Source: an optimization exercise on an open RTL-to-GDS flow (aim: small area). Production flows keep margins and buffers that such runs may drop.
Only simulation tests tie the RTL to the original design; equivalence was not proved.
Not every run is shown, and edits may drop behaviour that the tests do not exercise.
Power figures rest on the tool's default switching activity, not on a simulated workload.

<file path="flow/config.mk">
export PLATFORM = sky130hd
export DESIGN_NAME = busBridge3
export DESIGN_NICKNAME = busBridge3
export VERILOG_FILES = /design/flow/design.v
export SDC_FILE = /design/flow/constraint.sdc
export NUM_CORES = 4
export LEC_CHECK = 0
export CAP_MARGIN = 20
export CORE_MARGIN = 2
export CORE_UTILIZATION = 40
export SLEW_MARGIN = 20
</file>
<file path="flow/constraint.sdc">
create_clock -name core_clock -period 5.0 [get_ports {i_CLK}]
set_input_delay 1.0000 -clock core_clock [delete_from_list [all_inputs] [get_ports {i_CLK}]]
set_output_delay 1.0000 -clock core_clock [all_outputs]
set_load 0.01 [all_outputs]
</file>
<file path="flow/design.v">
`default_nettype none
module busBridge3
  (i_CLK,
   i_rst,
   i_dataRx,
   i_strobeRx,
   o_dataTx,
   i_strobeTx,
   i_strobeSync,
   o_busAddr,
   o_busData,
   i_busData,
   o_busWe,
   o_busRe,
   i_busAck  
   );
   input wire   i_CLK;
   input wire   i_rst;  
   input wire [7:0] i_dataRx;
   input wire 	    i_strobeRx;
   output wire [7:0] o_dataTx;
   input wire 	     i_strobeTx;
   input wire 	     i_strobeSync;
   output wire [31:0] o_busAddr;
   output wire [31:0] o_busData;
   input wire [31:0] i_busData;
   output reg 	     o_busWe;
   output reg 	     o_busRe;
   input wire 	     i_busAck;
   localparam [3:0] S_IDLE      = 4'd0;
   localparam [3:0] S_ADDRINC   = 4'd1;
   localparam [3:0] S_WORDWIDTH = 4'd2;
   localparam [3:0] S_NWORDS    = 4'd3;
   localparam [3:0] S_ADDRWRITE = 4'd4;
   localparam [3:0] S_WRITE     = 4'd5;
   localparam [3:0] S_ADDRREAD  = 4'd6;
   localparam [3:0] S_READ      = 4'd7;
   localparam [3:0] S_MARGIN    = 4'd8;
   reg [3:0] 	     state;
   reg [1:0] 	     byteIdx;       
   reg 		     pendingRead;
   reg [1:0] 	     marginPre;
   reg [15:0] 	     margin;
   reg [15:0] 	     marginMin;
   reg [31:0] 	     shiftIn;
   reg [31:0] 	     shiftOut;
   assign o_dataTx = shiftOut[7:0];
   reg [31:0] 	     addr;
   assign o_busAddr = addr;
   assign o_busData = shiftIn;
   reg [7:0] 	     config_addrInc;
   reg [1:0] 	     config_wordwidthMinusOne;
   reg [15:0] 	     config_nWordsMinusOne;
   reg [15:0] 	     countNWords;   
   wire 	     lastWord = countNWords == config_nWordsMinusOne;
   wire [31:0] 	     rxAddr = {i_dataRx, shiftIn[23:0]};
   reg [1:0] 	     lastIdx;
   always @(*) begin
      case (state)
	S_NWORDS: lastIdx = 2'd1;
	S_ADDRWRITE, S_ADDRREAD: lastIdx = 2'd3;
	S_WRITE, S_READ: lastIdx = config_wordwidthMinusOne;
	default: lastIdx = 2'd0;
      endcase
   end
   wire 	     lastByte = byteIdx == lastIdx;
   task doRead;
      begin
	 o_busRe <= 1'b1;
	 pendingRead <= 1'b1;
	 marginPre <= 2'd2;
	 margin <= 16'd0;
	 countNWords <= countNWords + 16'd1;
	 if (lastWord) begin
	    state <= S_IDLE;
	    countNWords <= 16'd0;
	 end else
	   state <= S_READ;
      end
   endtask
   always @(posedge i_CLK) begin
      o_busWe <= 1'b0;
      o_busRe <= 1'b0;
      if (marginPre != 2'd0)
	marginPre <= marginPre - 2'd1;
      else if (margin != 16'hFFFD)
	margin <= margin + 16'd1;
      if (o_busWe | o_busRe)
	addr <= addr + {24'd0, config_addrInc};
      if (i_strobeTx) begin
	 shiftOut <= {8'd0, shiftOut[31:8]};
	 if (pendingRead)
	   marginMin <= 16'd0;
	 else if (margin < marginMin)
	   marginMin <= margin;
      end
      if (i_busAck & pendingRead) begin
	 shiftOut <= i_busData;
	 pendingRead <= 1'b0;
	 marginPre <= 2'd2;
	 margin <= 16'd0;
      end
      if (i_strobeRx) begin
	 case (byteIdx)
	   2'd0: shiftIn <= {24'd0, i_dataRx};
	   2'd1: shiftIn[15:8] <= i_dataRx;
	   2'd2: shiftIn[23:16] <= i_dataRx;
	   2'd3: shiftIn[31:24] <= i_dataRx;
	 endcase
	 byteIdx <= byteIdx + 2'd1;
	 if (lastByte) begin
	    byteIdx <= 2'd0;
	    case (state)
	      S_IDLE: begin
		 case (i_dataRx)
		   8'd1, 8'd2, 8'd3, 8'd4, 8'd6: state <= i_dataRx[3:0];
		   8'd5: state <= S_WRITE;
		   8'd7: doRead;
		   8'd8: begin
		      state <= S_MARGIN;
		      if (pendingRead) begin
			 shiftOut <= 32'd0;
			 pendingRead <= 1'b0;
		      end else
			shiftOut <= {16'd0, marginMin};
		      marginMin <= 16'hFFFD;
		   end
		   default: ;
		 endcase
	      end
	      S_ADDRWRITE: begin
		 addr <= rxAddr;
		 state <= S_WRITE;
	      end
	      S_ADDRREAD: begin
		 addr <= rxAddr;
		 doRead;
	      end
	      S_ADDRINC: begin
		 config_addrInc <= i_dataRx;
		 state <= S_IDLE;
	      end
	      S_WORDWIDTH: begin
		 config_wordwidthMinusOne <= i_dataRx[1:0];
		 state <= S_IDLE;
	      end
	      S_NWORDS: begin
		 config_nWordsMinusOne <= {i_dataRx, shiftIn[7:0]};
		 state <= S_IDLE;
	      end
	      S_WRITE: begin
		 o_busWe <= 1'b1;
		 countNWords <= countNWords + 16'd1;
		 if (lastWord) begin
		    state <= S_IDLE;
		    countNWords <= 16'd0;
		 end
	      end
	      S_READ: doRead;
	      default: state <= S_IDLE;
	    endcase
	 end
      end
      if (i_strobeSync) begin
	 state <= S_IDLE;
	 byteIdx <= 2'd0;
	 pendingRead <= 1'b0;
	 countNWords <= 16'd0;
      end
      if (i_rst) begin
	 o_busWe <= 1'b0;
	 o_busRe <= 1'b0;
	 pendingRead <= 1'b0;
	 marginPre <= 2'd0;
	 margin <= 16'hFFFD;
	 marginMin <= 16'hFFFD;
	 shiftOut <= 32'd0;
	 byteIdx <= 2'd0;
	 state <= S_IDLE;
	 addr <= 32'd0;
	 config_addrInc <= 8'd1;
	 config_wordwidthMinusOne <= 2'd3;
	 config_nWordsMinusOne <= 16'd0;
	 countNWords <= 16'd0;
      end
   end
endmodule
</file>
<file path="flow/flow/run.sh">
#!/bin/bash
# Own layout flow:
#  1. the standard synthesis, unchanged (standard.sh synth).
#  2. The combinational logic of that netlist is re-mapped by ABC for area (resyn.sh);
#     every flip-flop instance is kept as it is, with its name and cell type.
#  3. the standard layout steps, except that the ports are buffered with
#     sky130_fd_sc_hd__buf_1 and CTS inserts no dummy loads.
# Each tool's output goes to a log file of its own in this folder.
set -euo pipefail
R=orfs/results/sky130hd/busBridge3/base
bash standard.sh synth > synth.log 2>&1
cp $R/1_2_yosys.v 1_2_yosys.standard.v
bash flow/resyn.sh 1_2_yosys.standard.v $R/1_2_yosys.v > resyn.log 2>&1
rm -f $R/1_synth.odb $R/1_synth.sdc
bash standard.sh synth > synth_odb.log 2>&1
bash standard.sh \
  "BUFFER_PORTS_ARGS=-buffer_cell sky130_fd_sc_hd__buf_1" \
  "CTS_ARGS=-sink_clustering_enable -repair_clock_nets -dont_use_dummy_load -buf_list {sky130_fd_sc_hd__clkbuf_4 sky130_fd_sc_hd__clkbuf_8}" \
  finish > layout.log 2>&1
</file>
<file path="flow/flow/abc.constr">
set_driving_cell sky130_fd_sc_hd__buf_1
set_load 5
</file>
<file path="flow/flow/keeptop.py">
import re, sys
# print only module sys.argv[2] from the Verilog file sys.argv[1]
src = open(sys.argv[1]).read()
m = re.search(r'^module\s+' + re.escape(sys.argv[2]) + r'\b.*?^endmodule\s*$', src, re.S | re.M)
sys.stdout.write(m.group(0) + "\n")
</file>
<file path="flow/flow/resyn.abc">
&get -n
&st
&dch -f
&nf -R 1000
&put
</file>
<file path="flow/flow/resyn.sh">
#!/bin/bash
# resyn.sh IN.v OUT.v: re-map the combinational cells of a synthesized netlist with ABC
# (area-recovering script flow/resyn.abc); flip-flops and tie cells are kept as instances.
set -euo pipefail
LIB=$FLOW_HOME/platforms/sky130hd/lib/sky130_fd_sc_hd__tt_025C_1v80.lib
HERE=$(cd $(dirname $0) && pwd)
cat > resyn.ys <<EOY
read_liberty -ignore_miss_func $LIB
read_verilog $1
hierarchy -top $FLOW_TOP
setattr -mod -set keep_hierarchy 1 sky130_fd_sc_hd__dfxtp_1 sky130_fd_sc_hd__edfxtp_1 sky130_fd_sc_hd__dfrtp_1 sky130_fd_sc_hd__dfstp_1 sky130_fd_sc_hd__dfxbp_1 sky130_fd_sc_hd__conb_1
flatten
rename -hide w:*.*
opt_clean
abc -script $HERE/resyn.abc -liberty $LIB -dont_use sky130_fd_sc_hd__lpflow_bleeder_1 -dont_use sky130_fd_sc_hd__lpflow_clkbufkapwr_1 -dont_use sky130_fd_sc_hd__lpflow_clkbufkapwr_16 -dont_use sky130_fd_sc_hd__lpflow_clkbufkapwr_2 -dont_use sky130_fd_sc_hd__lpflow_clkbufkapwr_4 -dont_use sky130_fd_sc_hd__lpflow_clkbufkapwr_8 -dont_use sky130_fd_sc_hd__lpflow_clkinvkapwr_1 -dont_use sky130_fd_sc_hd__lpflow_clkinvkapwr_16 -dont_use sky130_fd_sc_hd__lpflow_clkinvkapwr_2 -dont_use sky130_fd_sc_hd__lpflow_clkinvkapwr_4 -dont_use sky130_fd_sc_hd__lpflow_clkinvkapwr_8 -dont_use sky130_fd_sc_hd__lpflow_decapkapwr_12 -dont_use sky130_fd_sc_hd__lpflow_decapkapwr_3 -dont_use sky130_fd_sc_hd__lpflow_decapkapwr_4 -dont_use sky130_fd_sc_hd__lpflow_decapkapwr_6 -dont_use sky130_fd_sc_hd__lpflow_decapkapwr_8 -dont_use sky130_fd_sc_hd__lpflow_inputiso0n_1 -dont_use sky130_fd_sc_hd__lpflow_inputiso0p_1 -dont_use sky130_fd_sc_hd__lpflow_inputiso1n_1 -dont_use sky130_fd_sc_hd__lpflow_inputiso1p_1 -dont_use sky130_fd_sc_hd__lpflow_inputisolatch_1 -dont_use sky130_fd_sc_hd__lpflow_isobufsrc_1 -dont_use sky130_fd_sc_hd__lpflow_isobufsrc_16 -dont_use sky130_fd_sc_hd__lpflow_isobufsrc_2 -dont_use sky130_fd_sc_hd__lpflow_isobufsrc_4 -dont_use sky130_fd_sc_hd__lpflow_isobufsrc_8 -dont_use sky130_fd_sc_hd__lpflow_isobufsrckapwr_16 -dont_use sky130_fd_sc_hd__lpflow_lsbuf_lh_hl_isowell_tap_1 -dont_use sky130_fd_sc_hd__lpflow_lsbuf_lh_hl_isowell_tap_2 -dont_use sky130_fd_sc_hd__lpflow_lsbuf_lh_hl_isowell_tap_4 -dont_use sky130_fd_sc_hd__lpflow_lsbuf_lh_isowell_4 -dont_use sky130_fd_sc_hd__lpflow_lsbuf_lh_isowell_tap_1 -dont_use sky130_fd_sc_hd__lpflow_lsbuf_lh_isowell_tap_2 -dont_use sky130_fd_sc_hd__lpflow_lsbuf_lh_isowell_tap_4 -dont_use sky130_fd_sc_hd__probe_p_8 -dont_use sky130_fd_sc_hd__probec_p_8  -constr $HERE/abc.constr -D $(awk "BEGIN{print $FLOW_PERIOD_NS*1000}")
splitnets
opt_clean -purge
hilomap -singleton -hicell sky130_fd_sc_hd__conb_1 HI -locell sky130_fd_sc_hd__conb_1 LO
insbuf -buf sky130_fd_sc_hd__buf_4 A X
stat -liberty $LIB
write_verilog -noattr -noexpr -nohex -nodec -selected $2.tmp
EOY
yosys -l resyn_yosys.log resyn.ys
# keep only the top module
python3 $HERE/keeptop.py $2.tmp $FLOW_TOP > $2
</file>
<file path="flow/standard.sh">
#!/bin/bash
# synth_recipe.tcl (not shown) runs the flow's synth.tcl, then flattens the netlist and writes it again
# the make line also repeats each setting of config.mk as NAME=value (left out here)
make -C /OpenROAD-flow-scripts/flow DESIGN_CONFIG=/design/flow/config.mk WORK_HOME=/design/flow/orfs CLKGATE_MAP_FILE= SYNTH_SCRIPT=/design/flow/synth_recipe.tcl "${@:-finish}"
</file>
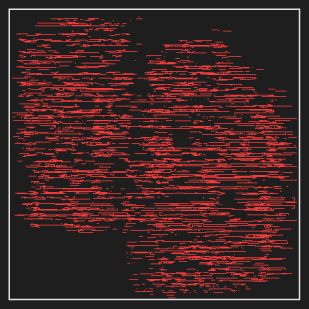
run_1/m1.png
Drawn at 2 px/um.
main direction: horizontal
share of all routed wire: 47%
nets with wire on the layer: 969
wire length on this layer: 9,810 um
longest straight run: 38.2 um

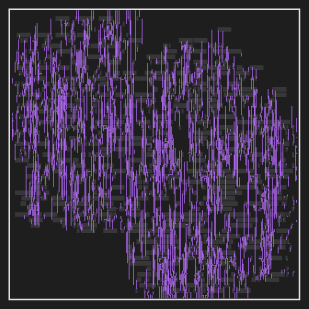
run_1/m2.png
Drawn at 2 px/um. Cells faint in the background.
longest straight run: 59.2 um
nets with wire on the layer: 834
wire length on this layer: 9,720 um

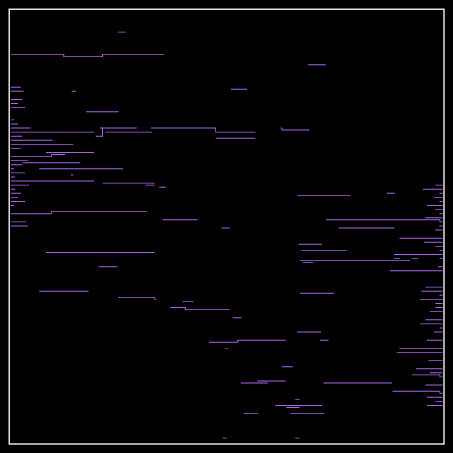
run_1/m3.png
Drawn at 3 px/um.
main direction: horizontal
share of all routed wire: 5.2%
longest straight run: 37.7 um
wire length on this layer: 1,090 um
nets with wire on the layer: 106

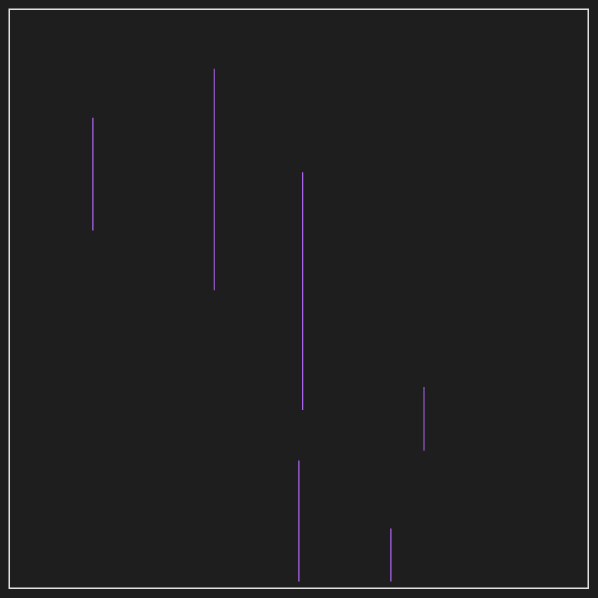
run_1/m4.png
Drawn at 4 px/um.
wire length on this layer: 201 um
share of all routed wire: 0.96%

==> out/qor.yml, run 1 <==
rsz0062_at_grt: "no"
crit_chain: "nand2_1 > o21ai_0 > nand3_1 > a21oi_1 > a21oi_1 > nor2_1 > a21oi_1 > nor3_1 > and2_0 > nor2_1 > nor2_1 > and2_0 > and3_1 > and2_0 > and3_1 > a21oi_1 > a311oi_1 > a21o_1"
path_delay_family: "simple AND/OR/NAND/NOR gates"
synthToLayoutAreaGrowth_pct: 13.7
p_per_area_nw_per_um2: 366
dp_slack_ns: 0.985
worst_pin_slew_ns: 0.864
fillers: 1976
clkTransAtPathRegs_ns: 0.08
grt_pass1_wl_um: 32700
cts_setup_buffers: 0
via_per_inst: 5.35
drc: 0
crit_slowest_cell: "and2_0"
core-area_sq_um: 19400
synth_nets: 907
avgRoutedWirePerCell_um: 16.4
ff2ff_path_depth: 18
period_share_pct: 77.4
drive_gt1_share_pct: 3.78
cp_max_fo: 9
status: "finished clean"
fp-row-count: 51
cp.buffers_inverters: 0
maxCapViolCount: 0
fmax_ghz: 0.258
portBuffers: 119
holdWs_ns: 0.454
cp_data_required_time_ns: 5.40
grt.total_usage_pct: 20.1
irDropWorstVdd_uv: 258
hold_viol: 0
synth_warnings: 1
grt_max_degree: 47
clockBufferDepth: 2
cts_tree: "built"
fin_crit_ns: 3.87
cts_resized: 0
routabilityCongestion: 0.871
wirelength_um: 20800
wl_met3_um: 1090
cts_made_buffers: 17
insertion_delay_ns: 0.47
start_kind: "register"
first_pass_iters: 5
holdBufCountCts: 0
drtAntennaViolNets: 0
fp.dieH_um: 144
cts_sinks: 181
die_area_sq_um: 20900
dp_hpwl_um: 14600
synthCells: 861
cts-root-buf: "clkbuf_8"
endpoint_kind: "register"
total_power_w: 0.00328
holdPathStages: 1
num_vias: 6791
cpMostUsedCell: "a21oi_1"
arrival_ns: 4.27
critPathMaxStageDelay_ns: 0.42
antenna_cells: 0
dr.first_iter.drc_count: 376
setup_viol: 0
final_net_count: 1052
skew_ns: 0.0422
top_layer: "met4"
power.leakage_nw: 3.18
crit_type: "register to register"
overflow: 0
wl_met2_um: 9720
start_util_pct: 40.6
htree_levels: 4
fin_ws_ns: 1.13
regArea_sq_um: 3940
hp-class: "register to register"
num_io_pins: 120
antenna_found_initial: 0
syn-cell-area_sq_um: 7890
path_depth: 18
wl_met1_um: 9810
syn_area_per_cell_sq_um: 9.16
maxSlewHeadroom_pct: 42.4
slew_violations: 0
fin_setup_tns_ns: 0
fp.dieW_um: 144
multiInputGateArea_sq_um: 3790
first_global_vias: 6263
-- run 1: through the flow --
stage | area, sq um | util [%] | cells
2_1_floorplan | 7890 | - | 861
3_3_place_gp | 8730 | 45.0 | 1252
3_5_place_dp | 8730 | 45.0 | 1252
4_1_cts | 8960 | 46.2 | 1269
5_1_grt | 8970 | 46.2 | 1269
6_report | 8970 | 46.2 | 1269
-- run 1: where the power goes --
group          leakage (nW)  switching, W  internal (W)
Sequential             1.53      0.000156       0.00160
Clock                 0.122      0.000453      0.000301
Combinational          1.52      0.000433      0.000338
Total                  3.18       0.00104       0.00224
-- run 1: routing by layer --
metal	up-vias	global-route usage, %
met5	-	0
met4	0	5.01
met3	14	4.30
met2	175	33.6
met1	3179	26.5
li1	3423	-
-- run 1: path summary, 6_finish.rpt --
kind                                    from            to  slack, ns
worst max-delay path                 addr[0]      addr[25]       1.13
worst min-delay path            marginPre[0]  marginPre[0]       0.45
worst max register to register       addr[0]      addr[25]       1.13
worst min register to register  marginPre[0]  marginPre[0]       0.45
-- run 1: flip-flops by register name, indices dropped and copies added, names as in the netlist --
| signal | count |
|---|---|
| addr | 32 |
| byteIdx | 2 |
| config_addrInc | 8 |
| config_nWordsMinusOne | 16 |
| config_wordwidthMinusOne | 2 |
| countNWords | 16 |
| margin | 16 |
| marginMin | 16 |
| marginPre | 2 |
| o_busRe | 1 |
| o_busWe | 1 |
| pendingRead | 1 |
| shiftIn | 32 |
| shiftOut | 32 |
| state | 4 |
-- run 1: layout make-up --
class,count,share of cell area (%)
Tap cell,265,3.70
Sequential cell,181,44.0
Inverter,29,1.21
Timing Repair Buffer,134,6.26
Clock buffer,17,2.61
Multi-Input combinational cell,643,42.2
-- run 1: layout by cell type (no fill, tap or decap), types with 26 or more instances in the layout --
cell type  instances
and3_1            36
o21ai_0           69
buf_1            117
edfxtp_1          32
xnor2_1           37
dfxtp_1          149
a21oi_1           79
clkinv_1          29
nor2_1            70
and2_0            26
nand2_1           96
--- run 2 (diff from run 1) ---
--- a/flow/flow/run.sh
+++ b/flow/flow/run.sh
@@ -17,3 +17,3 @@
   "BUFFER_PORTS_ARGS=-buffer_cell sky130_fd_sc_hd__buf_1" \
-  "CTS_ARGS=-sink_clustering_enable -repair_clock_nets -dont_use_dummy_load -buf_list {sky130_fd_sc_hd__clkbuf_4 sky130_fd_sc_hd__clkbuf_8}" \
+  "CTS_ARGS=-sink_clustering_enable -repair_clock_nets -dont_use_dummy_load -buf_list {sky130_fd_sc_hd__clkbuf_8} -sink_clustering_size 24 -sink_clustering_max_diameter 80" \
   finish > layout.log 2>&1
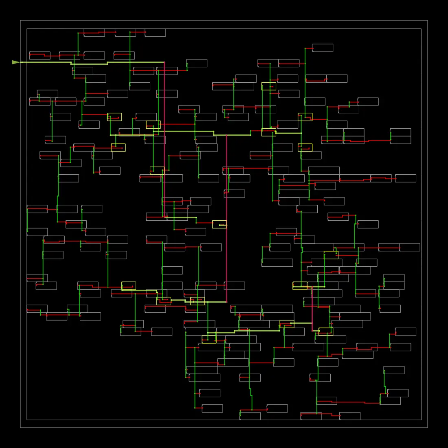
run_2/clock_nets.png
later-pin clock latency in the skew report: 0.47 ns
Sink Count: 181
CTS buffer count: 17
flip-flop and latch count: 181
Layout clock buffers: 17

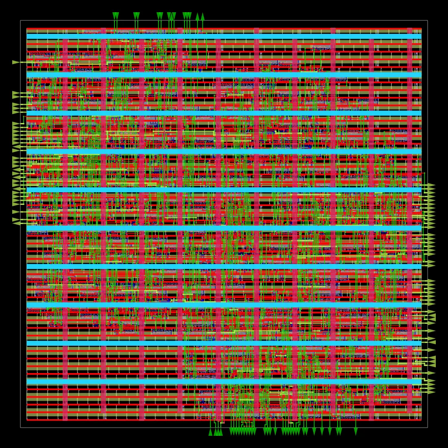
run_2/top_view.png
die width: 144 um
io pins: 120
total routed wirelength: 20,800 um

==> run 2 against run 1 <==
Against the previous run: die area stayed put; flip-flop and latch count unchanged; first-iteration DRC count unchanged; design area stayed put; critical endpoint unchanged; worst hold slack did not move; sequential share of layout area unchanged; largest power group unchanged; clock power hardly changed; register-to-register slack about the same.
==> out/qor.yml, run 2 <==
grt.total_usage_pct: 20.1
die_area_sq_um: 20900
grt_pass1_wl_um: 32700
design_area_sq_um: 8970
status: "finished clean"
antenna_cells: 0
critPathLaunch: "addr[0]"
dp_hpwl_um: 14600
worst_pin_slew_ns: 0.864
r2r_slack_ns: 1.13
holdBufCountCts: 0
cp_data_required_time_ns: 5.40
fp-row-count: 51
final_common_cell: "dfxtp_1"
holdWs_ns: 0.454
hold_end: "marginPre[0]"
endpoint_kind: "register"
synthToLayoutAreaGrowth_pct: 13.7
critPathMaxStageDelay_ns: 0.42
multiInputGateArea_sq_um: 3790
syn-cell-area_sq_um: 7890
drtAntennaViolNets: 0
cp.buffers_inverters: 0
slew_violations: 0
first_global_vias: 6263
worst_hold_startpoint: "marginPre[0]"
crit_type: "register to register"
antenna_found_initial: 0
total_power_w: 0.00328
holdPathStages: 1
routabilityCongestion: 0.871
skew_ns: 0.0422
path_delay_family: "simple AND/OR/NAND/NOR gates"
portBuffers: 119
syn_area_per_cell_sq_um: 9.16
fin_crit_ns: 3.87
arrival_ns: 4.27
crit_chain: "nand2_1 > o21ai_0 > nand3_1 > a21oi_1 > a21oi_1 > nor2_1 > a21oi_1 > nor3_1 > and2_0 > nor2_1 > nor2_1 > and2_0 > and3_1 > and2_0 > and3_1 > a21oi_1 > a311oi_1 > a21o_1"
irDropWorstVdd_uv: 258
dp_slack_ns: 0.985
fmax_ghz: 0.258
htree_levels: 4
first_pass_iters: 5
final_net_count: 1052
hold_viol: 0
power.leakage_nw: 3.18
dpl-instance-area_sq_um: 8730
clock_power_share_pct: 23.0
core-area_sq_um: 19400
drive_gt1_share_pct: 3.78
synth_warnings: 1
cpMostUsedCell: "a21oi_1"
period_share_pct: 77.4
p_per_area_nw_per_um2: 366
start_util_pct: 40.6
regArea_sq_um: 3940
cts_resized: 0
maxCapViolCount: 0
crit_slowest_cell: "and2_0"
synth_nets: 907
rsz0062_at_grt: "no"
netSwitchingFraction_pct: 31.7
worstReg2RegEnd: "addr[25]"
ff2ff_path_depth: 18
maxSlewHeadroom_pct: 42.4
synthCells: 861
worstReg2RegStart: "addr[0]"
overflow: 0
cellInternalPower_w: 0.00224
setup_viol: 0
grt_max_degree: 47
clkTransAtPathRegs_ns: 0.08
dr.first_iter.drc_count: 376
cts_tree: "built"
hp-class: "register to register"
cp_max_fo: 9
start_kind: "register"
avgRoutedWirePerCell_um: 16.4
seqPwrFrac_pct: 53.5
final_cell_mix: "149 x dfxtp_1, 117 x buf_1, 96 x nand2_1, 79 x a21oi_1, 70 x nor2_1"
fin_ws_ns: 1.13
fin_setup_tns_ns: 0
cts-root-buf: "clkbuf_8"
cts_setup_buffers: 0
num_vias: 6791
drc: 0
via_per_inst: 5.35
fillers: 1976
switchingPower_w: 0.00104
clockBufferDepth: 2
combinationalPowerShare_pct: 23.5
run 2: cell counts in the layout (fill, tap and decap cells not counted):
No cell type changed its count.
run 2: power by group through the flow:
stage               Sequential (W)  Combinational (W)  Clock (W)
floorplan                  0.00175           0.000566          0
global placement           0.00179           0.000763          0
detailed placement         0.00179           0.000769          0
CTS                        0.00176           0.000773   0.000773
global route               0.00178           0.000867   0.000836
finish                     0.00176           0.000770   0.000754
run 2: metrics by stage:
stage,cells,utilization [%]
finish,1269,46.2
global route,1269,46.2
CTS,1269,46.2
detailed placement,1252,45.0
global placement,1252,45.0
floorplan,861,-
run 2: area by class of cell:
type	count	share of cell area, %
repair buffers	134	6.26
clock buffers	17	2.61
inverters	29	1.21
well taps	265	3.70
flip-flops and latches	181	44.0
multi-input cells	643	42.2
run 2: how the worst max path moves through the flow:
stage / end / slack (ns) / cells past startpoint
6_report: addr[25] / 1.13 / 18
5_1_grt: addr[25] / 0.68 / 18
4_1_cts: addr[25] / 1.19 / 18
3_5_place_dp: countNWords[15] / 0.99 / 11
3_3_place_gp: countNWords[15] / 1.07 / 11
2_1_floorplan: shiftOut[10] / 0.61 / 4
run 2: routing by layer:
metal,global-route usage (%),wire (um),share of wire [%],vias up
met3,4.30,1090,5.2,14
met5,0,0,0,-
met4,5.01,200,0.96,0
li1,-,-,-,3423
met1,26.5,9810,47,3179
met2,33.6,9720,47,175
--- run 3 (diff from run 2) ---
--- a/flow/flow/run.sh
+++ b/flow/flow/run.sh
@@ -17,3 +17,3 @@
   "BUFFER_PORTS_ARGS=-buffer_cell sky130_fd_sc_hd__buf_1" \
-  "CTS_ARGS=-sink_clustering_enable -repair_clock_nets -dont_use_dummy_load -buf_list {sky130_fd_sc_hd__clkbuf_8} -sink_clustering_size 24 -sink_clustering_max_diameter 80" \
+  "CTS_ARGS=-sink_clustering_enable -repair_clock_nets -dont_use_dummy_load -buf_list {sky130_fd_sc_hd__clkbuf_16} -sink_clustering_size 32 -sink_clustering_max_diameter 100" \
   finish > layout.log 2>&1
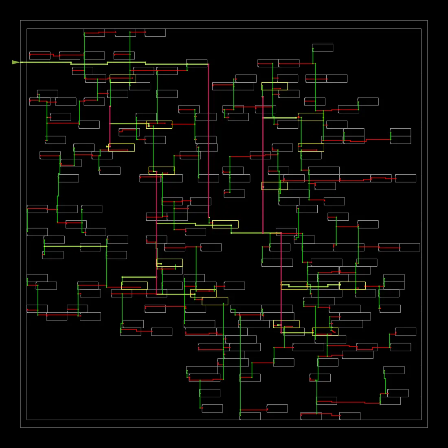
run_3/clock_nets.png
Final Skew: 0.0280 ns
later-pin clock latency in the skew report: 0.43 ns
clock-net power: 0.00108 W

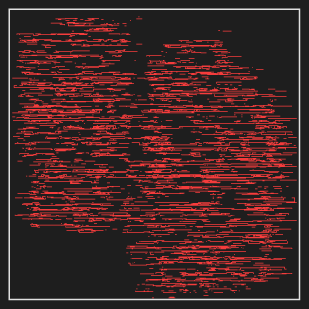
run_3/m1.png
Drawn at 2 px/um.
nets with wire on the layer: 969
wire length on this layer: 9,830 um
longest straight run: 37.3 um

==> run 3 against run 2 <==
Against the previous run: still clean on timing, DRC and antenna; first-iteration DRC count decreased by 3.5%; synthesized cell count unchanged; critical path depth unchanged; flip-flop and latch count unchanged; sequential share of layout area decreased by 0.92 points; critical endpoint unchanged; largest power group unchanged; highest routed layer unchanged.
==> out/qor.yml, run 3 <==
arrival_ns: 4.23
first_pass_iters: 5
fp.dieH_um: 144
clock_power_share_pct: 29.9
synthToLayoutAreaGrowth_pct: 16.2
cellInternalPower_w: 0.00253
cts_sinks: 181
antenna_cells: 0
syn-cell-area_sq_um: 7890
clockBufferDepth: 2
first_global_vias: 6243
dpl.cell_count: 1252
period_share_pct: 77.2
cp_data_required_time_ns: 5.37
maxCapViolCount: 0
fp.dieW_um: 144
core-area_sq_um: 19400
cts_resized: 0
synthCells: 861
worst_pin_slew_ns: 0.857
fmax_ghz: 0.259
fin_setup_tns_ns: 0
fillers: 1958
avgRoutedWirePerCell_um: 16.4
fp-row-count: 51
dp_hpwl_um: 14600
status: "finished clean"
grt_max_degree: 47
switchingPower_w: 0.00108
portBuffers: 119
maxSlewHeadroom_pct: 42.9
htree_levels: 4
regArea_sq_um: 3940
overflow: 0
p_per_area_nw_per_um2: 394
wirelength_um: 20900
holdBufCountCts: 0
drc: 0
design_area_sq_um: 9160
final_cell_mix: "149 x dfxtp_1, 117 x buf_1, 96 x nand2_1, 79 x a21oi_1, 70 x nor2_1"
dp_slack_ns: 0.985
via_per_inst: 5.33
final_common_cell: "dfxtp_1"
netSwitchingFraction_pct: 29.9
multiInputGateArea_sq_um: 3790
clkTransAtPathRegs_ns: 0.06
slew_violations: 0
power.leakage_nw: 3.26
start_kind: "register"
hold_viol: 0
rsz0062_at_grt: "no"
grt_pass1_wl_um: 32800
dr.first_iter.drc_count: 363
num_vias: 6765
setup_viol: 0
antenna_found_initial: 0
fin_crit_ns: 3.86
cts_tree: "built"
dpl-instance-area_sq_um: 8730
num_io_pins: 120
seqPwrFrac_pct: 48.7
drtAntennaViolNets: 0
cts_made_buffers: 17
combinationalPowerShare_pct: 21.4
drive_gt1_share_pct: 3.78
finalNonFillerCells: 1269
syn_area_per_cell_sq_um: 9.16
start_util_pct: 40.6
routabilityCongestion: 0.871
cts-root-buf: "clkbuf_16"
endpoint_kind: "register"
cts_setup_buffers: 0
die_area_sq_um: 20900
hp-class: "register to register"
final_net_count: 1052
synth_nets: 907
grt.total_usage_pct: 20.2
cp_max_fo: 9
crit_type: "register to register"
fin_ws_ns: 1.14
irDropWorstVdd_uv: 255
synth_warnings: 1
total_power_w: 0.00361
run 3: area by class of cell:
cell class,instances,area share (%)
Sequential cell,181,43.1
Multi-Input combinational cell,643,41.4
Timing Repair Buffer,134,6.13
Clock buffer,17,4.64
Tap cell,265,3.62
Inverter,29,1.19
run 3: metal layers:
metal  wire (um)  track usage, %  vias to the layer above
li1            -               -                     3426
met1        9830            26.6                     3164
met2        9770            33.6                      153
met3        1010            3.94                       22
met4         246            5.72                        0
met5           0               0                        -
run 3: worst max-delay path, stage by stage (launching register included):
cell and delay, ns:
dfxtp_1 0.36, nand2_1 0.09, o21ai_0 0.25, nand3_1 0.15
a21oi_1 0.20, a21oi_1 0.08, nor2_1 0.11, a21oi_1 0.08
nor3_1 0.33, and2_0 0.21, nor2_1 0.06, nor2_1 0.15
and2_0 0.22, and3_1 0.28, and2_0 0.42, and3_1 0.36
a21oi_1 0.10, a311oi_1 0.26, a21o_1 0.12
run 3: worst paths after layout:
kind | from | end | slack, ns | cells after the start
max | addr[0] | addr[25] | 1.14 | 18
min | marginPre[0] | marginPre[0] | 0.45 | 1
max reg2reg | addr[0] | addr[25] | 1.14 | 18
min reg2reg | marginPre[0] | marginPre[0] | 0.45 | 1
run 3: power groups by stage:
stage	combinational [W]	sequential (W)	clock, W
final	0.000773	0.00176	0.00108
after global routing	0.000867	0.00178	0.00117
after CTS	0.000773	0.00176	0.00110
after detailed placement	0.000769	0.00179	0
after global placement	0.000763	0.00179	0
after floorplan	0.000566	0.00175	0
run 3: through the flow:
| stage | util, % | hold WS, ns |
|---|---|---|
| 2_1_floorplan | - | 0.422 |
| 3_3_place_gp | 45.0 | 0.438 |
| 3_5_place_dp | 45.0 | 0.450 |
| 4_1_cts | 47.2 | 0.459 |
| 5_1_grt | 47.2 | 0.490 |
| 6_report | 47.2 | 0.452 |
--- run 4 (diff from run 3) ---
--- a/flow/design.v
+++ b/flow/design.v
@@ -20,3 +20,3 @@
    input wire 	    i_strobeRx;
-   output wire [7:0] o_dataTx;
+   output reg [7:0]  o_dataTx;
    input wire 	     i_strobeTx;
@@ -45,4 +45,3 @@
    reg [31:0] 	     shiftIn;
-   reg [31:0] 	     shiftOut;
-   assign o_dataTx = shiftOut[7:0];
+   reg [31:8] 	     shiftOut;
    reg [31:0] 	     addr;
@@ -55,2 +54,7 @@
    wire 	     lastWord = countNWords == config_nWordsMinusOne;
+   reg [1:0] 	     addrStep;      
+   reg 		     addrCarry;
+   wire 	     addrStep0 = addrStep == 2'd0;
+   wire 	     addrStepping = o_busWe | o_busRe | ~addrStep0;
+   wire [8:0] 	     addrSum = {1'b0, addr[7:0]} + {1'b0, config_addrInc & {8{addrStep0}}} + {8'd0, addrCarry & ~addrStep0};
    wire [31:0] 	     rxAddr = {i_dataRx, shiftIn[23:0]};
@@ -87,6 +91,9 @@
 	margin <= margin + 16'd1;
-      if (o_busWe | o_busRe)
-	addr <= addr + {24'd0, config_addrInc};
+      if (addrStepping) begin
+	 addr <= {addrSum[7:0], addr[31:8]};
+	 addrCarry <= addrSum[8];
+	 addrStep <= addrStep + 2'd1;
+      end
       if (i_strobeTx) begin
-	 shiftOut <= {8'd0, shiftOut[31:8]};
+	 {shiftOut, o_dataTx} <= {8'd0, shiftOut};
 	 if (pendingRead)
@@ -97,3 +104,3 @@
       if (i_busAck & pendingRead) begin
-	 shiftOut <= i_busData;
+	 {shiftOut, o_dataTx} <= i_busData;
 	 pendingRead <= 1'b0;
@@ -121,6 +128,6 @@
 		      if (pendingRead) begin
-			 shiftOut <= 32'd0;
+			 {shiftOut, o_dataTx} <= 32'd0;
 			 pendingRead <= 1'b0;
 		      end else
-			shiftOut <= {16'd0, marginMin};
+			{shiftOut, o_dataTx} <= {16'd0, marginMin};
 		      marginMin <= 16'hFFFD;
@@ -176,3 +183,3 @@
 	 marginMin <= 16'hFFFD;
-	 shiftOut <= 32'd0;
+	 {shiftOut, o_dataTx} <= 32'd0;
 	 byteIdx <= 2'd0;
@@ -180,2 +187,3 @@
 	 addr <= 32'd0;
+	 addrStep <= 2'd0;
 	 config_addrInc <= 8'd1;
--- a/flow/flow/run.sh
+++ b/flow/flow/run.sh
@@ -17,3 +17,3 @@
   "BUFFER_PORTS_ARGS=-buffer_cell sky130_fd_sc_hd__buf_1" \
-  "CTS_ARGS=-sink_clustering_enable -repair_clock_nets -dont_use_dummy_load -buf_list {sky130_fd_sc_hd__clkbuf_16} -sink_clustering_size 32 -sink_clustering_max_diameter 100" \
+  "CTS_ARGS=-sink_clustering_enable -repair_clock_nets -dont_use_dummy_load -buf_list {sky130_fd_sc_hd__clkbuf_4 sky130_fd_sc_hd__clkbuf_8}" \
   finish > layout.log 2>&1
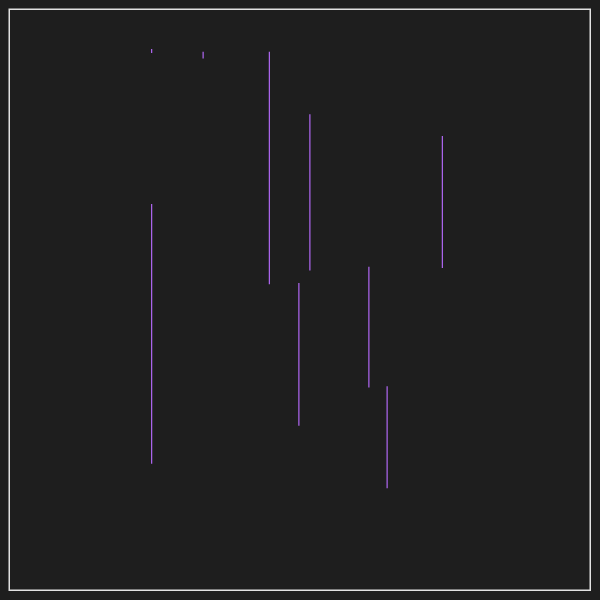
run_4/m4.png
Drawn at 4 px/um.
share of all routed wire: 1.4%
nets with wire on the layer: 4

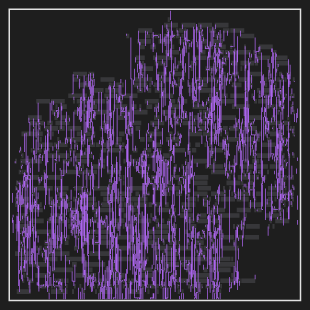
run_4/m2.png
Drawn at 2 px/um. Cells faint in the background.
main direction: vertical
longest straight run: 55.1 um

==> run 4 against run 3 <==
Against the previous run: die area rose by 0.69%; synthesized cell count rose by 1.7%; maximum frequency rose by 4.6%; largest power group unchanged; global-route usage fell by 0.60 points; area after synthesis rose by 0.71%; wire length fell by 0.37%; register-to-register slack improved by 0.77 ns; setup slack improved by 0.17 ns; largest cell class unchanged; design area fell by 0.72%; highest routed layer is now met5.
==> out/qor.yml, run 4 <==
status: "finished clean"
die_area_sq_um: 21000
fmax_ghz: 0.271
fp.dieW_um: 145
irDropWorstVdd_uv: 163
ff2ff_path_depth: 7
crit_type: "primary input to register"
design_area_sq_um: 9090
num_io_pins: 120
dpl-instance-area_sq_um: 8860
num_vias: 6952
maxSlewHeadroom_pct: 27.4
wirelength_um: 20800
synth_warnings: 1
cts_made_buffers: 17
dr.first_iter.drc_count: 447
hold_end: "config_addrInc[0]"
path_delay_family: "simple AND/OR/NAND/NOR gates"
cts_resized: 0
cpMostUsedCell: "and3_1"
synthToLayoutAreaGrowth_pct: 14.5
p_per_area_nw_per_um2: 345
endpoint_kind: "register"
crit_chain: "buf_1 > or4_1 > nor4b_1 > nand2_1 > a211oi_1 > buf_4 > and4_1 > and3_1 > and3_1 > nand3_1 > xor2_1 > nor2_1"
cts_tree: "built"
worst_pin_slew_ns: 1.09
cts_sinks: 184
synthCells: 876
clockBufferDepth: 2
holdBufCountCts: 0
holdWs_ns: 0.466
final_cell_mix: "151 x dfxtp_1, 121 x nor2_1, 118 x buf_1, 104 x nand2_1, 59 x o21ai_0"
total_power_w: 0.00314
fin_crit_ns: 3.69
avgRoutedWirePerCell_um: 16.1
cp_data_required_time_ns: 5.34
final_net_count: 1076
insertion_delay_ns: 0.47
first_global_vias: 6278
hold_viol: 0
via_per_inst: 5.38
drc: 0
cp.buffers_inverters: 2
maxCapViolCount: 0
start_kind: "primary input"
r2r_slack_ns: 1.91
synth_nets: 922
final_common_cell: "dfxtp_1"
grt_max_degree: 82
dp_hpwl_um: 14300
first_pass_iters: 5
start_util_pct: 40.8
setup_viol: 0
fin_setup_tns_ns: 0
grt.total_usage_pct: 19.6
core-area_sq_um: 19500
power.leakage_nw: 3.24
dpl.cell_count: 1276
worst_hold_startpoint: "config_addrInc[0]"
arrival_ns: 4.03
clkTransAtPathRegs_ns: 0.08
grt_pass1_wl_um: 33200
slew_violations: 0
portBuffers: 119
antenna_cells: 0
critPathMaxStageDelay_ns: 0.66
fillers: 1978
hp-class: "register to register"
routabilityCongestion: 0.819
holdPathStages: 2
drtAntennaViolNets: 0
crit_slowest_cell: "or4_1"
fp-row-count: 51
finalNonFillerCells: 1293
cp_max_fo: 8
period_share_pct: 73.8
rsz0062_at_grt: "no"
drive_gt1_share_pct: 3.50
cts-root-buf: "clkbuf_8"
cts_setup_buffers: 0
worstReg2RegEnd: "addr[19]"
worstReg2RegStart: "state[1]"
htree_levels: 4
overflow: 0
syn_area_per_cell_sq_um: 9.07
syn-cell-area_sq_um: 7940
skew_ns: 0.0340
fp.dieH_um: 145
antenna_found_initial: 1
run 4: worst max path at each step:
stage                startpoint               to  slack (ns)  cells after the start
floorplan           i_dataRx[4]  countNWords[15]        1.16                     10
global route        i_dataRx[4]  countNWords[15]        1.01                     12
global placement    i_dataRx[5]  countNWords[15]        0.95                     12
detailed placement  i_dataRx[6]  countNWords[15]        0.88                     12
finish              i_dataRx[4]  countNWords[15]        1.31                     12
CTS                 i_dataRx[4]  countNWords[15]        1.37                     12
run 4: layout make-up:
cell class	count	area, sq um	area share (%)
inverters	29	109	1.20
well taps	265	332	3.65
repair buffers	135	568	6.25
flip-flops and latches	184	4010	44.1
multi-input cells	663	3840	42.2
clock buffers	17	234	2.57
run 4: worst register-to-register path: cells and delay by family, from the launching register on:
family | cells | cell delay (ns)
compound gates | 2 | 0.65
buf+inv | 1 | 0.42
xor+xnor | 1 | 0.19
flops | 1 | 0.54
simple gates | 3 | 1.21
run 4: per-layer routing:
| metal | vias up | share of wire (%) | GRT usage, % |
|---|---|---|---|
| met4 | 2 | 1.4 | 5.84 |
| li1 | 3512 | - | - |
| met5 | - | 0.058 | 0 |
| met2 | 174 | 45 | 30.4 |
| met1 | 3239 | 48 | 27.8 |
| met3 | 25 | 5.0 | 3.58 |
run 4: where the power goes:
group	internal [W]	switching, W	total [W]
registers	0.00161	0.000116	0.00173
logic	0.000274	0.000378	0.000652
clock network	0.000301	0.000459	0.000760
total	0.00219	0.000953	0.00314
run 4: per-stage QoR:
| stage | util, % | worst slack [ns] |
|---|---|---|
| 6_report | 46.7 | 1.31 |
| 5_1_grt | 46.7 | 1.01 |
| 4_1_cts | 46.7 | 1.37 |
| 3_5_place_dp | 45.5 | 0.882 |
| 3_3_place_gp | 45.5 | 0.953 |
| 2_1_floorplan | - | 1.16 |
--- run 5 (diff from run 4) ---
--- a/flow/design.v
+++ b/flow/design.v
@@ -20,3 +20,3 @@
    input wire 	    i_strobeRx;
-   output reg [7:0]  o_dataTx;
+   output wire [7:0] o_dataTx;
    input wire 	     i_strobeTx;
@@ -45,3 +45,4 @@
    reg [31:0] 	     shiftIn;
-   reg [31:8] 	     shiftOut;
+   reg [31:0] 	     shiftOut;
+   assign o_dataTx = shiftOut[7:0];
    reg [31:0] 	     addr;
@@ -54,7 +55,2 @@
    wire 	     lastWord = countNWords == config_nWordsMinusOne;
-   reg [1:0] 	     addrStep;      
-   reg 		     addrCarry;
-   wire 	     addrStep0 = addrStep == 2'd0;
-   wire 	     addrStepping = o_busWe | o_busRe | ~addrStep0;
-   wire [8:0] 	     addrSum = {1'b0, addr[7:0]} + {1'b0, config_addrInc & {8{addrStep0}}} + {8'd0, addrCarry & ~addrStep0};
    wire [31:0] 	     rxAddr = {i_dataRx, shiftIn[23:0]};
@@ -91,9 +87,6 @@
 	margin <= margin + 16'd1;
-      if (addrStepping) begin
-	 addr <= {addrSum[7:0], addr[31:8]};
-	 addrCarry <= addrSum[8];
-	 addrStep <= addrStep + 2'd1;
-      end
+      if (o_busWe | o_busRe)
+	addr <= addr + {24'd0, config_addrInc};
       if (i_strobeTx) begin
-	 {shiftOut, o_dataTx} <= {8'd0, shiftOut};
+	 shiftOut <= {8'd0, shiftOut[31:8]};
 	 if (pendingRead)
@@ -104,3 +97,3 @@
       if (i_busAck & pendingRead) begin
-	 {shiftOut, o_dataTx} <= i_busData;
+	 shiftOut <= i_busData;
 	 pendingRead <= 1'b0;
@@ -128,6 +121,6 @@
 		      if (pendingRead) begin
-			 {shiftOut, o_dataTx} <= 32'd0;
+			 shiftOut <= 32'd0;
 			 pendingRead <= 1'b0;
 		      end else
-			{shiftOut, o_dataTx} <= {16'd0, marginMin};
+			shiftOut <= {16'd0, marginMin};
 		      marginMin <= 16'hFFFD;
@@ -183,3 +176,3 @@
 	 marginMin <= 16'hFFFD;
-	 {shiftOut, o_dataTx} <= 32'd0;
+	 shiftOut <= 32'd0;
 	 byteIdx <= 2'd0;
@@ -187,3 +180,2 @@
 	 addr <= 32'd0;
-	 addrStep <= 2'd0;
 	 config_addrInc <= 8'd1;
==> flow/run.sh (new file) <==
#!/bin/bash
# synth_recipe.tcl (not shown) runs the flow's synth.tcl, then flattens the netlist and writes it again
# the make line also repeats each setting of config.mk as NAME=value (left out here)
make -C /OpenROAD-flow-scripts/flow DESIGN_CONFIG=/design/flow/config.mk WORK_HOME=/design/flow/orfs CLKGATE_MAP_FILE= SYNTH_SCRIPT=/design/flow/synth_recipe.tcl finish
removed: flow/flow/run.sh
removed: flow/flow/abc.constr
removed: flow/flow/keeptop.py
removed: flow/flow/resyn.abc
removed: flow/flow/resyn.sh
removed: flow/standard.sh
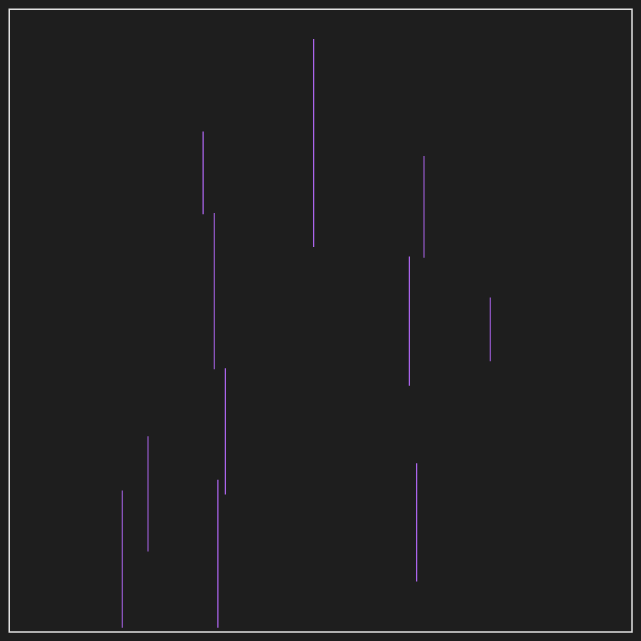
run_5/m4.png
Drawn at 4 px/um.
main direction: vertical
share of all routed wire: 1.4%
wire length on this layer: 343 um
nets with wire on the layer: 7

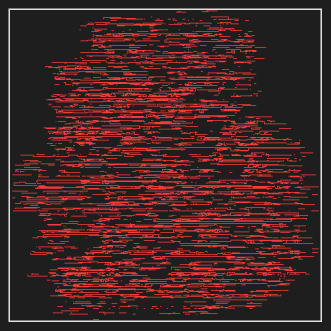
run_5/m1.png
Drawn at 2 px/um.
nets with wire on the layer: 1,071
longest straight run: 57.7 um
main direction: horizontal
share of all routed wire: 50%
wire length on this layer: 12,300 um

==> run 5 against run 4 <==
Against the previous run: setup slack improved by 0.29 ns; sequential power is essentially flat; critical endpoint is now margin[6]; highest routed layer is now met4; clock skew is 0.016 ns lower; worst hold slack lost 0.014 ns; via count up 9.7%; core utilization up 2.0 points; clock power up 78%; register-to-register slack got worse by 0.02 ns; area after synthesis is 15% higher; sequential share of layout area down 8.3 points.
==> out/qor.yml, run 5 <==
endpoint_kind: "register"
routabilityCongestion: 0.852
cts_made_buffers: 17
synthToLayoutAreaGrowth_pct: 20.2
r2r_slack_ns: 1.89
async_reset_ff_share_pct: 0
holdWs_ns: 0.452
num_vias: 7623
start_kind: "primary input"
design_area_sq_um: 11000
path_delay_family: "compound AO/OA/AOI/OAI gates"
critPathMaxStageDelay_ns: 0.79
drc: 0
drtAntennaViolNets: 0
skew_ns: 0.0184
dp_hpwl_um: 16900
insertion_delay_ns: 0.44
avgRoutedWirePerCell_um: 17.9
fp-row-count: 55
cts-root-buf: "clkbuf_16"
finalNonFillerCells: 1377
crit_slowest_cell: "o21ai_1"
htree_levels: 4
holdBufCountCts: 0
fp.dieW_um: 155
first_pass_iters: 5
rsz0062_at_grt: "no"
fmax_ghz: 0.294
p_per_area_nw_per_um2: 359
cts_sinks: 181
power.leakage_nw: 3.91
final_common_cell: "dfxtp_1"
cp_data_required_time_ns: 5.27
drive_gt1_share_pct: 5.13
dpl.cell_count: 1345
synthCells: 1008
num_io_pins: 120
syn_area_per_cell_sq_um: 9.08
holdPathStages: 1
status: "finished clean"
maxSlewHeadroom_pct: 29.2
antenna_cells: 0
crit_type: "primary input to register"
fin_ws_ns: 1.59
start_util_pct: 40.6
cts_setup_buffers: 0
cts_tree: "built"
die_area_sq_um: 24100
dr.first_iter.drc_count: 591
cp.buffers_inverters: 1
fp.dieH_um: 155
clkTransAtPathRegs_ns: 0.07
portBuffers: 119
cts_resized: 0
first_global_vias: 6998
grt.total_usage_pct: 20.3
dpl-instance-area_sq_um: 10400
grt_pass1_wl_um: 39000
maxCapViolCount: 0
arrival_ns: 3.68
hold_viol: 0
synth_warnings: 1
dp_slack_ns: 1.16
path_depth: 6
worst_pin_slew_ns: 1.05
via_per_inst: 5.54
period_share_pct: 68.1
wirelength_um: 24700
overflow: 0
crit_chain: "clkdlybuf4s50_1 > nor4_1 > and4b_1 > a22oi_1 > o21ai_1 > o21ai_0"
grt_max_degree: 71
synth_nets: 1085
fin_setup_tns_ns: 0
final_net_count: 1156
clockBufferDepth: 2
irDropWorstVdd_uv: 266
cp_max_fo: 16
hp-class: "register to register"
slew_violations: 0
setup_viol: 0
final_cell_mix: "149 x dfxtp_1, 117 x clkdlybuf4s50_1, 98 x nand2_1, 97 x nor2_1, 70 x a21oi_1"
## run 5: layout make-up
| class | count | area (sq um) |
|---|---|---|
| inverter | 28 | 105 |
| sequential | 181 | 3940 |
| multi-input combinational | 720 | 4740 |
| clock inverter | 12 | 129 |
| fill | 2132 | 11600 |
| clock buffer | 20 | 457 |
| tap | 285 | 357 |
| timing repair buffer | 131 | 1270 |
## run 5: final timing paths
kind	start	endpoint
max	i_dataRx[5]	margin[6]
min	marginPre[0]	marginPre[0]
max reg2reg	state[2]	countNWords[9]
min reg2reg	marginPre[0]	marginPre[0]
## run 5: logic make-up after synthesis
kind of cell	Yosys count	synth area share, %
AOI/OAI and AO/OA	219	16.6
and+or+nand+nor	362	20.0
xor gates and xnor gates	75	7.17
adders and majority gates	31	4.32
buffers and inverters	107	5.29
muxes	33	3.61
DFF	181	43.1
## run 5: power by group
group          switching [W]  internal [W]
sequential          0.000126       0.00159
combinational       0.000502      0.000383
clock               0.000584      0.000762
total                0.00121       0.00274
## run 5: per-layer routing
layer | share of wire [%] | track usage (%) | wire (um)
met5 | 0 | 0 | 0
met4 | 1.4 | 5.37 | 343
met3 | 4.1 | 3.12 | 1020
met2 | 45 | 30.4 | 11000
met1 | 50 | 30.3 | 12300
## run 5: metrics by stage
step / utilization (%) / power [W]
floorplan: - / 0.00238
global placement: 46.2 / 0.00262
detailed placement: 46.2 / 0.00263
CTS: 48.7 / 0.00398
global route: 48.8 / 0.00416
finish: 48.8 / 0.00395
--- run 6 (diff from run 5) ---
==> flow/flow/run.sh (new file) <==
#!/bin/bash
# Standard synthesis unchanged; the layout steps as standard, except that the ports
# are buffered with sky130_fd_sc_hd__buf_1 and CTS inserts no dummy loads.
set -euo pipefail
bash standard.sh synth > synth.log 2>&1
bash standard.sh \
  "BUFFER_PORTS_ARGS=-buffer_cell sky130_fd_sc_hd__buf_1" \
  "CTS_ARGS=-sink_clustering_enable -repair_clock_nets -dont_use_dummy_load" \
  finish > layout.log 2>&1
==> flow/standard.sh (new file) <==
#!/bin/bash
# synth_recipe.tcl (not shown) runs the flow's synth.tcl, then flattens the netlist and writes it again
# the make line also repeats each setting of config.mk as NAME=value (left out here)
make -C /OpenROAD-flow-scripts/flow DESIGN_CONFIG=/design/flow/config.mk WORK_HOME=/design/flow/orfs CLKGATE_MAP_FILE= SYNTH_SCRIPT=/design/flow/synth_recipe.tcl "${@:-finish}"
removed: flow/run.sh
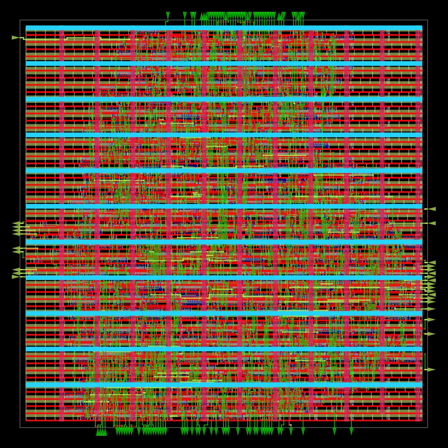
run_6/top_view.png
Core Rows: 55
post-layout util: 44.8%
total routed wirelength: 23,800 um
design area: 10,100 sq um
Final Non-Filler Cells: 1,361

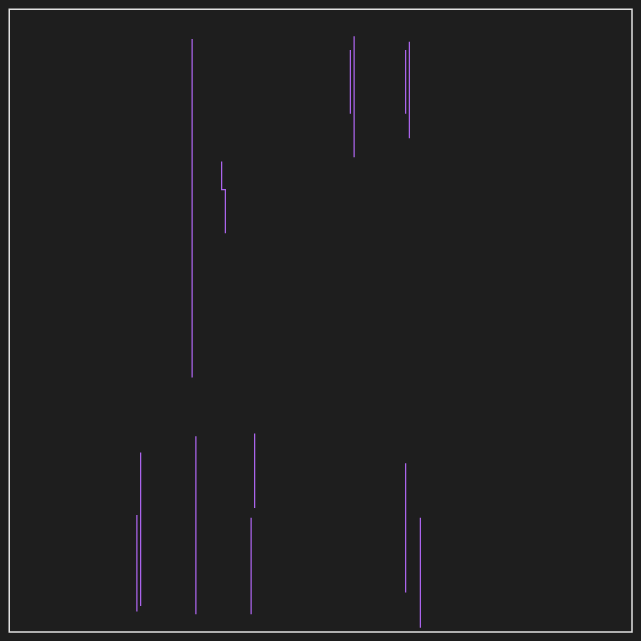
run_6/m4.png
Drawn at 4 px/um.
share of all routed wire: 1.7%
nets with wire on the layer: 11
main direction: vertical
longest straight run: 84.3 um

==> run 6 against run 5 <==
Against the previous run: design area shrank 8.2%; setup slack gained 0.20 ns; combinational power is 3.7% lower; total power decreased by 7.3%; synthesized cell count is the same; sequential power about the same; via count is 0.59% lower; largest cell class unchanged; highest routed layer unchanged.
==> out/qor.yml, run 6 <==
status: "finished clean"
first_pass_iters: 5
synth_edf_count: 32
p_per_area_nw_per_um2: 362
clkTransAtPathRegs_ns: 0.07
arrival_ns: 3.55
top_layer: "met4"
cts_sinks: 181
hold_viol: 0
fin_ws_ns: 1.80
crit_slowest_cell: "o2111ai_4"
dr.first_iter.drc_count: 544
path_depth: 7
slew_violations: 0
first_global_vias: 7041
final_net_count: 1155
overflow: 0
fin_crit_ns: 3.20
portBuffers: 119
fillers: 2234
wl_met2_um: 10700
fmax_ghz: 0.312
final_common_cell: "dfxtp_1"
antenna_found_initial: 0
synth_top_area_share_pct: 32.6
worst_hold_startpoint: "marginPre[0]"
crit_chain: "nor2b_4 > a21oi_1 > o2111ai_4 > buf_4 > nor2_1 > a211o_1 > a21oi_1"
drive_gt1_share_pct: 4.00
synthToLayoutAreaGrowth_pct: 10.4
syn-cell-area_sq_um: 9160
synth_warnings: 1
regArea_sq_um: 3940
num_vias: 7578
critPathLaunch: "state[2]"
synthTopCellsByCount: "149 x dfxtp_1, 98 x nand2_1, 97 x nor2_1"
synthFlopType: "dfxtp_1"
insertion_delay_ns: 0.43
fp.dieH_um: 155
setup_viol: 0
cp_max_fo: 31
die_area_sq_um: 24100
cpMostUsedCell: "a21oi_1"
synth_nets: 1085
fin_setup_tns_ns: 0
cts_made_buffers: 17
start_kind: "register"
routabilityCongestion: 0.811
synth_seq_cells: 181
dp_hpwl_um: 16300
core-area_sq_um: 22600
num_io_pins: 120
worst_pin_slew_ns: 1.07
r2r_slack_ns: 1.80
ys_seq_area_share_pct: 43.1
fp.dieW_um: 155
maxSlewHeadroom_pct: 28.4
htree_levels: 4
yosysTopAreaCell: "dfxtp_1"
grt.total_usage_pct: 19.7
syn_area_per_cell_sq_um: 9.08
dpl.cell_count: 1344
drtAntennaViolNets: 0
path_delay_family: "compound AO/OA/AOI/OAI gates"
start_util_pct: 40.6
wl_met1_um: 11800
drc: 0
maxCapViolCount: 0
final_cell_mix: "149 x dfxtp_1, 117 x buf_1, 98 x nand2_1, 97 x nor2_1, 70 x a21oi_1"
synthCells: 1008
cts_resized: 0
holdPathStages: 1
power.leakage_nw: 3.55
multiInputGateArea_sq_um: 4740
worstReg2RegStart: "state[2]"
grt_pass1_wl_um: 37900
period_share_pct: 64.0
via_per_inst: 5.57
ys_types: 59
irDropWorstVdd_uv: 194
cp_data_required_time_ns: 5.35
antenna_cells: 0
grt_max_degree: 66
cts-root-buf: "clkbuf_16"
clockBufferDepth: 2
endpoint_kind: "register"
async_reset_ff_share_pct: 0
crit_type: "register to register"
dp_slack_ns: 1.52
synthTopCellsByArea: "dfxtp_1 33%, edfxtp_1 10%, xnor2_1 5.9%"
skew_ns: 0.0186
cp.buffers_inverters: 1
hp-class: "register to register"
wl_met3_um: 850
cts_tree: "built"
yosysMostFrequentCell: "dfxtp_1"
critPathMaxStageDelay_ns: 0.70
avgRoutedWirePerCell_um: 17.5
cts_setup_buffers: 0
rsz0062_at_grt: "no"
holdBufCountCts: 0
hold_end: "marginPre[0]"
ff2ff_path_depth: 7
worstReg2RegEnd: "countNWords[1]"
run 6: layout make-up:
cell class | count | area share [%]
Sequential cell | 181 | 39.0
Tap cell | 285 | 3.53
Multi-Input combinational cell | 720 | 46.9
Inverter | 28 | 1.04
Clock buffer | 17 | 4.21
Timing Repair Buffer | 130 | 5.26
run 6: worst max path at each step:
stage / endpoint / slack (ns)
floorplan: countNWords[7] / 2.39
global placement: margin[4] / 1.62
detailed placement: margin[10] / 1.52
CTS: countNWords[1] / 1.82
global route: countNWords[1] / 1.58
finish: countNWords[1] / 1.80
run 6: routing by layer:
metal	vias to the layer above	track usage, %
met4	0	6.29
met2	138	29.0
li1	3753	-
met1	3660	29.1
met5	-	0
met3	27	3.73
run 6: kinds of logic (layout without fill, tap and decap cells):
group	count (synthesis)	in the layout	synth area share [%]
AO/OA/AOI/OAI	219	219	16.6
XOR/XNOR	75	75	7.17
AND/OR/NAND/NOR	362	362	20.0
adder cells (fa/ha/maj)	31	31	4.32
multiplexers	33	33	3.61
buffers and inverters	107	175	5.29
flip-flops	181	181	43.1
run 6: through the flow:
stage | hold WS, ns | total power [W] | cell area, sq um
after global placement | 0.434 | 0.00258 | 9680
final | 0.463 | 0.00366 | 10100
after CTS | 0.462 | 0.00368 | 10100
after floorplan | 0.424 | 0.00238 | 9160
after global routing | 0.479 | 0.00388 | 10100
after detailed placement | 0.453 | 0.00259 | 9680
run 6: power breakdown:
group	total (W)	switching [W]	internal [W]
registers	0.00172	0.000124	0.00160
logic	0.000852	0.000507	0.000345
clock network	0.00109	0.000498	0.000592
total	0.00366	0.00113	0.00253
--- run 7 (diff from run 6) ---
--- a/flow/flow/run.sh
+++ b/flow/flow/run.sh
@@ -7,3 +7,3 @@
   "BUFFER_PORTS_ARGS=-buffer_cell sky130_fd_sc_hd__buf_1" \
-  "CTS_ARGS=-sink_clustering_enable -repair_clock_nets -dont_use_dummy_load" \
+  "CTS_ARGS=-sink_clustering_enable -repair_clock_nets -dont_use_dummy_load -buf_list {sky130_fd_sc_hd__clkbuf_4 sky130_fd_sc_hd__clkbuf_8}" \
   finish > layout.log 2>&1
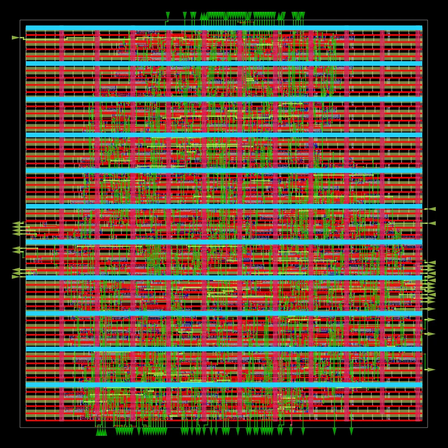
run_7/top_view.png
DIE AREA: 24,100 sq um
post-layout util: 43.9%
design area: 9920 sq um
die height: 155 um

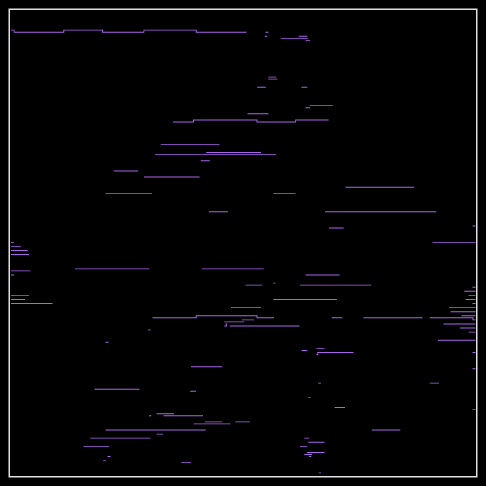
run_7/m3.png
Drawn at 3 px/um.
share of all routed wire: 3.8%
main direction: horizontal
nets with wire on the layer: 80
wire length on this layer: 908 um

==> run 7 against run 6 <==
Against the previous run: highest routed layer unchanged; critical endpoint unchanged; combinational power about the same; synthesized cell count did not move; sequential power barely moved; critical path type unchanged; setup slack gained 0.017 ns; maximum frequency is 0.54% higher; design area decreased by 1.9%; area after synthesis unchanged; core utilization down 0.85 points; critical path depth unchanged; flip-flop and latch count unchanged.
==> out/qor.yml, run 7 <==
synthToLayoutAreaGrowth_pct: 8.28
fp.dieW_um: 155
start_kind: "register"
slew_violations: 0
final_cell_mix: "149 x dfxtp_1, 117 x buf_1, 98 x nand2_1, 97 x nor2_1, 70 x a21oi_1"
synth_edf_count: 32
hold_viol: 0
fin_setup_tns_ns: 0
grt_max_degree: 66
fmax_ghz: 0.314
p_per_area_nw_per_um2: 335
synth_seq_cells: 181
clockBufferDepth: 2
first_global_vias: 7026
synthTopCellsByCount: "149 x dfxtp_1, 98 x nand2_1, 97 x nor2_1"
cts_made_buffers: 17
hp-class: "register to register"
dp_slack_ns: 1.52
start_util_pct: 40.6
worst_pin_slew_ns: 1.05
fin_ws_ns: 1.81
maxCapViolCount: 0
grt_pass1_wl_um: 37800
synth_nets: 1085
avgRoutedWirePerCell_um: 17.4
ys_seq_area_share_pct: 43.1
cts_tree: "built"
holdPathStages: 1
yosysMostFrequentCell: "dfxtp_1"
syn-cell-area_sq_um: 9160
fin_crit_ns: 3.19
cts-root-buf: "clkbuf_8"
clkTransAtPathRegs_ns: 0.09
routabilityCongestion: 0.811
drc: 0
grt.total_usage_pct: 19.6
dp_hpwl_um: 16300
wirelength_um: 23700
synthFlopType: "dfxtp_1"
final_common_cell: "dfxtp_1"
async_reset_ff_share_pct: 0
power.leakage_nw: 3.46
num_vias: 7559
first_pass_iters: 5
worstReg2RegEnd: "countNWords[1]"
portBuffers: 119
cp_data_required_time_ns: 5.37
arrival_ns: 3.56
crit_type: "register to register"
cts_resized: 0
htree_levels: 4
yosysTopAreaCell: "dfxtp_1"
endpoint_kind: "register"
period_share_pct: 63.7
ys_types: 59
status: "finished clean"
hold_end: "marginPre[0]"
antenna_found_initial: 0
insertion_delay_ns: 0.46
irDropWorstVdd_uv: 159
dr.first_iter.drc_count: 517
worstReg2RegStart: "state[2]"
ff2ff_path_depth: 7
holdBufCountCts: 0
via_per_inst: 5.55
fp-row-count: 55
overflow: 0
synthTopCellsByArea: "dfxtp_1 33%, edfxtp_1 10%, xnor2_1 5.9%"
synth_warnings: 1
r2r_slack_ns: 1.81
synth_top_area_share_pct: 32.6
cts_setup_buffers: 0
core-area_sq_um: 22600
cp_max_fo: 31
final_net_count: 1155
antenna_cells: 0
maxSlewHeadroom_pct: 29.4
synthCells: 1008
drive_gt1_share_pct: 4.00
cts_sinks: 181
worst_hold_startpoint: "marginPre[0]"
setup_viol: 0
syn_area_per_cell_sq_um: 9.08
drtAntennaViolNets: 0
total_power_w: 0.00333
num_io_pins: 120
rsz0062_at_grt: "no"
skew_ns: 0.0310
## run 7: cell counts after synthesis
No cell type changed its count.
## run 7: worst max-delay path, stage by stage (launching register included)
cell and delay [ns]:
dfxtp_1 0.63, nor2b_4 0.36, a21oi_1 0.14, o2111ai_4 0.70, buf_4 0.44, nor2_1 0.14
a211o_1 0.49, a21oi_1 0.20
## run 7: logic make-up after synthesis
kind of cell    Yosys count  share of synthesized area, %
fa+ha+maj                31                          4.32
compound gates          219                          16.6
simple gates            362                          20.0
flops                   181                          43.1
mux                      33                          3.61
xor+xnor                 75                          7.17
buf+inv                 107                          5.29
## run 7: final cells by class
class	count	area, sq um
clock buffer	17	234
multi-input combinational	720	4740
inverter	28	105
sequential	181	3940
timing repair buffer	130	532
tap	285	357
fill	2251	12700
## run 7: layer usage
metal  vias to the layer above  share of wire [%]  global-route usage (%)
li1                       3756                  -                       -
met1                      3609                 50                    29.1
met2                       163                 45                    28.8
met3                        31                3.8                    3.73
met4                         0                1.9                    6.07
met5                         -                  0                       0
## run 7: worst max-delay path by stage
| stage | startpoint | to | slack, ns |
|---|---|---|---|
| 6_report | state[2] | countNWords[1] | 1.81 |
| 3_3_place_gp | i_dataRx[5] | margin[4] | 1.62 |
| 5_1_grt | state[2] | countNWords[1] | 1.58 |
| 4_1_cts | state[2] | countNWords[1] | 1.82 |
| 2_1_floorplan | i_dataRx[4] | countNWords[7] | 2.39 |
| 3_5_place_dp | i_dataRx[5] | margin[10] | 1.52 |
## run 7: power breakdown
group | switching (W) | leakage [nW] | total [W] | internal, W
sequential | 0.000124 | 1.53 | 0.00172 | 0.00159
combinational | 0.000506 | 1.81 | 0.000850 | 0.000345
clock | 0.000457 | 0.122 | 0.000758 | 0.000301
total | 0.00109 | 3.46 | 0.00333 | 0.00224
## run 7: metrics by stage
stage	hold WS (ns)	area [sq um]	util (%)	cells
after floorplan	0.424	9160	-	1008
after global placement	0.434	9680	42.9	1344
after detailed placement	0.453	9680	42.9	1344
after CTS	0.466	9910	43.9	1361
after global routing	0.484	9920	43.9	1361
final	0.466	9920	43.9	1361
--- run 8 (diff from run 7) ---
==> flow/flow/run.sh (replaced) <==
#!/bin/bash
# Own layout flow:
#  1. the standard synthesis, unchanged (standard.sh synth).
#  2. The combinational logic of that netlist is re-mapped by ABC for area (resyn.sh, best of several scripts);
#     every flip-flop instance is kept as it is, with its name and cell type.
#  3. the standard layout steps, except that the ports are buffered with
#     sky130_fd_sc_hd__buf_1 and CTS inserts no dummy loads.
# Each tool's output goes to a log file of its own in this folder.
set -euo pipefail
R=orfs/results/sky130hd/busBridge3/base
bash standard.sh synth > synth.log 2>&1
cp $R/1_2_yosys.v 1_2_yosys.standard.v
bash flow/resyn.sh 1_2_yosys.standard.v $R/1_2_yosys.v > resyn.log 2>&1
rm -f $R/1_synth.odb $R/1_synth.sdc
bash standard.sh synth > synth_odb.log 2>&1
bash standard.sh \
  "BUFFER_PORTS_ARGS=-buffer_cell sky130_fd_sc_hd__buf_1" \
  "CTS_ARGS=-sink_clustering_enable -repair_clock_nets -dont_use_dummy_load -buf_list {sky130_fd_sc_hd__clkbuf_4 sky130_fd_sc_hd__clkbuf_8}" \
  finish > layout.log 2>&1
==> flow/flow/abc.constr (new file) <==
set_driving_cell sky130_fd_sc_hd__buf_1
set_load 5
==> flow/flow/abc1.script (new file) <==
&get -n
&st
&dch -f
&nf -R 1000
&put
==> flow/flow/abc2.script (new file) <==
&get -n
&st
&syn2
&dch -f
&nf -R 1000
&st
&syn2
&dch -f
&nf -R 1000
&st
&dch -f
&nf -R 1000
&put
==> flow/flow/abc3.script (new file) <==
&get -n
&st
&deepsyn -T 30
&dch -f
&nf -R 1000
&put
==> flow/flow/abc4.script (new file) <==
&get -n
&st
&deepsyn -T 30 -S 7
&dch -f
&nf -R 1000
&put
==> flow/flow/keeptop.py (new file) <==
import re, sys
# print only module sys.argv[2] from the Verilog file sys.argv[1]
src = open(sys.argv[1]).read()
m = re.search(r'^module\s+' + re.escape(sys.argv[2]) + r'\b.*?^endmodule\s*$', src, re.S | re.M)
sys.stdout.write(m.group(0) + "\n")
==> flow/flow/pick.py (new file) <==
import re, sys
# pick.py LIB NETLIST... : print each netlist's cell area, then (last line) the smallest one
lib = open(sys.argv[1]).read()
area = {m.group(1): float(m.group(2)) for m in
        re.finditer(r'cell\s*\(\s*"?(\w+)"?\s*\)\s*\{.*?area\s*:\s*([\d.]+)', lib, re.S)}
best = None
for f in sys.argv[2:]:
    try:
        src = open(f).read()
    except OSError:
        continue
    cells = re.findall(r'^\s*(sky130_fd_sc_hd__\w+)\s+\S+\s*\(', src, re.M)
    if not cells or 'endmodule' not in src:
        continue
    a = sum(area[c] for c in cells)
    print("%s %.2f" % (f, a))
    if best is None or a < best[0]:
        best = (a, f)
print(best[1])
==> flow/flow/resyn.sh (new file) <==
#!/bin/bash
# resyn.sh IN.v OUT.v: re-map the combinational cells of a synthesized netlist with ABC.
# Every flip-flop and tie cell is kept as the instance it is. Each ABC script flow/abc*.script
# is tried (in parallel) and the netlist with the smallest cell area is kept.
set -euo pipefail
LIB=$FLOW_HOME/platforms/sky130hd/lib/sky130_fd_sc_hd__tt_025C_1v80.lib
HERE=$(cd $(dirname $0) && pwd)
IN=$(readlink -f $1)
D=$(awk "BEGIN{print $FLOW_PERIOD_NS*1000}")
for S in $HERE/abc*.script; do
  T=$(basename $S .script)
  cat > resyn_$T.ys <<EOY
read_liberty -ignore_miss_func $LIB
read_verilog $IN
hierarchy -top $FLOW_TOP
setattr -mod -set keep_hierarchy 1 sky130_fd_sc_hd__dfxtp_1 sky130_fd_sc_hd__edfxtp_1 sky130_fd_sc_hd__dfrtp_1 sky130_fd_sc_hd__dfstp_1 sky130_fd_sc_hd__dfxbp_1 sky130_fd_sc_hd__conb_1
flatten
rename -hide w:*.*
opt_clean
abc -script $S -liberty $LIB -dont_use sky130_fd_sc_hd__lpflow_bleeder_1 -dont_use sky130_fd_sc_hd__lpflow_clkbufkapwr_1 -dont_use sky130_fd_sc_hd__lpflow_clkbufkapwr_16 -dont_use sky130_fd_sc_hd__lpflow_clkbufkapwr_2 -dont_use sky130_fd_sc_hd__lpflow_clkbufkapwr_4 -dont_use sky130_fd_sc_hd__lpflow_clkbufkapwr_8 -dont_use sky130_fd_sc_hd__lpflow_clkinvkapwr_1 -dont_use sky130_fd_sc_hd__lpflow_clkinvkapwr_16 -dont_use sky130_fd_sc_hd__lpflow_clkinvkapwr_2 -dont_use sky130_fd_sc_hd__lpflow_clkinvkapwr_4 -dont_use sky130_fd_sc_hd__lpflow_clkinvkapwr_8 -dont_use sky130_fd_sc_hd__lpflow_decapkapwr_12 -dont_use sky130_fd_sc_hd__lpflow_decapkapwr_3 -dont_use sky130_fd_sc_hd__lpflow_decapkapwr_4 -dont_use sky130_fd_sc_hd__lpflow_decapkapwr_6 -dont_use sky130_fd_sc_hd__lpflow_decapkapwr_8 -dont_use sky130_fd_sc_hd__lpflow_inputiso0n_1 -dont_use sky130_fd_sc_hd__lpflow_inputiso0p_1 -dont_use sky130_fd_sc_hd__lpflow_inputiso1n_1 -dont_use sky130_fd_sc_hd__lpflow_inputiso1p_1 -dont_use sky130_fd_sc_hd__lpflow_inputisolatch_1 -dont_use sky130_fd_sc_hd__lpflow_isobufsrc_1 -dont_use sky130_fd_sc_hd__lpflow_isobufsrc_16 -dont_use sky130_fd_sc_hd__lpflow_isobufsrc_2 -dont_use sky130_fd_sc_hd__lpflow_isobufsrc_4 -dont_use sky130_fd_sc_hd__lpflow_isobufsrc_8 -dont_use sky130_fd_sc_hd__lpflow_isobufsrckapwr_16 -dont_use sky130_fd_sc_hd__lpflow_lsbuf_lh_hl_isowell_tap_1 -dont_use sky130_fd_sc_hd__lpflow_lsbuf_lh_hl_isowell_tap_2 -dont_use sky130_fd_sc_hd__lpflow_lsbuf_lh_hl_isowell_tap_4 -dont_use sky130_fd_sc_hd__lpflow_lsbuf_lh_isowell_4 -dont_use sky130_fd_sc_hd__lpflow_lsbuf_lh_isowell_tap_1 -dont_use sky130_fd_sc_hd__lpflow_lsbuf_lh_isowell_tap_2 -dont_use sky130_fd_sc_hd__lpflow_lsbuf_lh_isowell_tap_4 -dont_use sky130_fd_sc_hd__probe_p_8 -dont_use sky130_fd_sc_hd__probec_p_8  -constr $HERE/abc.constr -D $D
splitnets
opt_clean -purge
hilomap -singleton -hicell sky130_fd_sc_hd__conb_1 HI -locell sky130_fd_sc_hd__conb_1 LO
insbuf -buf sky130_fd_sc_hd__buf_4 A X
write_verilog -noattr -noexpr -nohex -nodec resyn_$T.all.v
EOY
  ( yosys -l resyn_$T.log resyn_$T.ys > /dev/null 2>&1 && python3 $HERE/keeptop.py resyn_$T.all.v $FLOW_TOP > resyn_$T.top.v ) &
done
wait
python3 $HERE/pick.py $LIB resyn_abc*.top.v > resyn_pick.txt
cat resyn_pick.txt
cp $(tail -1 resyn_pick.txt) $2
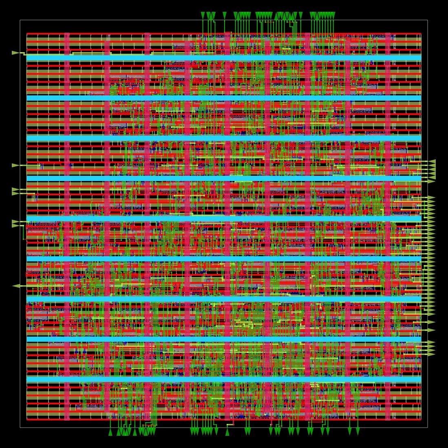
run_8/top_view.png
die height: 138 um
DIE AREA: 19,000 sq um

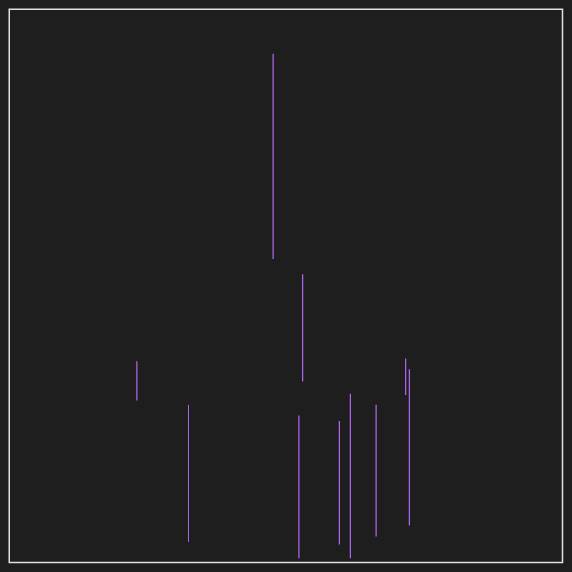
run_8/m4.png
Drawn at 4 px/um.
longest straight run: 51.0 um
main direction: vertical
share of all routed wire: 1.5%

==> run 8 against run 7 <==
Against the previous run: now fails the layout checks on setup timing; final cell count down 11%; combinational power is 4.0% lower; non-clock buffer count up 119; global-route usage increased by 2.3 points; clock skew shrank 0.0055 ns; largest cell class is now registers.
==> out/qor.yml, run 8 <==
status: "failed layout checks"
failed_checks: "setup timing"
path_delay_family: "buffers and inverters"
wirelength_um: 20700
final_cell_mix: "146 x dfxtp_1, 119 x buf_1, 106 x buf_4, 97 x nand2_1, 45 x o21ai_0"
htree_levels: 4
grt_max_degree: 33
critPathMaxStageDelay_ns: 0.33
dpl.cell_count: 1113
final_net_count: 1028
synthCells: 722
cellInternalPower_w: 0.00230
grt_pass1_wl_um: 32000
dp_hpwl_um: 13400
num_io_pins: 120
overflow: 0
hold_viol: 0
first_global_vias: 6093
grt_use_met2_pct: 33.7
switchingPower_w: 0.000984
cts_made_buffers: 17
grt.total_usage_pct: 21.9
fin_ws_ns: -0.701
fin_crit_ns: 5.70
met3_usage_pct: 4.86
p_per_area_nw_per_um2: 353
critPathLaunch: "config_addrInc[1]"
cts_sinks: 181
regArea_sq_um: 3950
final_common_cell: "dfxtp_1"
synth_nets: 768
start_util_pct: 41.2
syn-cell-area_sq_um: 7170
core-area_sq_um: 17400
clockBufferDepth: 2
drc: 0
cts_tree: "built"
synth_warnings: 1
insertion_delay_ns: 0.46
holdBufCountCts: 0
crit_type: "register to register"
multiInputGateArea_sq_um: 3210
seqPwrFrac_pct: 52.2
maxSlewHeadroom_pct: 40.6
worstReg2RegStart: "config_addrInc[1]"
via_per_inst: 5.38
portBuffers: 119
cpMostUsedCell: "buf_4"
skew_ns: 0.0255
ff2ff_path_depth: 38
period_share_pct: 114
antenna_found_initial: 0
maxCapViolCount: 0
rsz0062_at_grt: "yes"
met1_usage_pct: 30.4
cp_max_fo: 3
slew_violations: 0
antenna_cells: 0
dr.first_iter.drc_count: 528
combinationalPowerShare_pct: 24.8
syn_area_per_cell_sq_um: 9.94
finalNonFillerCells: 1205
path_depth: 38
start_kind: "register"
fp-row-count: 48
endpoint_kind: "register"
avgRoutedWirePerCell_um: 17.2
irDropWorstVdd_uv: 191
fmax_ghz: 0.175
dp_slack_ns: -0.699
endpoint: "addr[8]"
busiest_layer: "met2"
final_util_pct: 53.5
worst_pin_slew_ns: 0.891
synthToLayoutAreaGrowth_pct: 30.0
num_vias: 6477
power.leakage_nw: 3.67
setup_viol: 10
arrival_ns: 6.08
fillers: 1604
r2r_slack_ns: -0.70
holdWs_ns: 0.437
netSwitchingFraction_pct: 29.9
drive_gt1_share_pct: 20.2
cp_data_required_time_ns: 5.38
hp-class: "register to register"
fin_setup_tns_ns: -4.62
cp.buffers_inverters: 23
worstReg2RegEnd: "addr[8]"
crit_slowest_cell: "dfxtp_2"
cts-root-buf: "clkbuf_8"
clock_power_share_pct: 23.0
first_pass_iters: 8
routabilityCongestion: 0.822
fp.dieW_um: 138
clkTransAtPathRegs_ns: 0.08
drtAntennaViolNets: 0
run 8: changes by cell type in the layout (fill, tap and decap cells not counted), sizes merged, moves of 30 or more:
cell	before	now
a22o	0	31
xnor2	62	15
nor2	97	35
a211oi	43	3
mux2i	33	3
a21oi	72	42
buf	129	249
clkinv	0	38
ha	30	0
run 8: cell type report:
cell class | count | share of cell area, %
sequential | 181 | 42.3
clock buffer | 17 | 2.51
tap | 225 | 3.02
timing repair buffer | 249 | 16.2
multi-input combinational | 495 | 34.4
inverter | 38 | 1.56
run 8: what timing repair did:
action                     4_1_cts  5_1_grt
buffers inserted                66       10
setup endpoints to repair       23       30
pin swaps                       19       15
resized for setup               36       22
cloned                           1        0
run 8: stage by stage:
stage                     cell area [sq um]  total power [W]
after global routing                   9330          0.00346
after floorplan                        7260          0.00220
final                                  9330          0.00329
after CTS                              9180          0.00325
after detailed placement               8360          0.00248
after global placement                 8360          0.00247
run 8: how the worst min path moves through the flow:
stage | cells after the start | to | slack (ns) | start
global placement | 2 | shiftOut[4] | 0.43 | shiftOut[4]
finish | 2 | shiftOut[1] | 0.44 | shiftOut[1]
global route | 2 | shiftOut[1] | 0.46 | shiftOut[1]
floorplan | 2 | shiftOut[11] | 0.41 | shiftOut[11]
detailed placement | 2 | shiftOut[3] | 0.43 | shiftOut[3]
CTS | 2 | shiftOut[1] | 0.44 | shiftOut[1]
run 8: routing by layer:
layer  part of all wire (%)  vias up
li1                       -     3188
met1                     48     3078
met2                     46      188
met3                    5.1       23
met4                    1.5        0
met5                      0        -
run 8: power by group through the flow:
| stage | logic [W] | clock network (W) | registers (W) |
|---|---|---|---|
| after detailed placement | 0.000737 | 0 | 0.00174 |
| after global placement | 0.000731 | 0 | 0.00174 |
| after CTS | 0.000765 | 0.000778 | 0.00171 |
| after global routing | 0.000902 | 0.000827 | 0.00173 |
| final | 0.000816 | 0.000757 | 0.00172 |
| after floorplan | 0.000488 | 0 | 0.00172 |
run 8: worst reg2reg max path, delay by kind of cell (launching register included):
kind	cells	cell delay [ns]
fa+ha+maj	3	0.98
compound gates	5	0.59
simple gates	5	0.61
buf+inv	23	2.60
mux	2	0.57
flops	1	0.33
--- run 9 (diff from run 8) ---
==> flow/flow/run.sh (replaced) <==
#!/bin/bash
# Own layout flow:
#  1. the standard synthesis, unchanged (standard.sh synth).
#  2. flow/resyn.sh re-maps the combinational logic of that netlist with several ABC scripts;
#     every flip-flop instance is kept as it is, with its name and cell type.
#  3. the standard layout steps on the smallest candidate netlist, except that the ports
#     are buffered with sky130_fd_sc_hd__buf_1 and CTS uses clkbuf_4/clkbuf_8 and no dummy
#     loads. If that layout misses timing, the next candidate is laid out instead, ending
#     with the standard synthesis's netlist itself.
# Each tool's output goes to a log file of its own in this folder.
set -euo pipefail
R=orfs/results/sky130hd/busBridge3/base
bash standard.sh synth > synth.log 2>&1
cp $R/1_2_yosys.v 1_2_yosys.standard.v
bash flow/resyn.sh 1_2_yosys.standard.v > resyn.log 2>&1
mv orfs orfs_synth
n=0
for C in $(cat resyn_cands.txt); do
  n=$((n + 1))
  rm -rf orfs
  cp -a orfs_synth orfs
  cp $C $R/1_2_yosys.v
  rm -f $R/1_synth.odb $R/1_synth.sdc
  echo "try $n: $C" >> tries.log
  if bash standard.sh synth > synth_odb_$n.log 2>&1 &&
     bash standard.sh \
       "BUFFER_PORTS_ARGS=-buffer_cell sky130_fd_sc_hd__buf_1" \
       "CTS_ARGS=-sink_clustering_enable -repair_clock_nets -dont_use_dummy_load -buf_list {sky130_fd_sc_hd__clkbuf_4 sky130_fd_sc_hd__clkbuf_8}" \
       finish > layout_$n.log 2>&1 &&
     python3 -c "
import json, sys
ws = json.load(open('orfs/logs/sky130hd/busBridge3/base/6_report.json'))['finish__timing__setup__ws']
print('setup ws', ws)
sys.exit(0 if ws >= 0.05 else 1)" >> tries.log; then
    echo "kept try $n" >> tries.log
    exit 0
  fi
  mv orfs orfs_try$n
done
echo "no candidate met timing" >> tries.log
exit 1
==> flow/flow/abc2.script (replaced) <==
&get -n
&st
&deepsyn -J 50 -T 300
&dch -f
&nf -R 1000
&put
==> flow/flow/abc3.script (replaced) <==
&get -n
&st
&deepsyn -J 50 -T 300
&dch -f
&nf -R 20
&put
==> flow/flow/abc4.script (replaced) <==
&get -n
&st
&deepsyn -J 50 -T 300
&dch -f
&nf -D 3500
&put
==> flow/flow/abc5.script (new file) <==
&get -n
&st
&deepsyn -J 50 -S 3 -T 300
&dch -f
&nf -D 3500
&put
==> flow/flow/abc6.script (new file) <==
&get -n
&st
&dch -f
&nf -D 3500
&put
==> flow/flow/pick.py (replaced) <==
import re, sys, os
# pick.py LIB MIN_SLACK NETLIST... : list the netlists (each with its sta_<name>.log slack)
# whose slack is at least MIN_SLACK, smallest cell area first; the others as comments.
lib = open(sys.argv[1]).read()
area = {m.group(1): float(m.group(2)) for m in
        re.finditer(r'cell\s*\(\s*"?(\w+)"?\s*\)\s*\{.*?area\s*:\s*([\d.]+)', lib, re.S)}
lim = float(sys.argv[2])
ok, bad = [], []
for f in sys.argv[3:]:
    try:
        src = open(f).read()
        log = open('sta_' + os.path.basename(f).split('_', 1)[1].replace('.top.v', '') + '.log').read()
    except OSError:
        continue
    cells = re.findall(r'^\s*(sky130_fd_sc_hd__\w+)\s+\S+\s*\(', src, re.M)
    m = re.search(r'worst slack max\s+(-?[\d.]+)', log)
    if not cells or 'endmodule' not in src or not m:
        continue
    a = sum(area[c] for c in cells)
    s = float(m.group(1))
    (ok if s >= lim else bad).append((a, s, f))
for a, s, f in sorted(bad):
    print("# %s area %.2f slack %.2f (too slow)" % (f, a, s))
for a, s, f in sorted(ok):
    print("# %s area %.2f slack %.2f" % (f, a, s))
for a, s, f in sorted(ok):
    print(f)
--- a/flow/flow/resyn.sh
+++ b/flow/flow/resyn.sh
@@ -1,5 +1,6 @@
 #!/bin/bash
-# resyn.sh IN.v OUT.v: re-map the combinational cells of a synthesized netlist with ABC.
-# Every flip-flop and tie cell is kept as the instance it is. Each ABC script flow/abc*.script
-# is tried (in parallel) and the netlist with the smallest cell area is kept.
+# resyn.sh IN.v: re-map the combinational cells of a synthesized netlist with ABC, once per
+# script flow/abc*.script (in parallel). Every flip-flop and tie cell is kept as the instance it
+# is. Writes resyn_cands.txt: the candidate netlists whose setup slack before placement (STA,
+# no wires) is at least -0.1 ns, smallest cell area first, then IN.v itself as the last resort.
 set -euo pipefail
@@ -26,7 +27,22 @@
 EOY
-  ( yosys -l resyn_$T.log resyn_$T.ys > /dev/null 2>&1 && python3 $HERE/keeptop.py resyn_$T.all.v $FLOW_TOP > resyn_$T.top.v ) &
+  (
+    timeout 1200 yosys -l resyn_$T.log resyn_$T.ys > /dev/null 2>&1 &&
+    python3 $HERE/keeptop.py resyn_$T.all.v $FLOW_TOP > resyn_$T.top.v &&
+    cat > sta_$T.tcl <<EOT &&
+read_lef $FLOW_HOME/platforms/sky130hd/lef/sky130_fd_sc_hd.tlef
+read_lef $FLOW_HOME/platforms/sky130hd/lef/sky130_fd_sc_hd_merged.lef
+read_liberty $LIB
+read_verilog resyn_$T.top.v
+link_design $FLOW_TOP
+read_sdc $FLOW_SDC
+set_driving_cell -lib_cell sky130_fd_sc_hd__buf_1 [all_inputs]
+report_worst_slack -max
+EOT
+    openroad -no_init -exit sta_$T.tcl > sta_$T.log 2>&1
+  ) &
 done
 wait
-python3 $HERE/pick.py $LIB resyn_abc*.top.v > resyn_pick.txt
+python3 $HERE/pick.py $LIB -0.1 resyn_abc*.top.v > resyn_pick.txt
 cat resyn_pick.txt
-cp $(tail -1 resyn_pick.txt) $2
+grep -v '^#' resyn_pick.txt > resyn_cands.txt || true
+echo $IN >> resyn_cands.txt
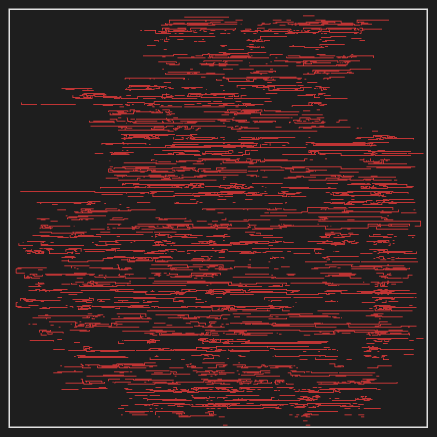
run_9/m1.png
Drawn at 3 px/um.
main direction: horizontal
nets with wire on the layer: 855

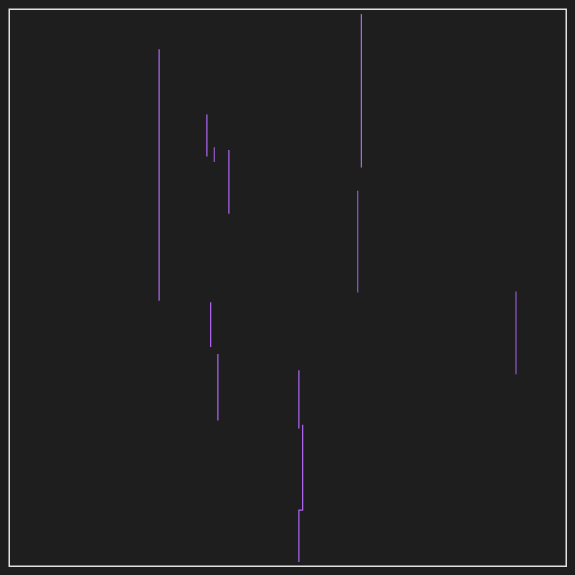
run_9/m4.png
Drawn at 4 px/um.
wire length on this layer: 252 um
main direction: vertical
share of all routed wire: 1.4%
nets with wire on the layer: 9
longest straight run: 62.6 um

==> run 9 against run 8 <==
Against the previous run: critical endpoint is now marginMin[10]; synthesized cell count is 1.4% higher; flip-flop and latch count stayed put; global-route usage is 2.9 points lower; sequential share of layout area is 4.3 points higher; die area is 1.3% higher; clock power is 3% lower; setup slack better by 0.97 ns; final cell count is 7.5% lower; critical path type unchanged; now clean on timing, DRC and antenna.
==> out/qor.yml, run 9 <==
dp_hpwl_um: 13300
dpl-instance-area_sq_um: 8130
holdBufCountCts: 0
hp-class: "register to register"
dr.first_iter.drc_count: 377
core-area_sq_um: 17900
cp_max_fo: 16
total_power_w: 0.00313
first_global_vias: 5499
endpoint_kind: "register"
antenna_cells: 0
synthCells: 732
ff2ff_path_depth: 17
cellInternalPower_w: 0.00221
cts_sinks: 181
synthToLayoutAreaGrowth_pct: 16.5
synth_nets: 778
dp_slack_ns: -0.0146
avgRoutedWirePerCell_um: 16.7
start_kind: "register"
hold_viol: 0
drive_gt1_share_pct: 7.00
fmax_ghz: 0.211
num_io_pins: 120
power.leakage_nw: 3.07
combinationalPowerShare_pct: 21.2
syn_area_per_cell_sq_um: 9.94
cp_data_required_time_ns: 5.32
first_pass_iters: 5
fillers: 1733
fp-row-count: 49
fp.dieW_um: 139
fin_crit_ns: 4.73
clockBufferDepth: 2
via_per_inst: 5.48
grt.total_usage_pct: 19.0
drtAntennaViolNets: 0
period_share_pct: 94.6
maxSlewHeadroom_pct: 29.7
maxCapViolCount: 0
die_area_sq_um: 19300
regArea_sq_um: 3950
cts_made_buffers: 17
irDropWorstVdd_uv: 183
final_net_count: 934
final_common_cell: "dfxtp_1"
cp.buffers_inverters: 1
crit_type: "register to register"
skew_ns: 0.0283
overflow: 0
wirelength_um: 18600
syn-cell-area_sq_um: 7270
start_util_pct: 40.6
holdPathStages: 1
crit_slowest_cell: "dfxtp_1"
drc: 0
p_per_area_nw_per_um2: 369
slew_violations: 0
path_delay_family: "adder cells"
switchingPower_w: 0.000921
status: "finished clean"
multiInputGateArea_sq_um: 3180
insertion_delay_ns: 0.45
worst_pin_slew_ns: 1.05
clkTransAtPathRegs_ns: 0.08
design_area_sq_um: 8470
antenna_found_initial: 0
clock_power_share_pct: 23.6
grt_max_degree: 33
crit_chain: "clkinv_1 > maj3_1 > maj3_1 > maj3_1 > maj3_1 > maj3_1 > maj3_1 > maj3_1 > maj3_1 > a21oi_1 > or2_0 > a31oi_1 > a221o_1 > o221ai_1 > a21oi_1 > nor2b_4 > a221o_1"
cpMostUsedCell: "maj3_1"
fin_ws_ns: 0.268
synth_warnings: 1
cts_tree: "built"
final_cell_mix: "147 x dfxtp_1, 119 x buf_1, 78 x nand2_1, 52 x o21ai_0, 48 x clkinv_1"
path_depth: 17
grt_pass1_wl_um: 29400
portBuffers: 119
fp.dieH_um: 139
seqPwrFrac_pct: 55.2
setup_viol: 0
arrival_ns: 5.06
cts-root-buf: "clkbuf_8"
critPathMaxStageDelay_ns: 0.38
num_vias: 6107
htree_levels: 4
netSwitchingFraction_pct: 29.4
routabilityCongestion: 0.810
## run 9: path summary, 6_finish.rpt
check	from	to	slack, ns
worst max-delay path	margin[1]	marginMin[10]	0.27
worst max register to register	margin[1]	marginMin[10]	0.27
worst min register to register	marginPre[0]	marginPre[0]	0.46
worst min-delay path	marginPre[0]	marginPre[0]	0.46
## run 9: layout make-up
type                    count  area share [%]
clock buffers              17            2.76
well taps                 229            3.38
flip-flops and latches    181            46.6
multi-input cells         495            37.6
inverters                  48            2.13
repair buffers            145            7.58
## run 9: power groups by stage
stage	clock (W)	sequential, W	combinational (W)
after detailed placement	0	0.00176	0.000648
after global routing	0.000823	0.00174	0.000737
after floorplan	0	0.00172	0.000478
after global placement	0	0.00176	0.000647
after CTS	0.000769	0.00172	0.000652
final	0.000738	0.00173	0.000663
## run 9: per-stage QoR
step / utilization, % / std cells / hold WS, ns / TNS (ns)
after floorplan: - / 732 / 0.422 / 0
after global placement: 45.4 / 1094 / 0.438 / 0
after detailed placement: 45.4 / 1094 / 0.443 / -0.0146
after CTS: 46.8 / 1111 / 0.451 / 0
after global routing: 47.3 / 1115 / 0.493 / -0.00546
final: 47.3 / 1115 / 0.462 / 0
## run 9: per-layer routing
metal / global-route usage [%] / up-vias / wire length [um]
li1: - / 3048 / -
met1: 28.0 / 2874 / 9200
met2: 27.7 / 162 / 8110
met3: 4.73 / 23 / 1030
met4: 5.53 / 0 / 251
met5: 0 / - / 0
## run 9: what timing repair did
action / in CTS / in global routing
pin swaps: 0 / 4
setup endpoints to repair: 2 / 12
gates resized for setup: 2 / 17
setup buffers: 0 / 4
--- run 10 (diff from run 9) ---
--- a/flow/design.v
+++ b/flow/design.v
@@ -20,3 +20,3 @@
    input wire 	    i_strobeRx;
-   output wire [7:0] o_dataTx;
+   output reg [7:0]  o_dataTx;
    input wire 	     i_strobeTx;
@@ -45,4 +45,3 @@
    reg [31:0] 	     shiftIn;
-   reg [31:0] 	     shiftOut;
-   assign o_dataTx = shiftOut[7:0];
+   reg [31:8] 	     shiftOut;
    reg [31:0] 	     addr;
@@ -55,2 +54,7 @@
    wire 	     lastWord = countNWords == config_nWordsMinusOne;
+   reg [1:0] 	     addrStep;      
+   reg 		     addrCarry;
+   wire 	     addrStep0 = addrStep == 2'd0;
+   wire 	     addrStepping = o_busWe | o_busRe | ~addrStep0;
+   wire [8:0] 	     addrSum = {1'b0, addr[7:0]} + {1'b0, config_addrInc & {8{addrStep0}}} + {8'd0, addrCarry & ~addrStep0};
    wire [31:0] 	     rxAddr = {i_dataRx, shiftIn[23:0]};
@@ -87,6 +91,9 @@
 	margin <= margin + 16'd1;
-      if (o_busWe | o_busRe)
-	addr <= addr + {24'd0, config_addrInc};
+      if (addrStepping) begin
+	 addr <= {addrSum[7:0], addr[31:8]};
+	 addrCarry <= addrSum[8];
+	 addrStep <= addrStep + 2'd1;
+      end
       if (i_strobeTx) begin
-	 shiftOut <= {8'd0, shiftOut[31:8]};
+	 {shiftOut, o_dataTx} <= {8'd0, shiftOut};
 	 if (pendingRead)
@@ -97,3 +104,3 @@
       if (i_busAck & pendingRead) begin
-	 shiftOut <= i_busData;
+	 {shiftOut, o_dataTx} <= i_busData;
 	 pendingRead <= 1'b0;
@@ -121,6 +128,6 @@
 		      if (pendingRead) begin
-			 shiftOut <= 32'd0;
+			 {shiftOut, o_dataTx} <= 32'd0;
 			 pendingRead <= 1'b0;
 		      end else
-			shiftOut <= {16'd0, marginMin};
+			{shiftOut, o_dataTx} <= {16'd0, marginMin};
 		      marginMin <= 16'hFFFD;
@@ -176,3 +183,3 @@
 	 marginMin <= 16'hFFFD;
-	 shiftOut <= 32'd0;
+	 {shiftOut, o_dataTx} <= 32'd0;
 	 byteIdx <= 2'd0;
@@ -180,2 +187,3 @@
 	 addr <= 32'd0;
+	 addrStep <= 2'd0;
 	 config_addrInc <= 8'd1;
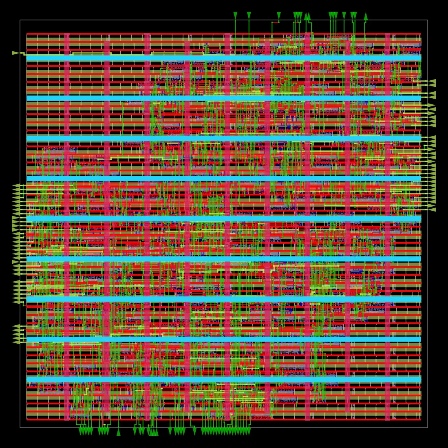
run_10/top_view.png
DIE AREA: 19,000 sq um
Final Non-Filler Cells: 1,079
Core Rows: 48

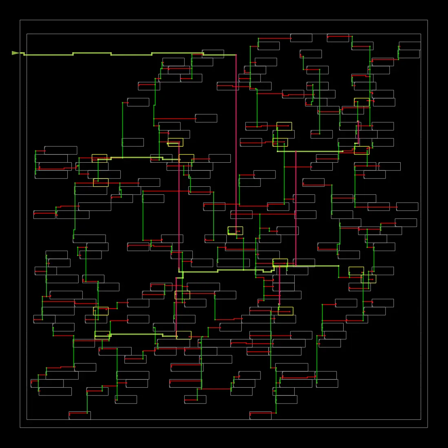
run_10/clock_nets.png
later-pin clock latency in the skew report: 0.47 ns
flip-flop and latch count: 184

==> run 10 against run 9 <==
Against the previous run: combinational power grew 6.2%; first-iteration DRC count grew 88%; flip-flop and latch count grew 3; still clean; largest power group unchanged; die area shrank 1.2%; clock power grew 3%; maximum frequency grew 0.11%; global-route usage grew 1.6 points; wire length grew 4.1%; via count grew 1.8%; sequential share of layout area grew 1.5 points; critical path depth grew 1; clock-buffer cell count is the same.
==> out/qor.yml, run 10 <==
synth_warnings: 1
regArea_sq_um: 4010
r2r_slack_ns: 0.27
final_common_cell: "dfxtp_1"
dr.first_iter.drc_count: 709
cp_max_fo: 16
wl_met2_um: 8090
final_util_pct: 47.9
power.leakage_nw: 3.08
final_net_count: 902
start_kind: "register"
maxCapViolCount: 0
clkTransAtPathRegs_ns: 0.10
grt.total_usage_pct: 20.6
top_layer: "met4"
period_share_pct: 94.5
irDropWorstVdd_uv: 166
wirelength_um: 19400
avgRoutedWirePerCell_um: 17.9
dpl-instance-area_sq_um: 8090
fin_crit_ns: 4.73
switchingPower_w: 0.000981
cts_sinks: 184
slew_violations: 0
drive_gt1_share_pct: 5.50
hold_viol: 0
fmax_ghz: 0.212
fp.dieW_um: 138
num_io_pins: 120
p_per_area_nw_per_um2: 387
arrival_ns: 5.05
holdWs_ns: 0.431
crit_type: "register to register"
portBuffers: 119
fillers: 1685
synthToLayoutAreaGrowth_pct: 16.2
syn-cell-area_sq_um: 7180
routabilityCongestion: 0.888
setup_viol: 0
fin_setup_tns_ns: 0
core-area_sq_um: 17400
dp_hpwl_um: 13600
worst_pin_slew_ns: 1.06
synth_nets: 744
wl_met1_um: 9300
clock_power_share_pct: 23.5
rsz0062_at_grt: "no"
wl_met3_um: 1630
clockBufferDepth: 2
cts_made_buffers: 17
fp.dieH_um: 138
first_pass_iters: 11
cp_data_required_time_ns: 5.32
synthCells: 698
hp-class: "register to register"
multiInputGateArea_sq_um: 2960
start_util_pct: 41.2
grt_pass1_wl_um: 30100
skew_ns: 0.0372
combinationalPowerShare_pct: 21.8
overflow: 0
holdBufCountCts: 0
via_per_inst: 5.76
seqPwrFrac_pct: 54.7
design_area_sq_um: 8340
maxSlewHeadroom_pct: 28.7
status: "finished clean"
antenna_found_initial: 0
netSwitchingFraction_pct: 30.4
drtAntennaViolNets: 0
cts_tree: "built"
num_vias: 6214
syn_area_per_cell_sq_um: 10.3
total_power_w: 0.00323
grt_max_degree: 33
cts-root-buf: "clkbuf_8"
final_cell_mix: "151 x dfxtp_1, 119 x buf_1, 71 x nand2_1, 67 x clkinv_1, 49 x a222oi_1"
htree_levels: 4
endpoint_kind: "register"
first_global_vias: 5650
cellInternalPower_w: 0.00224
drc: 0
antenna_cells: 0
[run 10: changes by cell type in the layout (fill, tap and decap cells not counted), moves of 6 or more]
cell,change
clkinv_1,+19
a22oi_1,-29
buf_4,-7
nor2b_1,-6
a222oi_1,+41
nand2_1,-7
o21ai_0,-27
[run 10: cell type report]
cell class	count	share of cell area (%)
Clock buffer	17	2.80
Inverter	68	3.06
Multi-Input combinational cell	446	35.4
Sequential cell	184	48.1
Tap cell	225	3.37
Timing Repair Buffer	139	7.20
[run 10: power groups by stage]
stage | sequential (W) | clock, W | combinational [W]
after floorplan | 0.00175 | 0 | 0.000509
after global placement | 0.00179 | 0 | 0.000667
after detailed placement | 0.00179 | 0 | 0.000682
after CTS | 0.00176 | 0.000778 | 0.000686
after global routing | 0.00178 | 0.000834 | 0.000787
final | 0.00177 | 0.000757 | 0.000704
[run 10: worst max-delay path: stages, from the launching register on]
cell       delay (ns)
dfxtp_1          0.37
inv_2            0.06
maj3_1           0.35
maj3_1           0.36
maj3_1           0.35
a21oi_1          0.12
o2bb2ai_1        0.09
maj3_1           0.35
a21oi_1          0.13
o2bb2ai_1        0.09
maj3_1           0.35
maj3_1           0.36
maj3_1           0.36
maj3_1           0.36
a21oi_1          0.13
a2bb2oi_1        0.17
a21oi_1          0.11
nor2b_4          0.19
a221o_1          0.32
[run 10: final timing paths]
kind | cells after the start | to | start
worst min register to register | 2 | shiftOut[14] | shiftOut[22]
worst max register to register | 18 | marginMin[15] | margin[1]
worst min-delay path | 2 | shiftOut[14] | shiftOut[22]
worst max-delay path | 18 | marginMin[15] | margin[1]
[run 10: routing by layer]
metal / GRT usage, % / vias to the layer above
li1: - / 2976
met1: 30.6 / 2953
met2: 29.2 / 259
met3: 4.86 / 26
met4: 6.92 / 0
met5: 0 / -
[run 10: stage by stage]
stage | instances | setup WS, ns
floorplan | 698 | 0.0748
global placement | 1062 | 0.153
detailed placement | 1062 | 0.0905
CTS | 1079 | 0.0758
global route | 1079 | 0.0274
finish | 1079 | 0.273
[run 10: timing repair]
item                                    CTS  global route
buffers inserted                          0             0
resized for setup                         0             5
endpoints found under the setup margin    0            17
--- run 11 (diff from run 10) ---
--- a/flow/design.v
+++ b/flow/design.v
@@ -42,6 +42,14 @@
    reg [1:0] 	     marginPre;
-   reg [15:0] 	     margin;
+   reg [15:0] 	     marginN;       
+   wire [15:0] 	     margin = ~marginN;
    reg [15:0] 	     marginMin;
    reg [31:0] 	     shiftIn;
-   reg [31:8] 	     shiftOut;
+   reg [31:8] 	     shiftOutN;     
+   wire [31:8] 	     shiftOut = ~shiftOutN;
+   task setTx(input [31:0] x);
+      begin
+	 shiftOutN <= ~x[31:8];
+	 o_dataTx <= x[7:0];
+      end
+   endtask
    reg [31:0] 	     addr;
@@ -49,5 +57,7 @@
    assign o_busData = shiftIn;
-   reg [7:0] 	     config_addrInc;
+   reg [7:0] 	     config_addrIncN;     
+   wire [7:0] 	     config_addrInc = ~config_addrIncN;
    reg [1:0] 	     config_wordwidthMinusOne;
-   reg [15:0] 	     config_nWordsMinusOne;
+   reg [15:0] 	     config_nWordsMinusOneN;     
+   wire [15:0] 	     config_nWordsMinusOne = ~config_nWordsMinusOneN;
    reg [15:0] 	     countNWords;   
@@ -75,3 +85,3 @@
 	 marginPre <= 2'd2;
-	 margin <= 16'd0;
+	 marginN <= 16'hFFFF;
 	 countNWords <= countNWords + 16'd1;
@@ -90,3 +100,3 @@
       else if (margin != 16'hFFFD)
-	margin <= margin + 16'd1;
+	marginN <= ~(margin + 16'd1);
       if (addrStepping) begin
@@ -97,3 +107,3 @@
       if (i_strobeTx) begin
-	 {shiftOut, o_dataTx} <= {8'd0, shiftOut};
+	 setTx({8'd0, shiftOut});
 	 if (pendingRead)
@@ -104,6 +114,6 @@
       if (i_busAck & pendingRead) begin
-	 {shiftOut, o_dataTx} <= i_busData;
+	 setTx(i_busData);
 	 pendingRead <= 1'b0;
 	 marginPre <= 2'd2;
-	 margin <= 16'd0;
+	 marginN <= 16'hFFFF;
       end
@@ -128,6 +138,6 @@
 		      if (pendingRead) begin
-			 {shiftOut, o_dataTx} <= 32'd0;
+			 setTx(32'd0);
 			 pendingRead <= 1'b0;
 		      end else
-			{shiftOut, o_dataTx} <= {16'd0, marginMin};
+			setTx({16'd0, marginMin});
 		      marginMin <= 16'hFFFD;
@@ -146,3 +156,3 @@
 	      S_ADDRINC: begin
-		 config_addrInc <= i_dataRx;
+		 config_addrIncN <= ~(i_dataRx);
 		 state <= S_IDLE;
@@ -154,3 +164,3 @@
 	      S_NWORDS: begin
-		 config_nWordsMinusOne <= {i_dataRx, shiftIn[7:0]};
+		 config_nWordsMinusOneN <= ~({i_dataRx, shiftIn[7:0]});
 		 state <= S_IDLE;
@@ -181,5 +191,5 @@
 	 marginPre <= 2'd0;
-	 margin <= 16'hFFFD;
+	 marginN <= 16'h0002;
 	 marginMin <= 16'hFFFD;
-	 {shiftOut, o_dataTx} <= 32'd0;
+	 setTx(32'd0);
 	 byteIdx <= 2'd0;
@@ -188,5 +198,5 @@
 	 addrStep <= 2'd0;
-	 config_addrInc <= 8'd1;
+	 config_addrIncN <= ~(8'd1);
 	 config_wordwidthMinusOne <= 2'd3;
-	 config_nWordsMinusOne <= 16'd0;
+	 config_nWordsMinusOneN <= ~(16'd0);
 	 countNWords <= 16'd0;
==> flow/flow/abc7.script (new file) <==
&get -n
&st
&deepsyn -J 50 -S 4 -T 300
&dch -f
&nf -R 1000
&put
==> flow/flow/abc8.script (new file) <==
&get -n
&st
&deepsyn -J 100 -T 300
&dch -f
&nf -R 1000
&put
==> flow/flow/abc9.script (new file) <==
&get -n
&st
&deepsyn -J 50 -T 300
&dch -f
&nf -R 1000 -p
&put
--- a/flow/config.mk
+++ b/flow/config.mk
@@ -9,3 +9,3 @@
 export CORE_MARGIN = 2
-export CORE_UTILIZATION = 40
+export CORE_UTILIZATION = 65
 export SLEW_MARGIN = 20
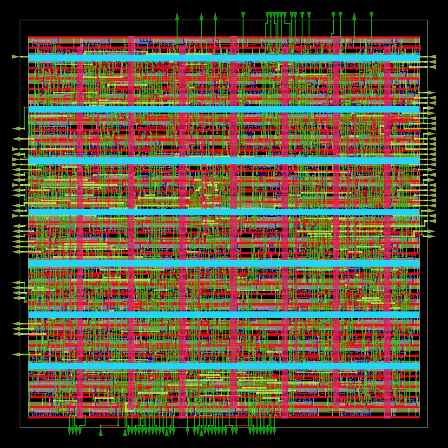
run_11/top_view.png
post-layout util: 77.4%
die height: 108 um
Final Non-Filler Cells: 995
design area: 8060 sq um
Core Rows: 37

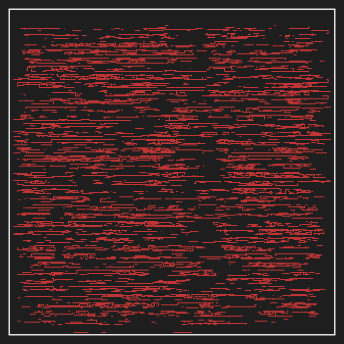
run_11/m1.png
Drawn at 3 px/um.
share of all routed wire: 40%
longest straight run: 29.9 um
main direction: horizontal
wire length on this layer: 7,270 um

==> run 11 against run 10 <==
Against the previous run: still clean; combinational power decreased by 38%; final cell count decreased by 7.8%; worst hold slack improved by 0.019 ns; setup slack improved by 0.24 ns; register-to-register slack improved by 0.24 ns; die area decreased by 39%; first-iteration DRC count increased by 5.5%; critical path depth unchanged; clock-buffer cell count unchanged; via count increased by 0.68%; non-clock buffer count decreased by 1; area after synthesis decreased by 2.1%; largest cell class unchanged; largest power group unchanged.
==> out/qor.yml, run 11 <==
status: "finished clean"
clkTransAtPathRegs_ns: 0.08
fmax_ghz: 0.223
holdPathStages: 2
cp_max_fo: 8
synthCells: 704
dpl.cell_count: 978
cts-root-buf: "clkbuf_8"
core-area_sq_um: 10400
dp_hpwl_um: 12500
grt_pass1_wl_um: 28700
skew_ns: 0.0194
r2r_slack_ns: 0.51
via_per_inst: 6.29
synth_warnings: 1
final_cell_mix: "151 x dfxtp_1, 119 x buf_1, 80 x nor2_1, 66 x a21oi_1, 43 x nand2_1"
num_io_pins: 120
rsz0062_at_grt: "no"
drive_gt1_share_pct: 5.12
routabilityCongestion: 0.899
worst_pin_slew_ns: 0.960
avgRoutedWirePerCell_um: 18.1
critPathLaunch: "state[3]"
worstReg2RegEnd: "countNWords[15]"
power.leakage_nw: 2.84
endpoint_kind: "register"
num_vias: 6256
grt_max_degree: 41
final_net_count: 907
final_common_cell: "dfxtp_1"
overflow: 0
cp_data_required_time_ns: 5.34
cts_sinks: 184
portBuffers: 119
holdWs_ns: 0.450
htree_levels: 4
start_kind: "register"
fillers: 729
hold_viol: 0
grt.total_usage_pct: 31.9
hold_end: "config_addrIncN[0]"
slew_violations: 0
wirelength_um: 18000
fin_crit_ns: 4.49
antenna_cells: 0
setup_viol: 0
fp.dieW_um: 108
maxSlewHeadroom_pct: 35.7
fin_ws_ns: 0.508
hp-class: "register to register"
crit_type: "register to register"
first_global_vias: 5833
fin_setup_tns_ns: 0
drc: 0
syn-cell-area_sq_um: 7030
holdBufCountCts: 0
clockBufferDepth: 2
period_share_pct: 89.8
maxCapViolCount: 0
worstReg2RegStart: "state[3]"
drtAntennaViolNets: 0
ff2ff_path_depth: 18
synthToLayoutAreaGrowth_pct: 14.7
first_pass_iters: 8
worst_hold_startpoint: "config_addrIncN[0]"
irDropWorstVdd_uv: 256
die_area_sq_um: 11700
antenna_found_initial: 0
dp_slack_ns: 0.0199
cts_made_buffers: 17
insertion_delay_ns: 0.47
dr.first_iter.drc_count: 748
arrival_ns: 4.83
start_util_pct: 67.5
p_per_area_nw_per_um2: 355
cts_tree: "built"
synth_nets: 750
syn_area_per_cell_sq_um: 9.98
[run 11: changes by cell type in the layout (fill, tap and decap cells not counted), moves of 14 or more]
| cell | delta |
|---|---|
| a21oi_1 | +36 |
| clkinv_1 | -31 |
| nor2_1 | +49 |
| a22o_1 | -31 |
| a22oi_1 | +14 |
| o211ai_1 | +21 |
| a221o_1 | -16 |
| a222oi_1 | -18 |
| nand2_1 | -28 |
[run 11: worst max path at each step]
stage               depth (start not counted)               to
floorplan                                  15  countNWords[15]
global placement                           16  countNWords[15]
detailed placement                         17  countNWords[15]
CTS                                        18  countNWords[15]
global route                               19  countNWords[15]
finish                                     18  countNWords[15]
[run 11: timing repair]
action                                  CTS  global route
endpoints found under the setup margin    0             1
setup buffers                             0             0
resized for setup                         0             2
[run 11: metrics by stage]
| step | area (sq um) | total power (W) |
|---|---|---|
| final | 8060 | 0.00287 |
| after global routing | 8060 | 0.00299 |
| after CTS | 8050 | 0.00286 |
| after detailed placement | 7820 | 0.00215 |
| after global placement | 7820 | 0.00213 |
| after floorplan | 7030 | 0.00199 |
[run 11: critical path: stages (launching register included)]
cell and delay (ns):
dfxtp_1 0.36, nand2b_1 0.31, a21oi_1 0.07, a31oi_1 0.25, o211ai_1 0.22, nor4_2 0.37, a22oi_1 0.20, o21ai_0 0.20
and3_1 0.28, and3_1 0.21, and2_0 0.24, and3_1 0.23, and2_0 0.24, and3_1 0.26, and3_1 0.21, and2_0 0.26
and3_1 0.25, xnor2_1 0.15, nor2_1 0.05
[run 11: where the power goes]
group          switching (W)  internal, W  total (W)
clock               0.000437     0.000300   0.000737
combinational       0.000264     0.000175   0.000439
sequential          0.000100      0.00159    0.00169
total               0.000802      0.00206    0.00287
[run 11: layer usage]
metal	vias up	routed length [um]	global-route usage, %
li1	2960	-	-
met1	2973	7270	39.9
met2	274	8940	54.3
met3	49	1220	6.03
met4	0	589	13.5
met5	-	0	0
[run 11: cell type report]
type	instances	area (sq um)	share of cell area, %
clock buffers	17	234	2.90
repair buffers	138	589	7.31
multi-input cells	484	2920	36.2
well taps	136	170	2.11
inverters	36	135	1.68
flip-flops and latches	184	4010	49.8
--- run 12 (diff from run 11) ---
--- a/flow/config.mk
+++ b/flow/config.mk
@@ -9,3 +9,4 @@
 export CORE_MARGIN = 2
-export CORE_UTILIZATION = 65
+export CORE_UTILIZATION = 40
+export GPL_TIMING_DRIVEN = 0
 export SLEW_MARGIN = 20
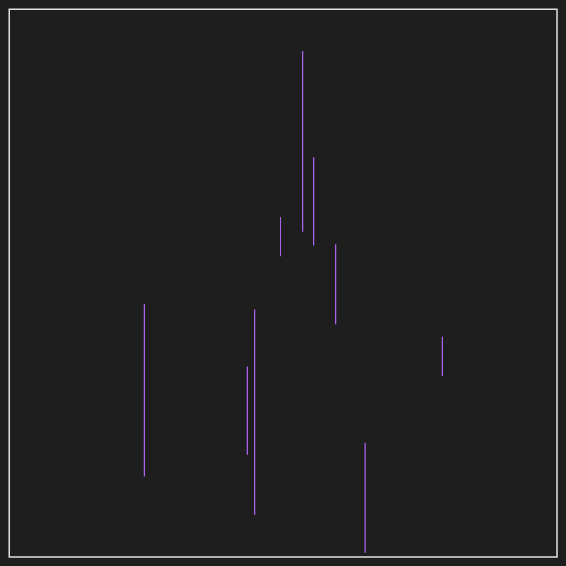
run_12/m4.png
Drawn at 4 px/um.
longest straight run: 51.0 um
nets with wire on the layer: 6

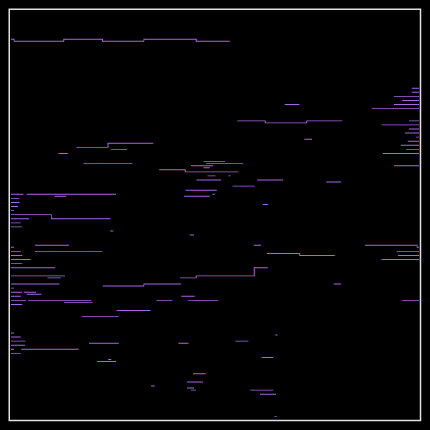
run_12/m3.png
Drawn at 3 px/um.
longest straight run: 29.4 um
main direction: horizontal
share of all routed wire: 4.9%
wire length on this layer: 886 um

==> run 12 against run 11 <==
Against the previous run: sequential share of layout area down 0.80 points; area after synthesis unchanged; maximum frequency down 2.4%; wire length up 1.0%; clock-buffer cell count unchanged; still clean; clock power up 3%.
==> out/qor.yml, run 12 <==
holdPathStages: 2
fmax_ghz: 0.217
antenna_found_initial: 0
synth_nets: 750
clockBufferDepth: 2
netSwitchingFraction_pct: 28.3
syn_area_per_cell_sq_um: 9.98
insertion_delay_ns: 0.47
worst_pin_slew_ns: 1.07
hold_viol: 0
synthCells: 704
path_delay_family: "simple AND/OR/NAND/NOR gates"
worst_hold_startpoint: "config_addrIncN[0]"
maxSlewHeadroom_pct: 28.3
cpMostUsedCell: "and3_1"
first_global_vias: 5410
rsz0062_at_grt: "no"
final_net_count: 904
skew_ns: 0.0434
first_pass_iters: 7
seqPwrFrac_pct: 58.5
start_util_pct: 40.8
p_per_area_nw_per_um2: 351
cp_max_fo: 8
status: "finished clean"
endpoint_kind: "register"
design_area_sq_um: 8190
syn-cell-area_sq_um: 7030
dr.first_iter.drc_count: 494
r2r_slack_ns: 0.52
via_per_inst: 5.53
maxCapViolCount: 0
crit_type: "primary input to register"
arrival_ns: 4.92
period_share_pct: 92.0
grt_max_degree: 41
fillers: 1655
antenna_cells: 0
cts_made_buffers: 17
hold_end: "config_addrIncN[0]"
dpl-instance-area_sq_um: 7950
switchingPower_w: 0.000814
irDropWorstVdd_uv: 180
core-area_sq_um: 17200
critPathMaxStageDelay_ns: 0.63
finalNonFillerCells: 1081
synth_warnings: 1
portBuffers: 119
cts-root-buf: "clkbuf_8"
routabilityCongestion: 0.822
final_common_cell: "dfxtp_1"
worstReg2RegStart: "state[2]"
cp.buffers_inverters: 1
cellInternalPower_w: 0.00206
cts_sinks: 184
fp-row-count: 48
slew_violations: 0
drtAntennaViolNets: 0
fp.dieH_um: 137
start_kind: "primary input"
fp.dieW_um: 137
crit_chain: "buf_1 > or4_1 > nor4_2 > a22oi_1 > o21ai_0 > and3_1 > and3_1 > and2_0 > and3_1 > and2_0 > and3_1 > and3_1 > and2_0 > and3_1 > xnor2_1 > nor2_1"
crit_slowest_cell: "or4_1"
clkTransAtPathRegs_ns: 0.09
num_io_pins: 120
overflow: 0
die_area_sq_um: 18700
wirelength_um: 18200
avgRoutedWirePerCell_um: 16.8
drc: 0
num_vias: 5980
ff2ff_path_depth: 18
dp_hpwl_um: 12700
setup_viol: 0
grt_pass1_wl_um: 28400
hp-class: "register to register"
cp_data_required_time_ns: 5.32
final_cell_mix: "151 x dfxtp_1, 118 x buf_1, 79 x nor2_1, 67 x a21oi_1, 43 x nand2_1"
clock_power_share_pct: 26.3
worstReg2RegEnd: "countNWords[15]"
cts_setup_buffers: 0
drive_gt1_share_pct: 5.26
combinationalPowerShare_pct: 15.2
dp_slack_ns: -0.112
dpl.cell_count: 1064
cts_tree: "built"
synthToLayoutAreaGrowth_pct: 16.6
fin_ws_ns: 0.398
fin_crit_ns: 4.60
htree_levels: 4
grt.total_usage_pct: 19.8
power.leakage_nw: 2.85
-- run 12: worst max path at each step --
| stage | from | to | slack [ns] | depth (start not counted) |
|---|---|---|---|---|
| finish | i_dataRx[4] | countNWords[15] | 0.40 | 16 |
| global route | state[2] | countNWords[15] | 0.02 | 18 |
| CTS | i_dataRx[4] | countNWords[15] | 0.37 | 16 |
| detailed placement | i_dataRx[7] | countNWords[15] | -0.11 | 16 |
| global placement | i_rst | addr[17] | -1.63 | 4 |
| floorplan | i_dataRx[7] | countNWords[15] | 0.71 | 15 |
-- run 12: worst register-to-register path, delay by kind of cell, from the launching register on --
kind             cells  cell delay [ns]
AND/OR/NAND/NOR     12             2.49
AO/OA/AOI/OAI        5             1.34
flip-flops           1             0.40
XOR/XNOR             1             0.13
-- run 12: per-layer routing --
metal | vias up | part of all wire [%] | GRT usage (%)
li1 | 2961 | - | -
met1 | 2840 | 48 | 27.3
met2 | 159 | 46 | 30.8
met3 | 20 | 4.9 | 4.56
met4 | 0 | 1.4 | 6.31
met5 | - | 0 | 0
-- run 12: through the flow --
stage          hold slack (ns)  power [W]  setup TNS (ns)  utilization (%)
2_1_floorplan            0.412    0.00199               0                -
3_3_place_gp             0.433    0.00214          -47.66             45.0
3_5_place_dp             0.436    0.00215          -0.112             46.1
4_1_cts                  0.446    0.00290               0             47.5
5_1_grt                  0.462    0.00303               0             47.5
6_report                 0.447    0.00288               0             47.5
-- run 12: timing repair --
item | CTS | global route
hold buffers | 0 | 0
endpoints found under the setup margin | 0 | 1
gates resized for setup | 0 | 1
-- run 12: layout make-up --
type / count / area [sq um] / share of cell area (%)
Inverter: 36 / 135 / 1.65
Sequential cell: 184 / 4010 / 49.0
Multi-Input combinational cell: 484 / 2940 / 35.8
Tap cell: 225 / 282 / 3.44
Clock buffer: 17 / 234 / 2.86
Timing Repair Buffer: 135 / 593 / 7.24
-- run 12: power groups by stage --
| stage | Combinational [W] | Clock [W] | Sequential [W] |
|---|---|---|---|
| finish | 0.000439 | 0.000756 | 0.00168 |
| global route | 0.000493 | 0.000840 | 0.00170 |
| CTS | 0.000438 | 0.000780 | 0.00168 |
| detailed placement | 0.000437 | 0 | 0.00172 |
| global placement | 0.000420 | 0 | 0.00172 |
| floorplan | 0.000303 | 0 | 0.00169 |
--- run 13 (diff from run 12) ---
--- a/flow/config.mk
+++ b/flow/config.mk
@@ -10,3 +10,2 @@
 export CORE_UTILIZATION = 40
-export GPL_TIMING_DRIVEN = 0
 export SLEW_MARGIN = 20
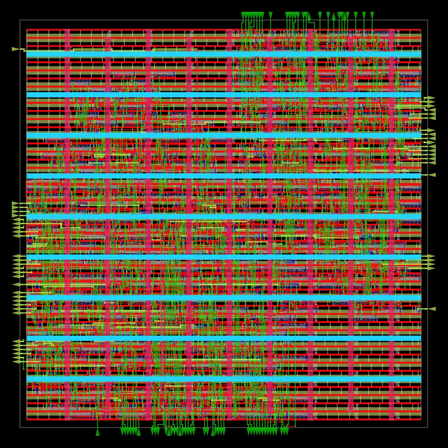
run_13/top_view.png
die width: 137 um
design area: 8170 sq um
post-layout util: 47.4%
total routed wirelength: 18,300 um

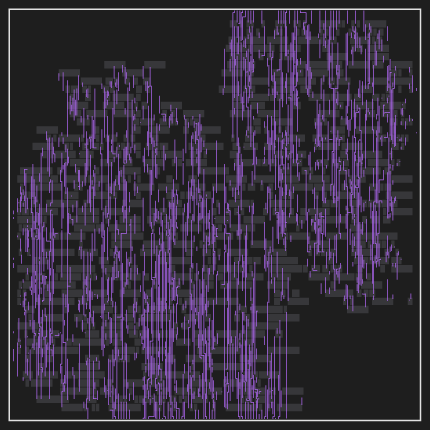
run_13/m2.png
Drawn at 3 px/um. Cells faint in the background.
longest straight run: 55.8 um
nets with wire on the layer: 736
wire length on this layer: 8,670 um
main direction: vertical

==> run 13 against run 12 <==
Against the previous run: critical endpoint unchanged; maximum frequency is 4.1% higher; clock power increased by 0.7%; largest cell class unchanged; still clean on timing, DRC and antenna; flip-flop and latch count unchanged.
==> out/qor.yml, run 13 <==
fp-row-count: 48
syn-cell-area_sq_um: 7030
skew_ns: 0.0351
switchingPower_w: 0.000819
setup_viol: 0
busiest_layer: "met2"
multiInputGateArea_sq_um: 2910
num_io_pins: 120
synth_warnings: 1
seqPwrFrac_pct: 58.4
portBuffers: 119
cellInternalPower_w: 0.00207
clock_power_share_pct: 26.3
drc: 0
irDropWorstVdd_uv: 191
final_cell_mix: "151 x dfxtp_1, 118 x buf_1, 80 x nor2_1, 68 x a21oi_1, 43 x nand2_1"
crit_type: "register to register"
antenna_found_initial: 0
cts_sinks: 184
grt.total_usage_pct: 20.2
dp_hpwl_um: 12700
status: "finished clean"
start_util_pct: 40.8
fin_setup_tns_ns: 0
holdBufCountCts: 0
first_pass_iters: 9
rsz0062_at_grt: "no"
antenna_cells: 0
num_vias: 5965
avgRoutedWirePerCell_um: 16.9
clkTransAtPathRegs_ns: 0.08
grt_max_degree: 33
slew_violations: 0
regArea_sq_um: 4010
routabilityCongestion: 0.785
met3_usage_pct: 4.26
final_net_count: 908
drive_gt1_share_pct: 5.12
cts_tree: "built"
power.leakage_nw: 2.85
cts-root-buf: "clkbuf_8"
synthToLayoutAreaGrowth_pct: 16.3
fin_crit_ns: 4.42
period_share_pct: 88.4
hold_viol: 0
fmax_ghz: 0.226
first_global_vias: 5468
grt_pass1_wl_um: 29100
synth_nets: 750
cp_max_fo: 8
cp_data_required_time_ns: 5.34
met1_usage_pct: 27.7
dr.first_iter.drc_count: 445
htree_levels: 4
endpoint_kind: "register"
combinationalPowerShare_pct: 15.3
synthCells: 704
syn_area_per_cell_sq_um: 9.98
overflow: 0
fillers: 1682
hp-class: "register to register"
worst_pin_slew_ns: 1.07
finalNonFillerCells: 1085
via_per_inst: 5.50
final_common_cell: "dfxtp_1"
p_per_area_nw_per_um2: 353
drtAntennaViolNets: 0
dpl.cell_count: 1068
die_area_sq_um: 18700
start_kind: "register"
maxCapViolCount: 0
cts_made_buffers: 17
grt_use_met2_pct: 32.0
cts_resized: 0
netSwitchingFraction_pct: 28.4
arrival_ns: 4.76
insertion_delay_ns: 0.48
cts_setup_buffers: 0
clockBufferDepth: 2
maxSlewHeadroom_pct: 28.2
core-area_sq_um: 17200
run 13: cell type report:
class / instances / share of cell area (%)
Clock buffer: 17 / 2.86
Inverter: 36 / 1.65
Multi-Input combinational cell: 484 / 35.6
Sequential cell: 184 / 49.1
Tap cell: 225 / 3.44
Timing Repair Buffer: 139 / 7.32
run 13: critical path: stages (launching register included):
cell	delay (ns)
dfxtp_1	0.41
nand2b_1	0.21
a21oi_1	0.21
xnor2_1	0.14
o211ai_1	0.19
nor4_1	0.41
a22oi_1	0.23
o21ai_0	0.20
and3_1	0.26
and3_1	0.20
and2_0	0.25
and3_1	0.23
and2_0	0.24
and3_1	0.27
and3_1	0.22
and2_0	0.25
and3_1	0.22
xnor2_1	0.12
nor2_1	0.05
run 13: per-layer routing:
metal  vias up  share of wire, %
li1       2963                 -
met1      2846                46
met2       137                47
met3        19               4.8
met4         0               1.5
met5         -                 0
run 13: final timing paths:
check / from / to / slack [ns] / cells past startpoint
hold reg to reg: config_addrIncN[0] / config_addrIncN[0] / 0.45 / 2
hold / removal: config_addrIncN[0] / config_addrIncN[0] / 0.45 / 2
setup reg to reg: state[2] / countNWords[15] / 0.58 / 18
setup / recovery: state[2] / countNWords[15] / 0.58 / 18
run 13: power by group through the flow:
| stage | Sequential (W) | Clock [W] | Combinational (W) |
|---|---|---|---|
| after detailed placement | 0.00172 | 0 | 0.000440 |
| after CTS | 0.00168 | 0.000783 | 0.000443 |
| after floorplan | 0.00169 | 0 | 0.000303 |
| final | 0.00169 | 0.000761 | 0.000442 |
| after global routing | 0.00170 | 0.000829 | 0.000500 |
| after global placement | 0.00172 | 0 | 0.000434 |
run 13: metrics by stage:
stage | cell area [sq um] | power (W) | worst slack, ns | hold WS, ns | util, %
2_1_floorplan | 7030 | 0.00199 | 0.708 | 0.412 | -
3_3_place_gp | 7940 | 0.00215 | 0.245 | 0.427 | 46.1
3_5_place_dp | 7940 | 0.00216 | 0.138 | 0.432 | 46.1
4_1_cts | 8170 | 0.00291 | 0.593 | 0.444 | 47.4
5_1_grt | 8170 | 0.00303 | 0.125 | 0.464 | 47.4
6_report | 8170 | 0.00289 | 0.579 | 0.446 | 47.4

## afterwards: timing with drivers on the ports
In the flow no input, the clock included, has a driving cell. The finished layouts below were timed again as built, in two steps. Step 1 assumes that a clkbuf_16 drives the clock port and a buf_2 every other input. Step 2 adds t to the input delays and takes it off the output delays; t is the mean of the earliest and latest rising clock arrival at the registers after step 1. Input paths then give back, and output paths get back, about the clock's delay inside the block. Three values: ideal ports, drivers, drivers and shift; two values: the first two.
run	t, ns	setup slack, ns	clock arrival spread, ns	pins driven straight from the clock port
run 1	0.488	1.130 / 1.130 / 0.911	0.042 / 0.043	1
run 2	0.488	1.130 / 1.130 / 0.911	0.042 / 0.043	1
run 3	0.459	1.140 / 1.140 / 0.868	0.028 / 0.028	1
run 4	0.495	1.308 / 1.321 / 0.825	0.041 / 0.041	1
run 5	0.473	1.594 / 1.618 / 1.145	0.019 / 0.019	1
run 6	0.469	1.798 / 1.798 / 1.550	0.019 / 0.018	1
run 7	0.495	1.815 / 1.815 / 1.544	0.031 / 0.031	1
run 8	0.484	-0.701 / -0.701 / -0.701	0.032 / 0.031	1
run 9	0.483	0.268 / 0.268 / 0.103	0.034 / 0.034	1
run 10	0.488	0.273 / 0.273 / 0.209	0.037 / 0.037	1
run 11	0.491	0.508 / 0.508 / 0.028	0.020 / 0.020	1
run 12	0.483	0.398 / 0.413 / -0.070	0.044 / 0.044	1
run 13	0.491	0.579 / 0.579 / 0.092	0.045 / 0.045	1
Met with ideal ports but missed after step 2: setup timing in run 12. The setup slack of run 13, which loses most, moves by 0.000 ns with the drivers and by -0.487 ns with both steps.
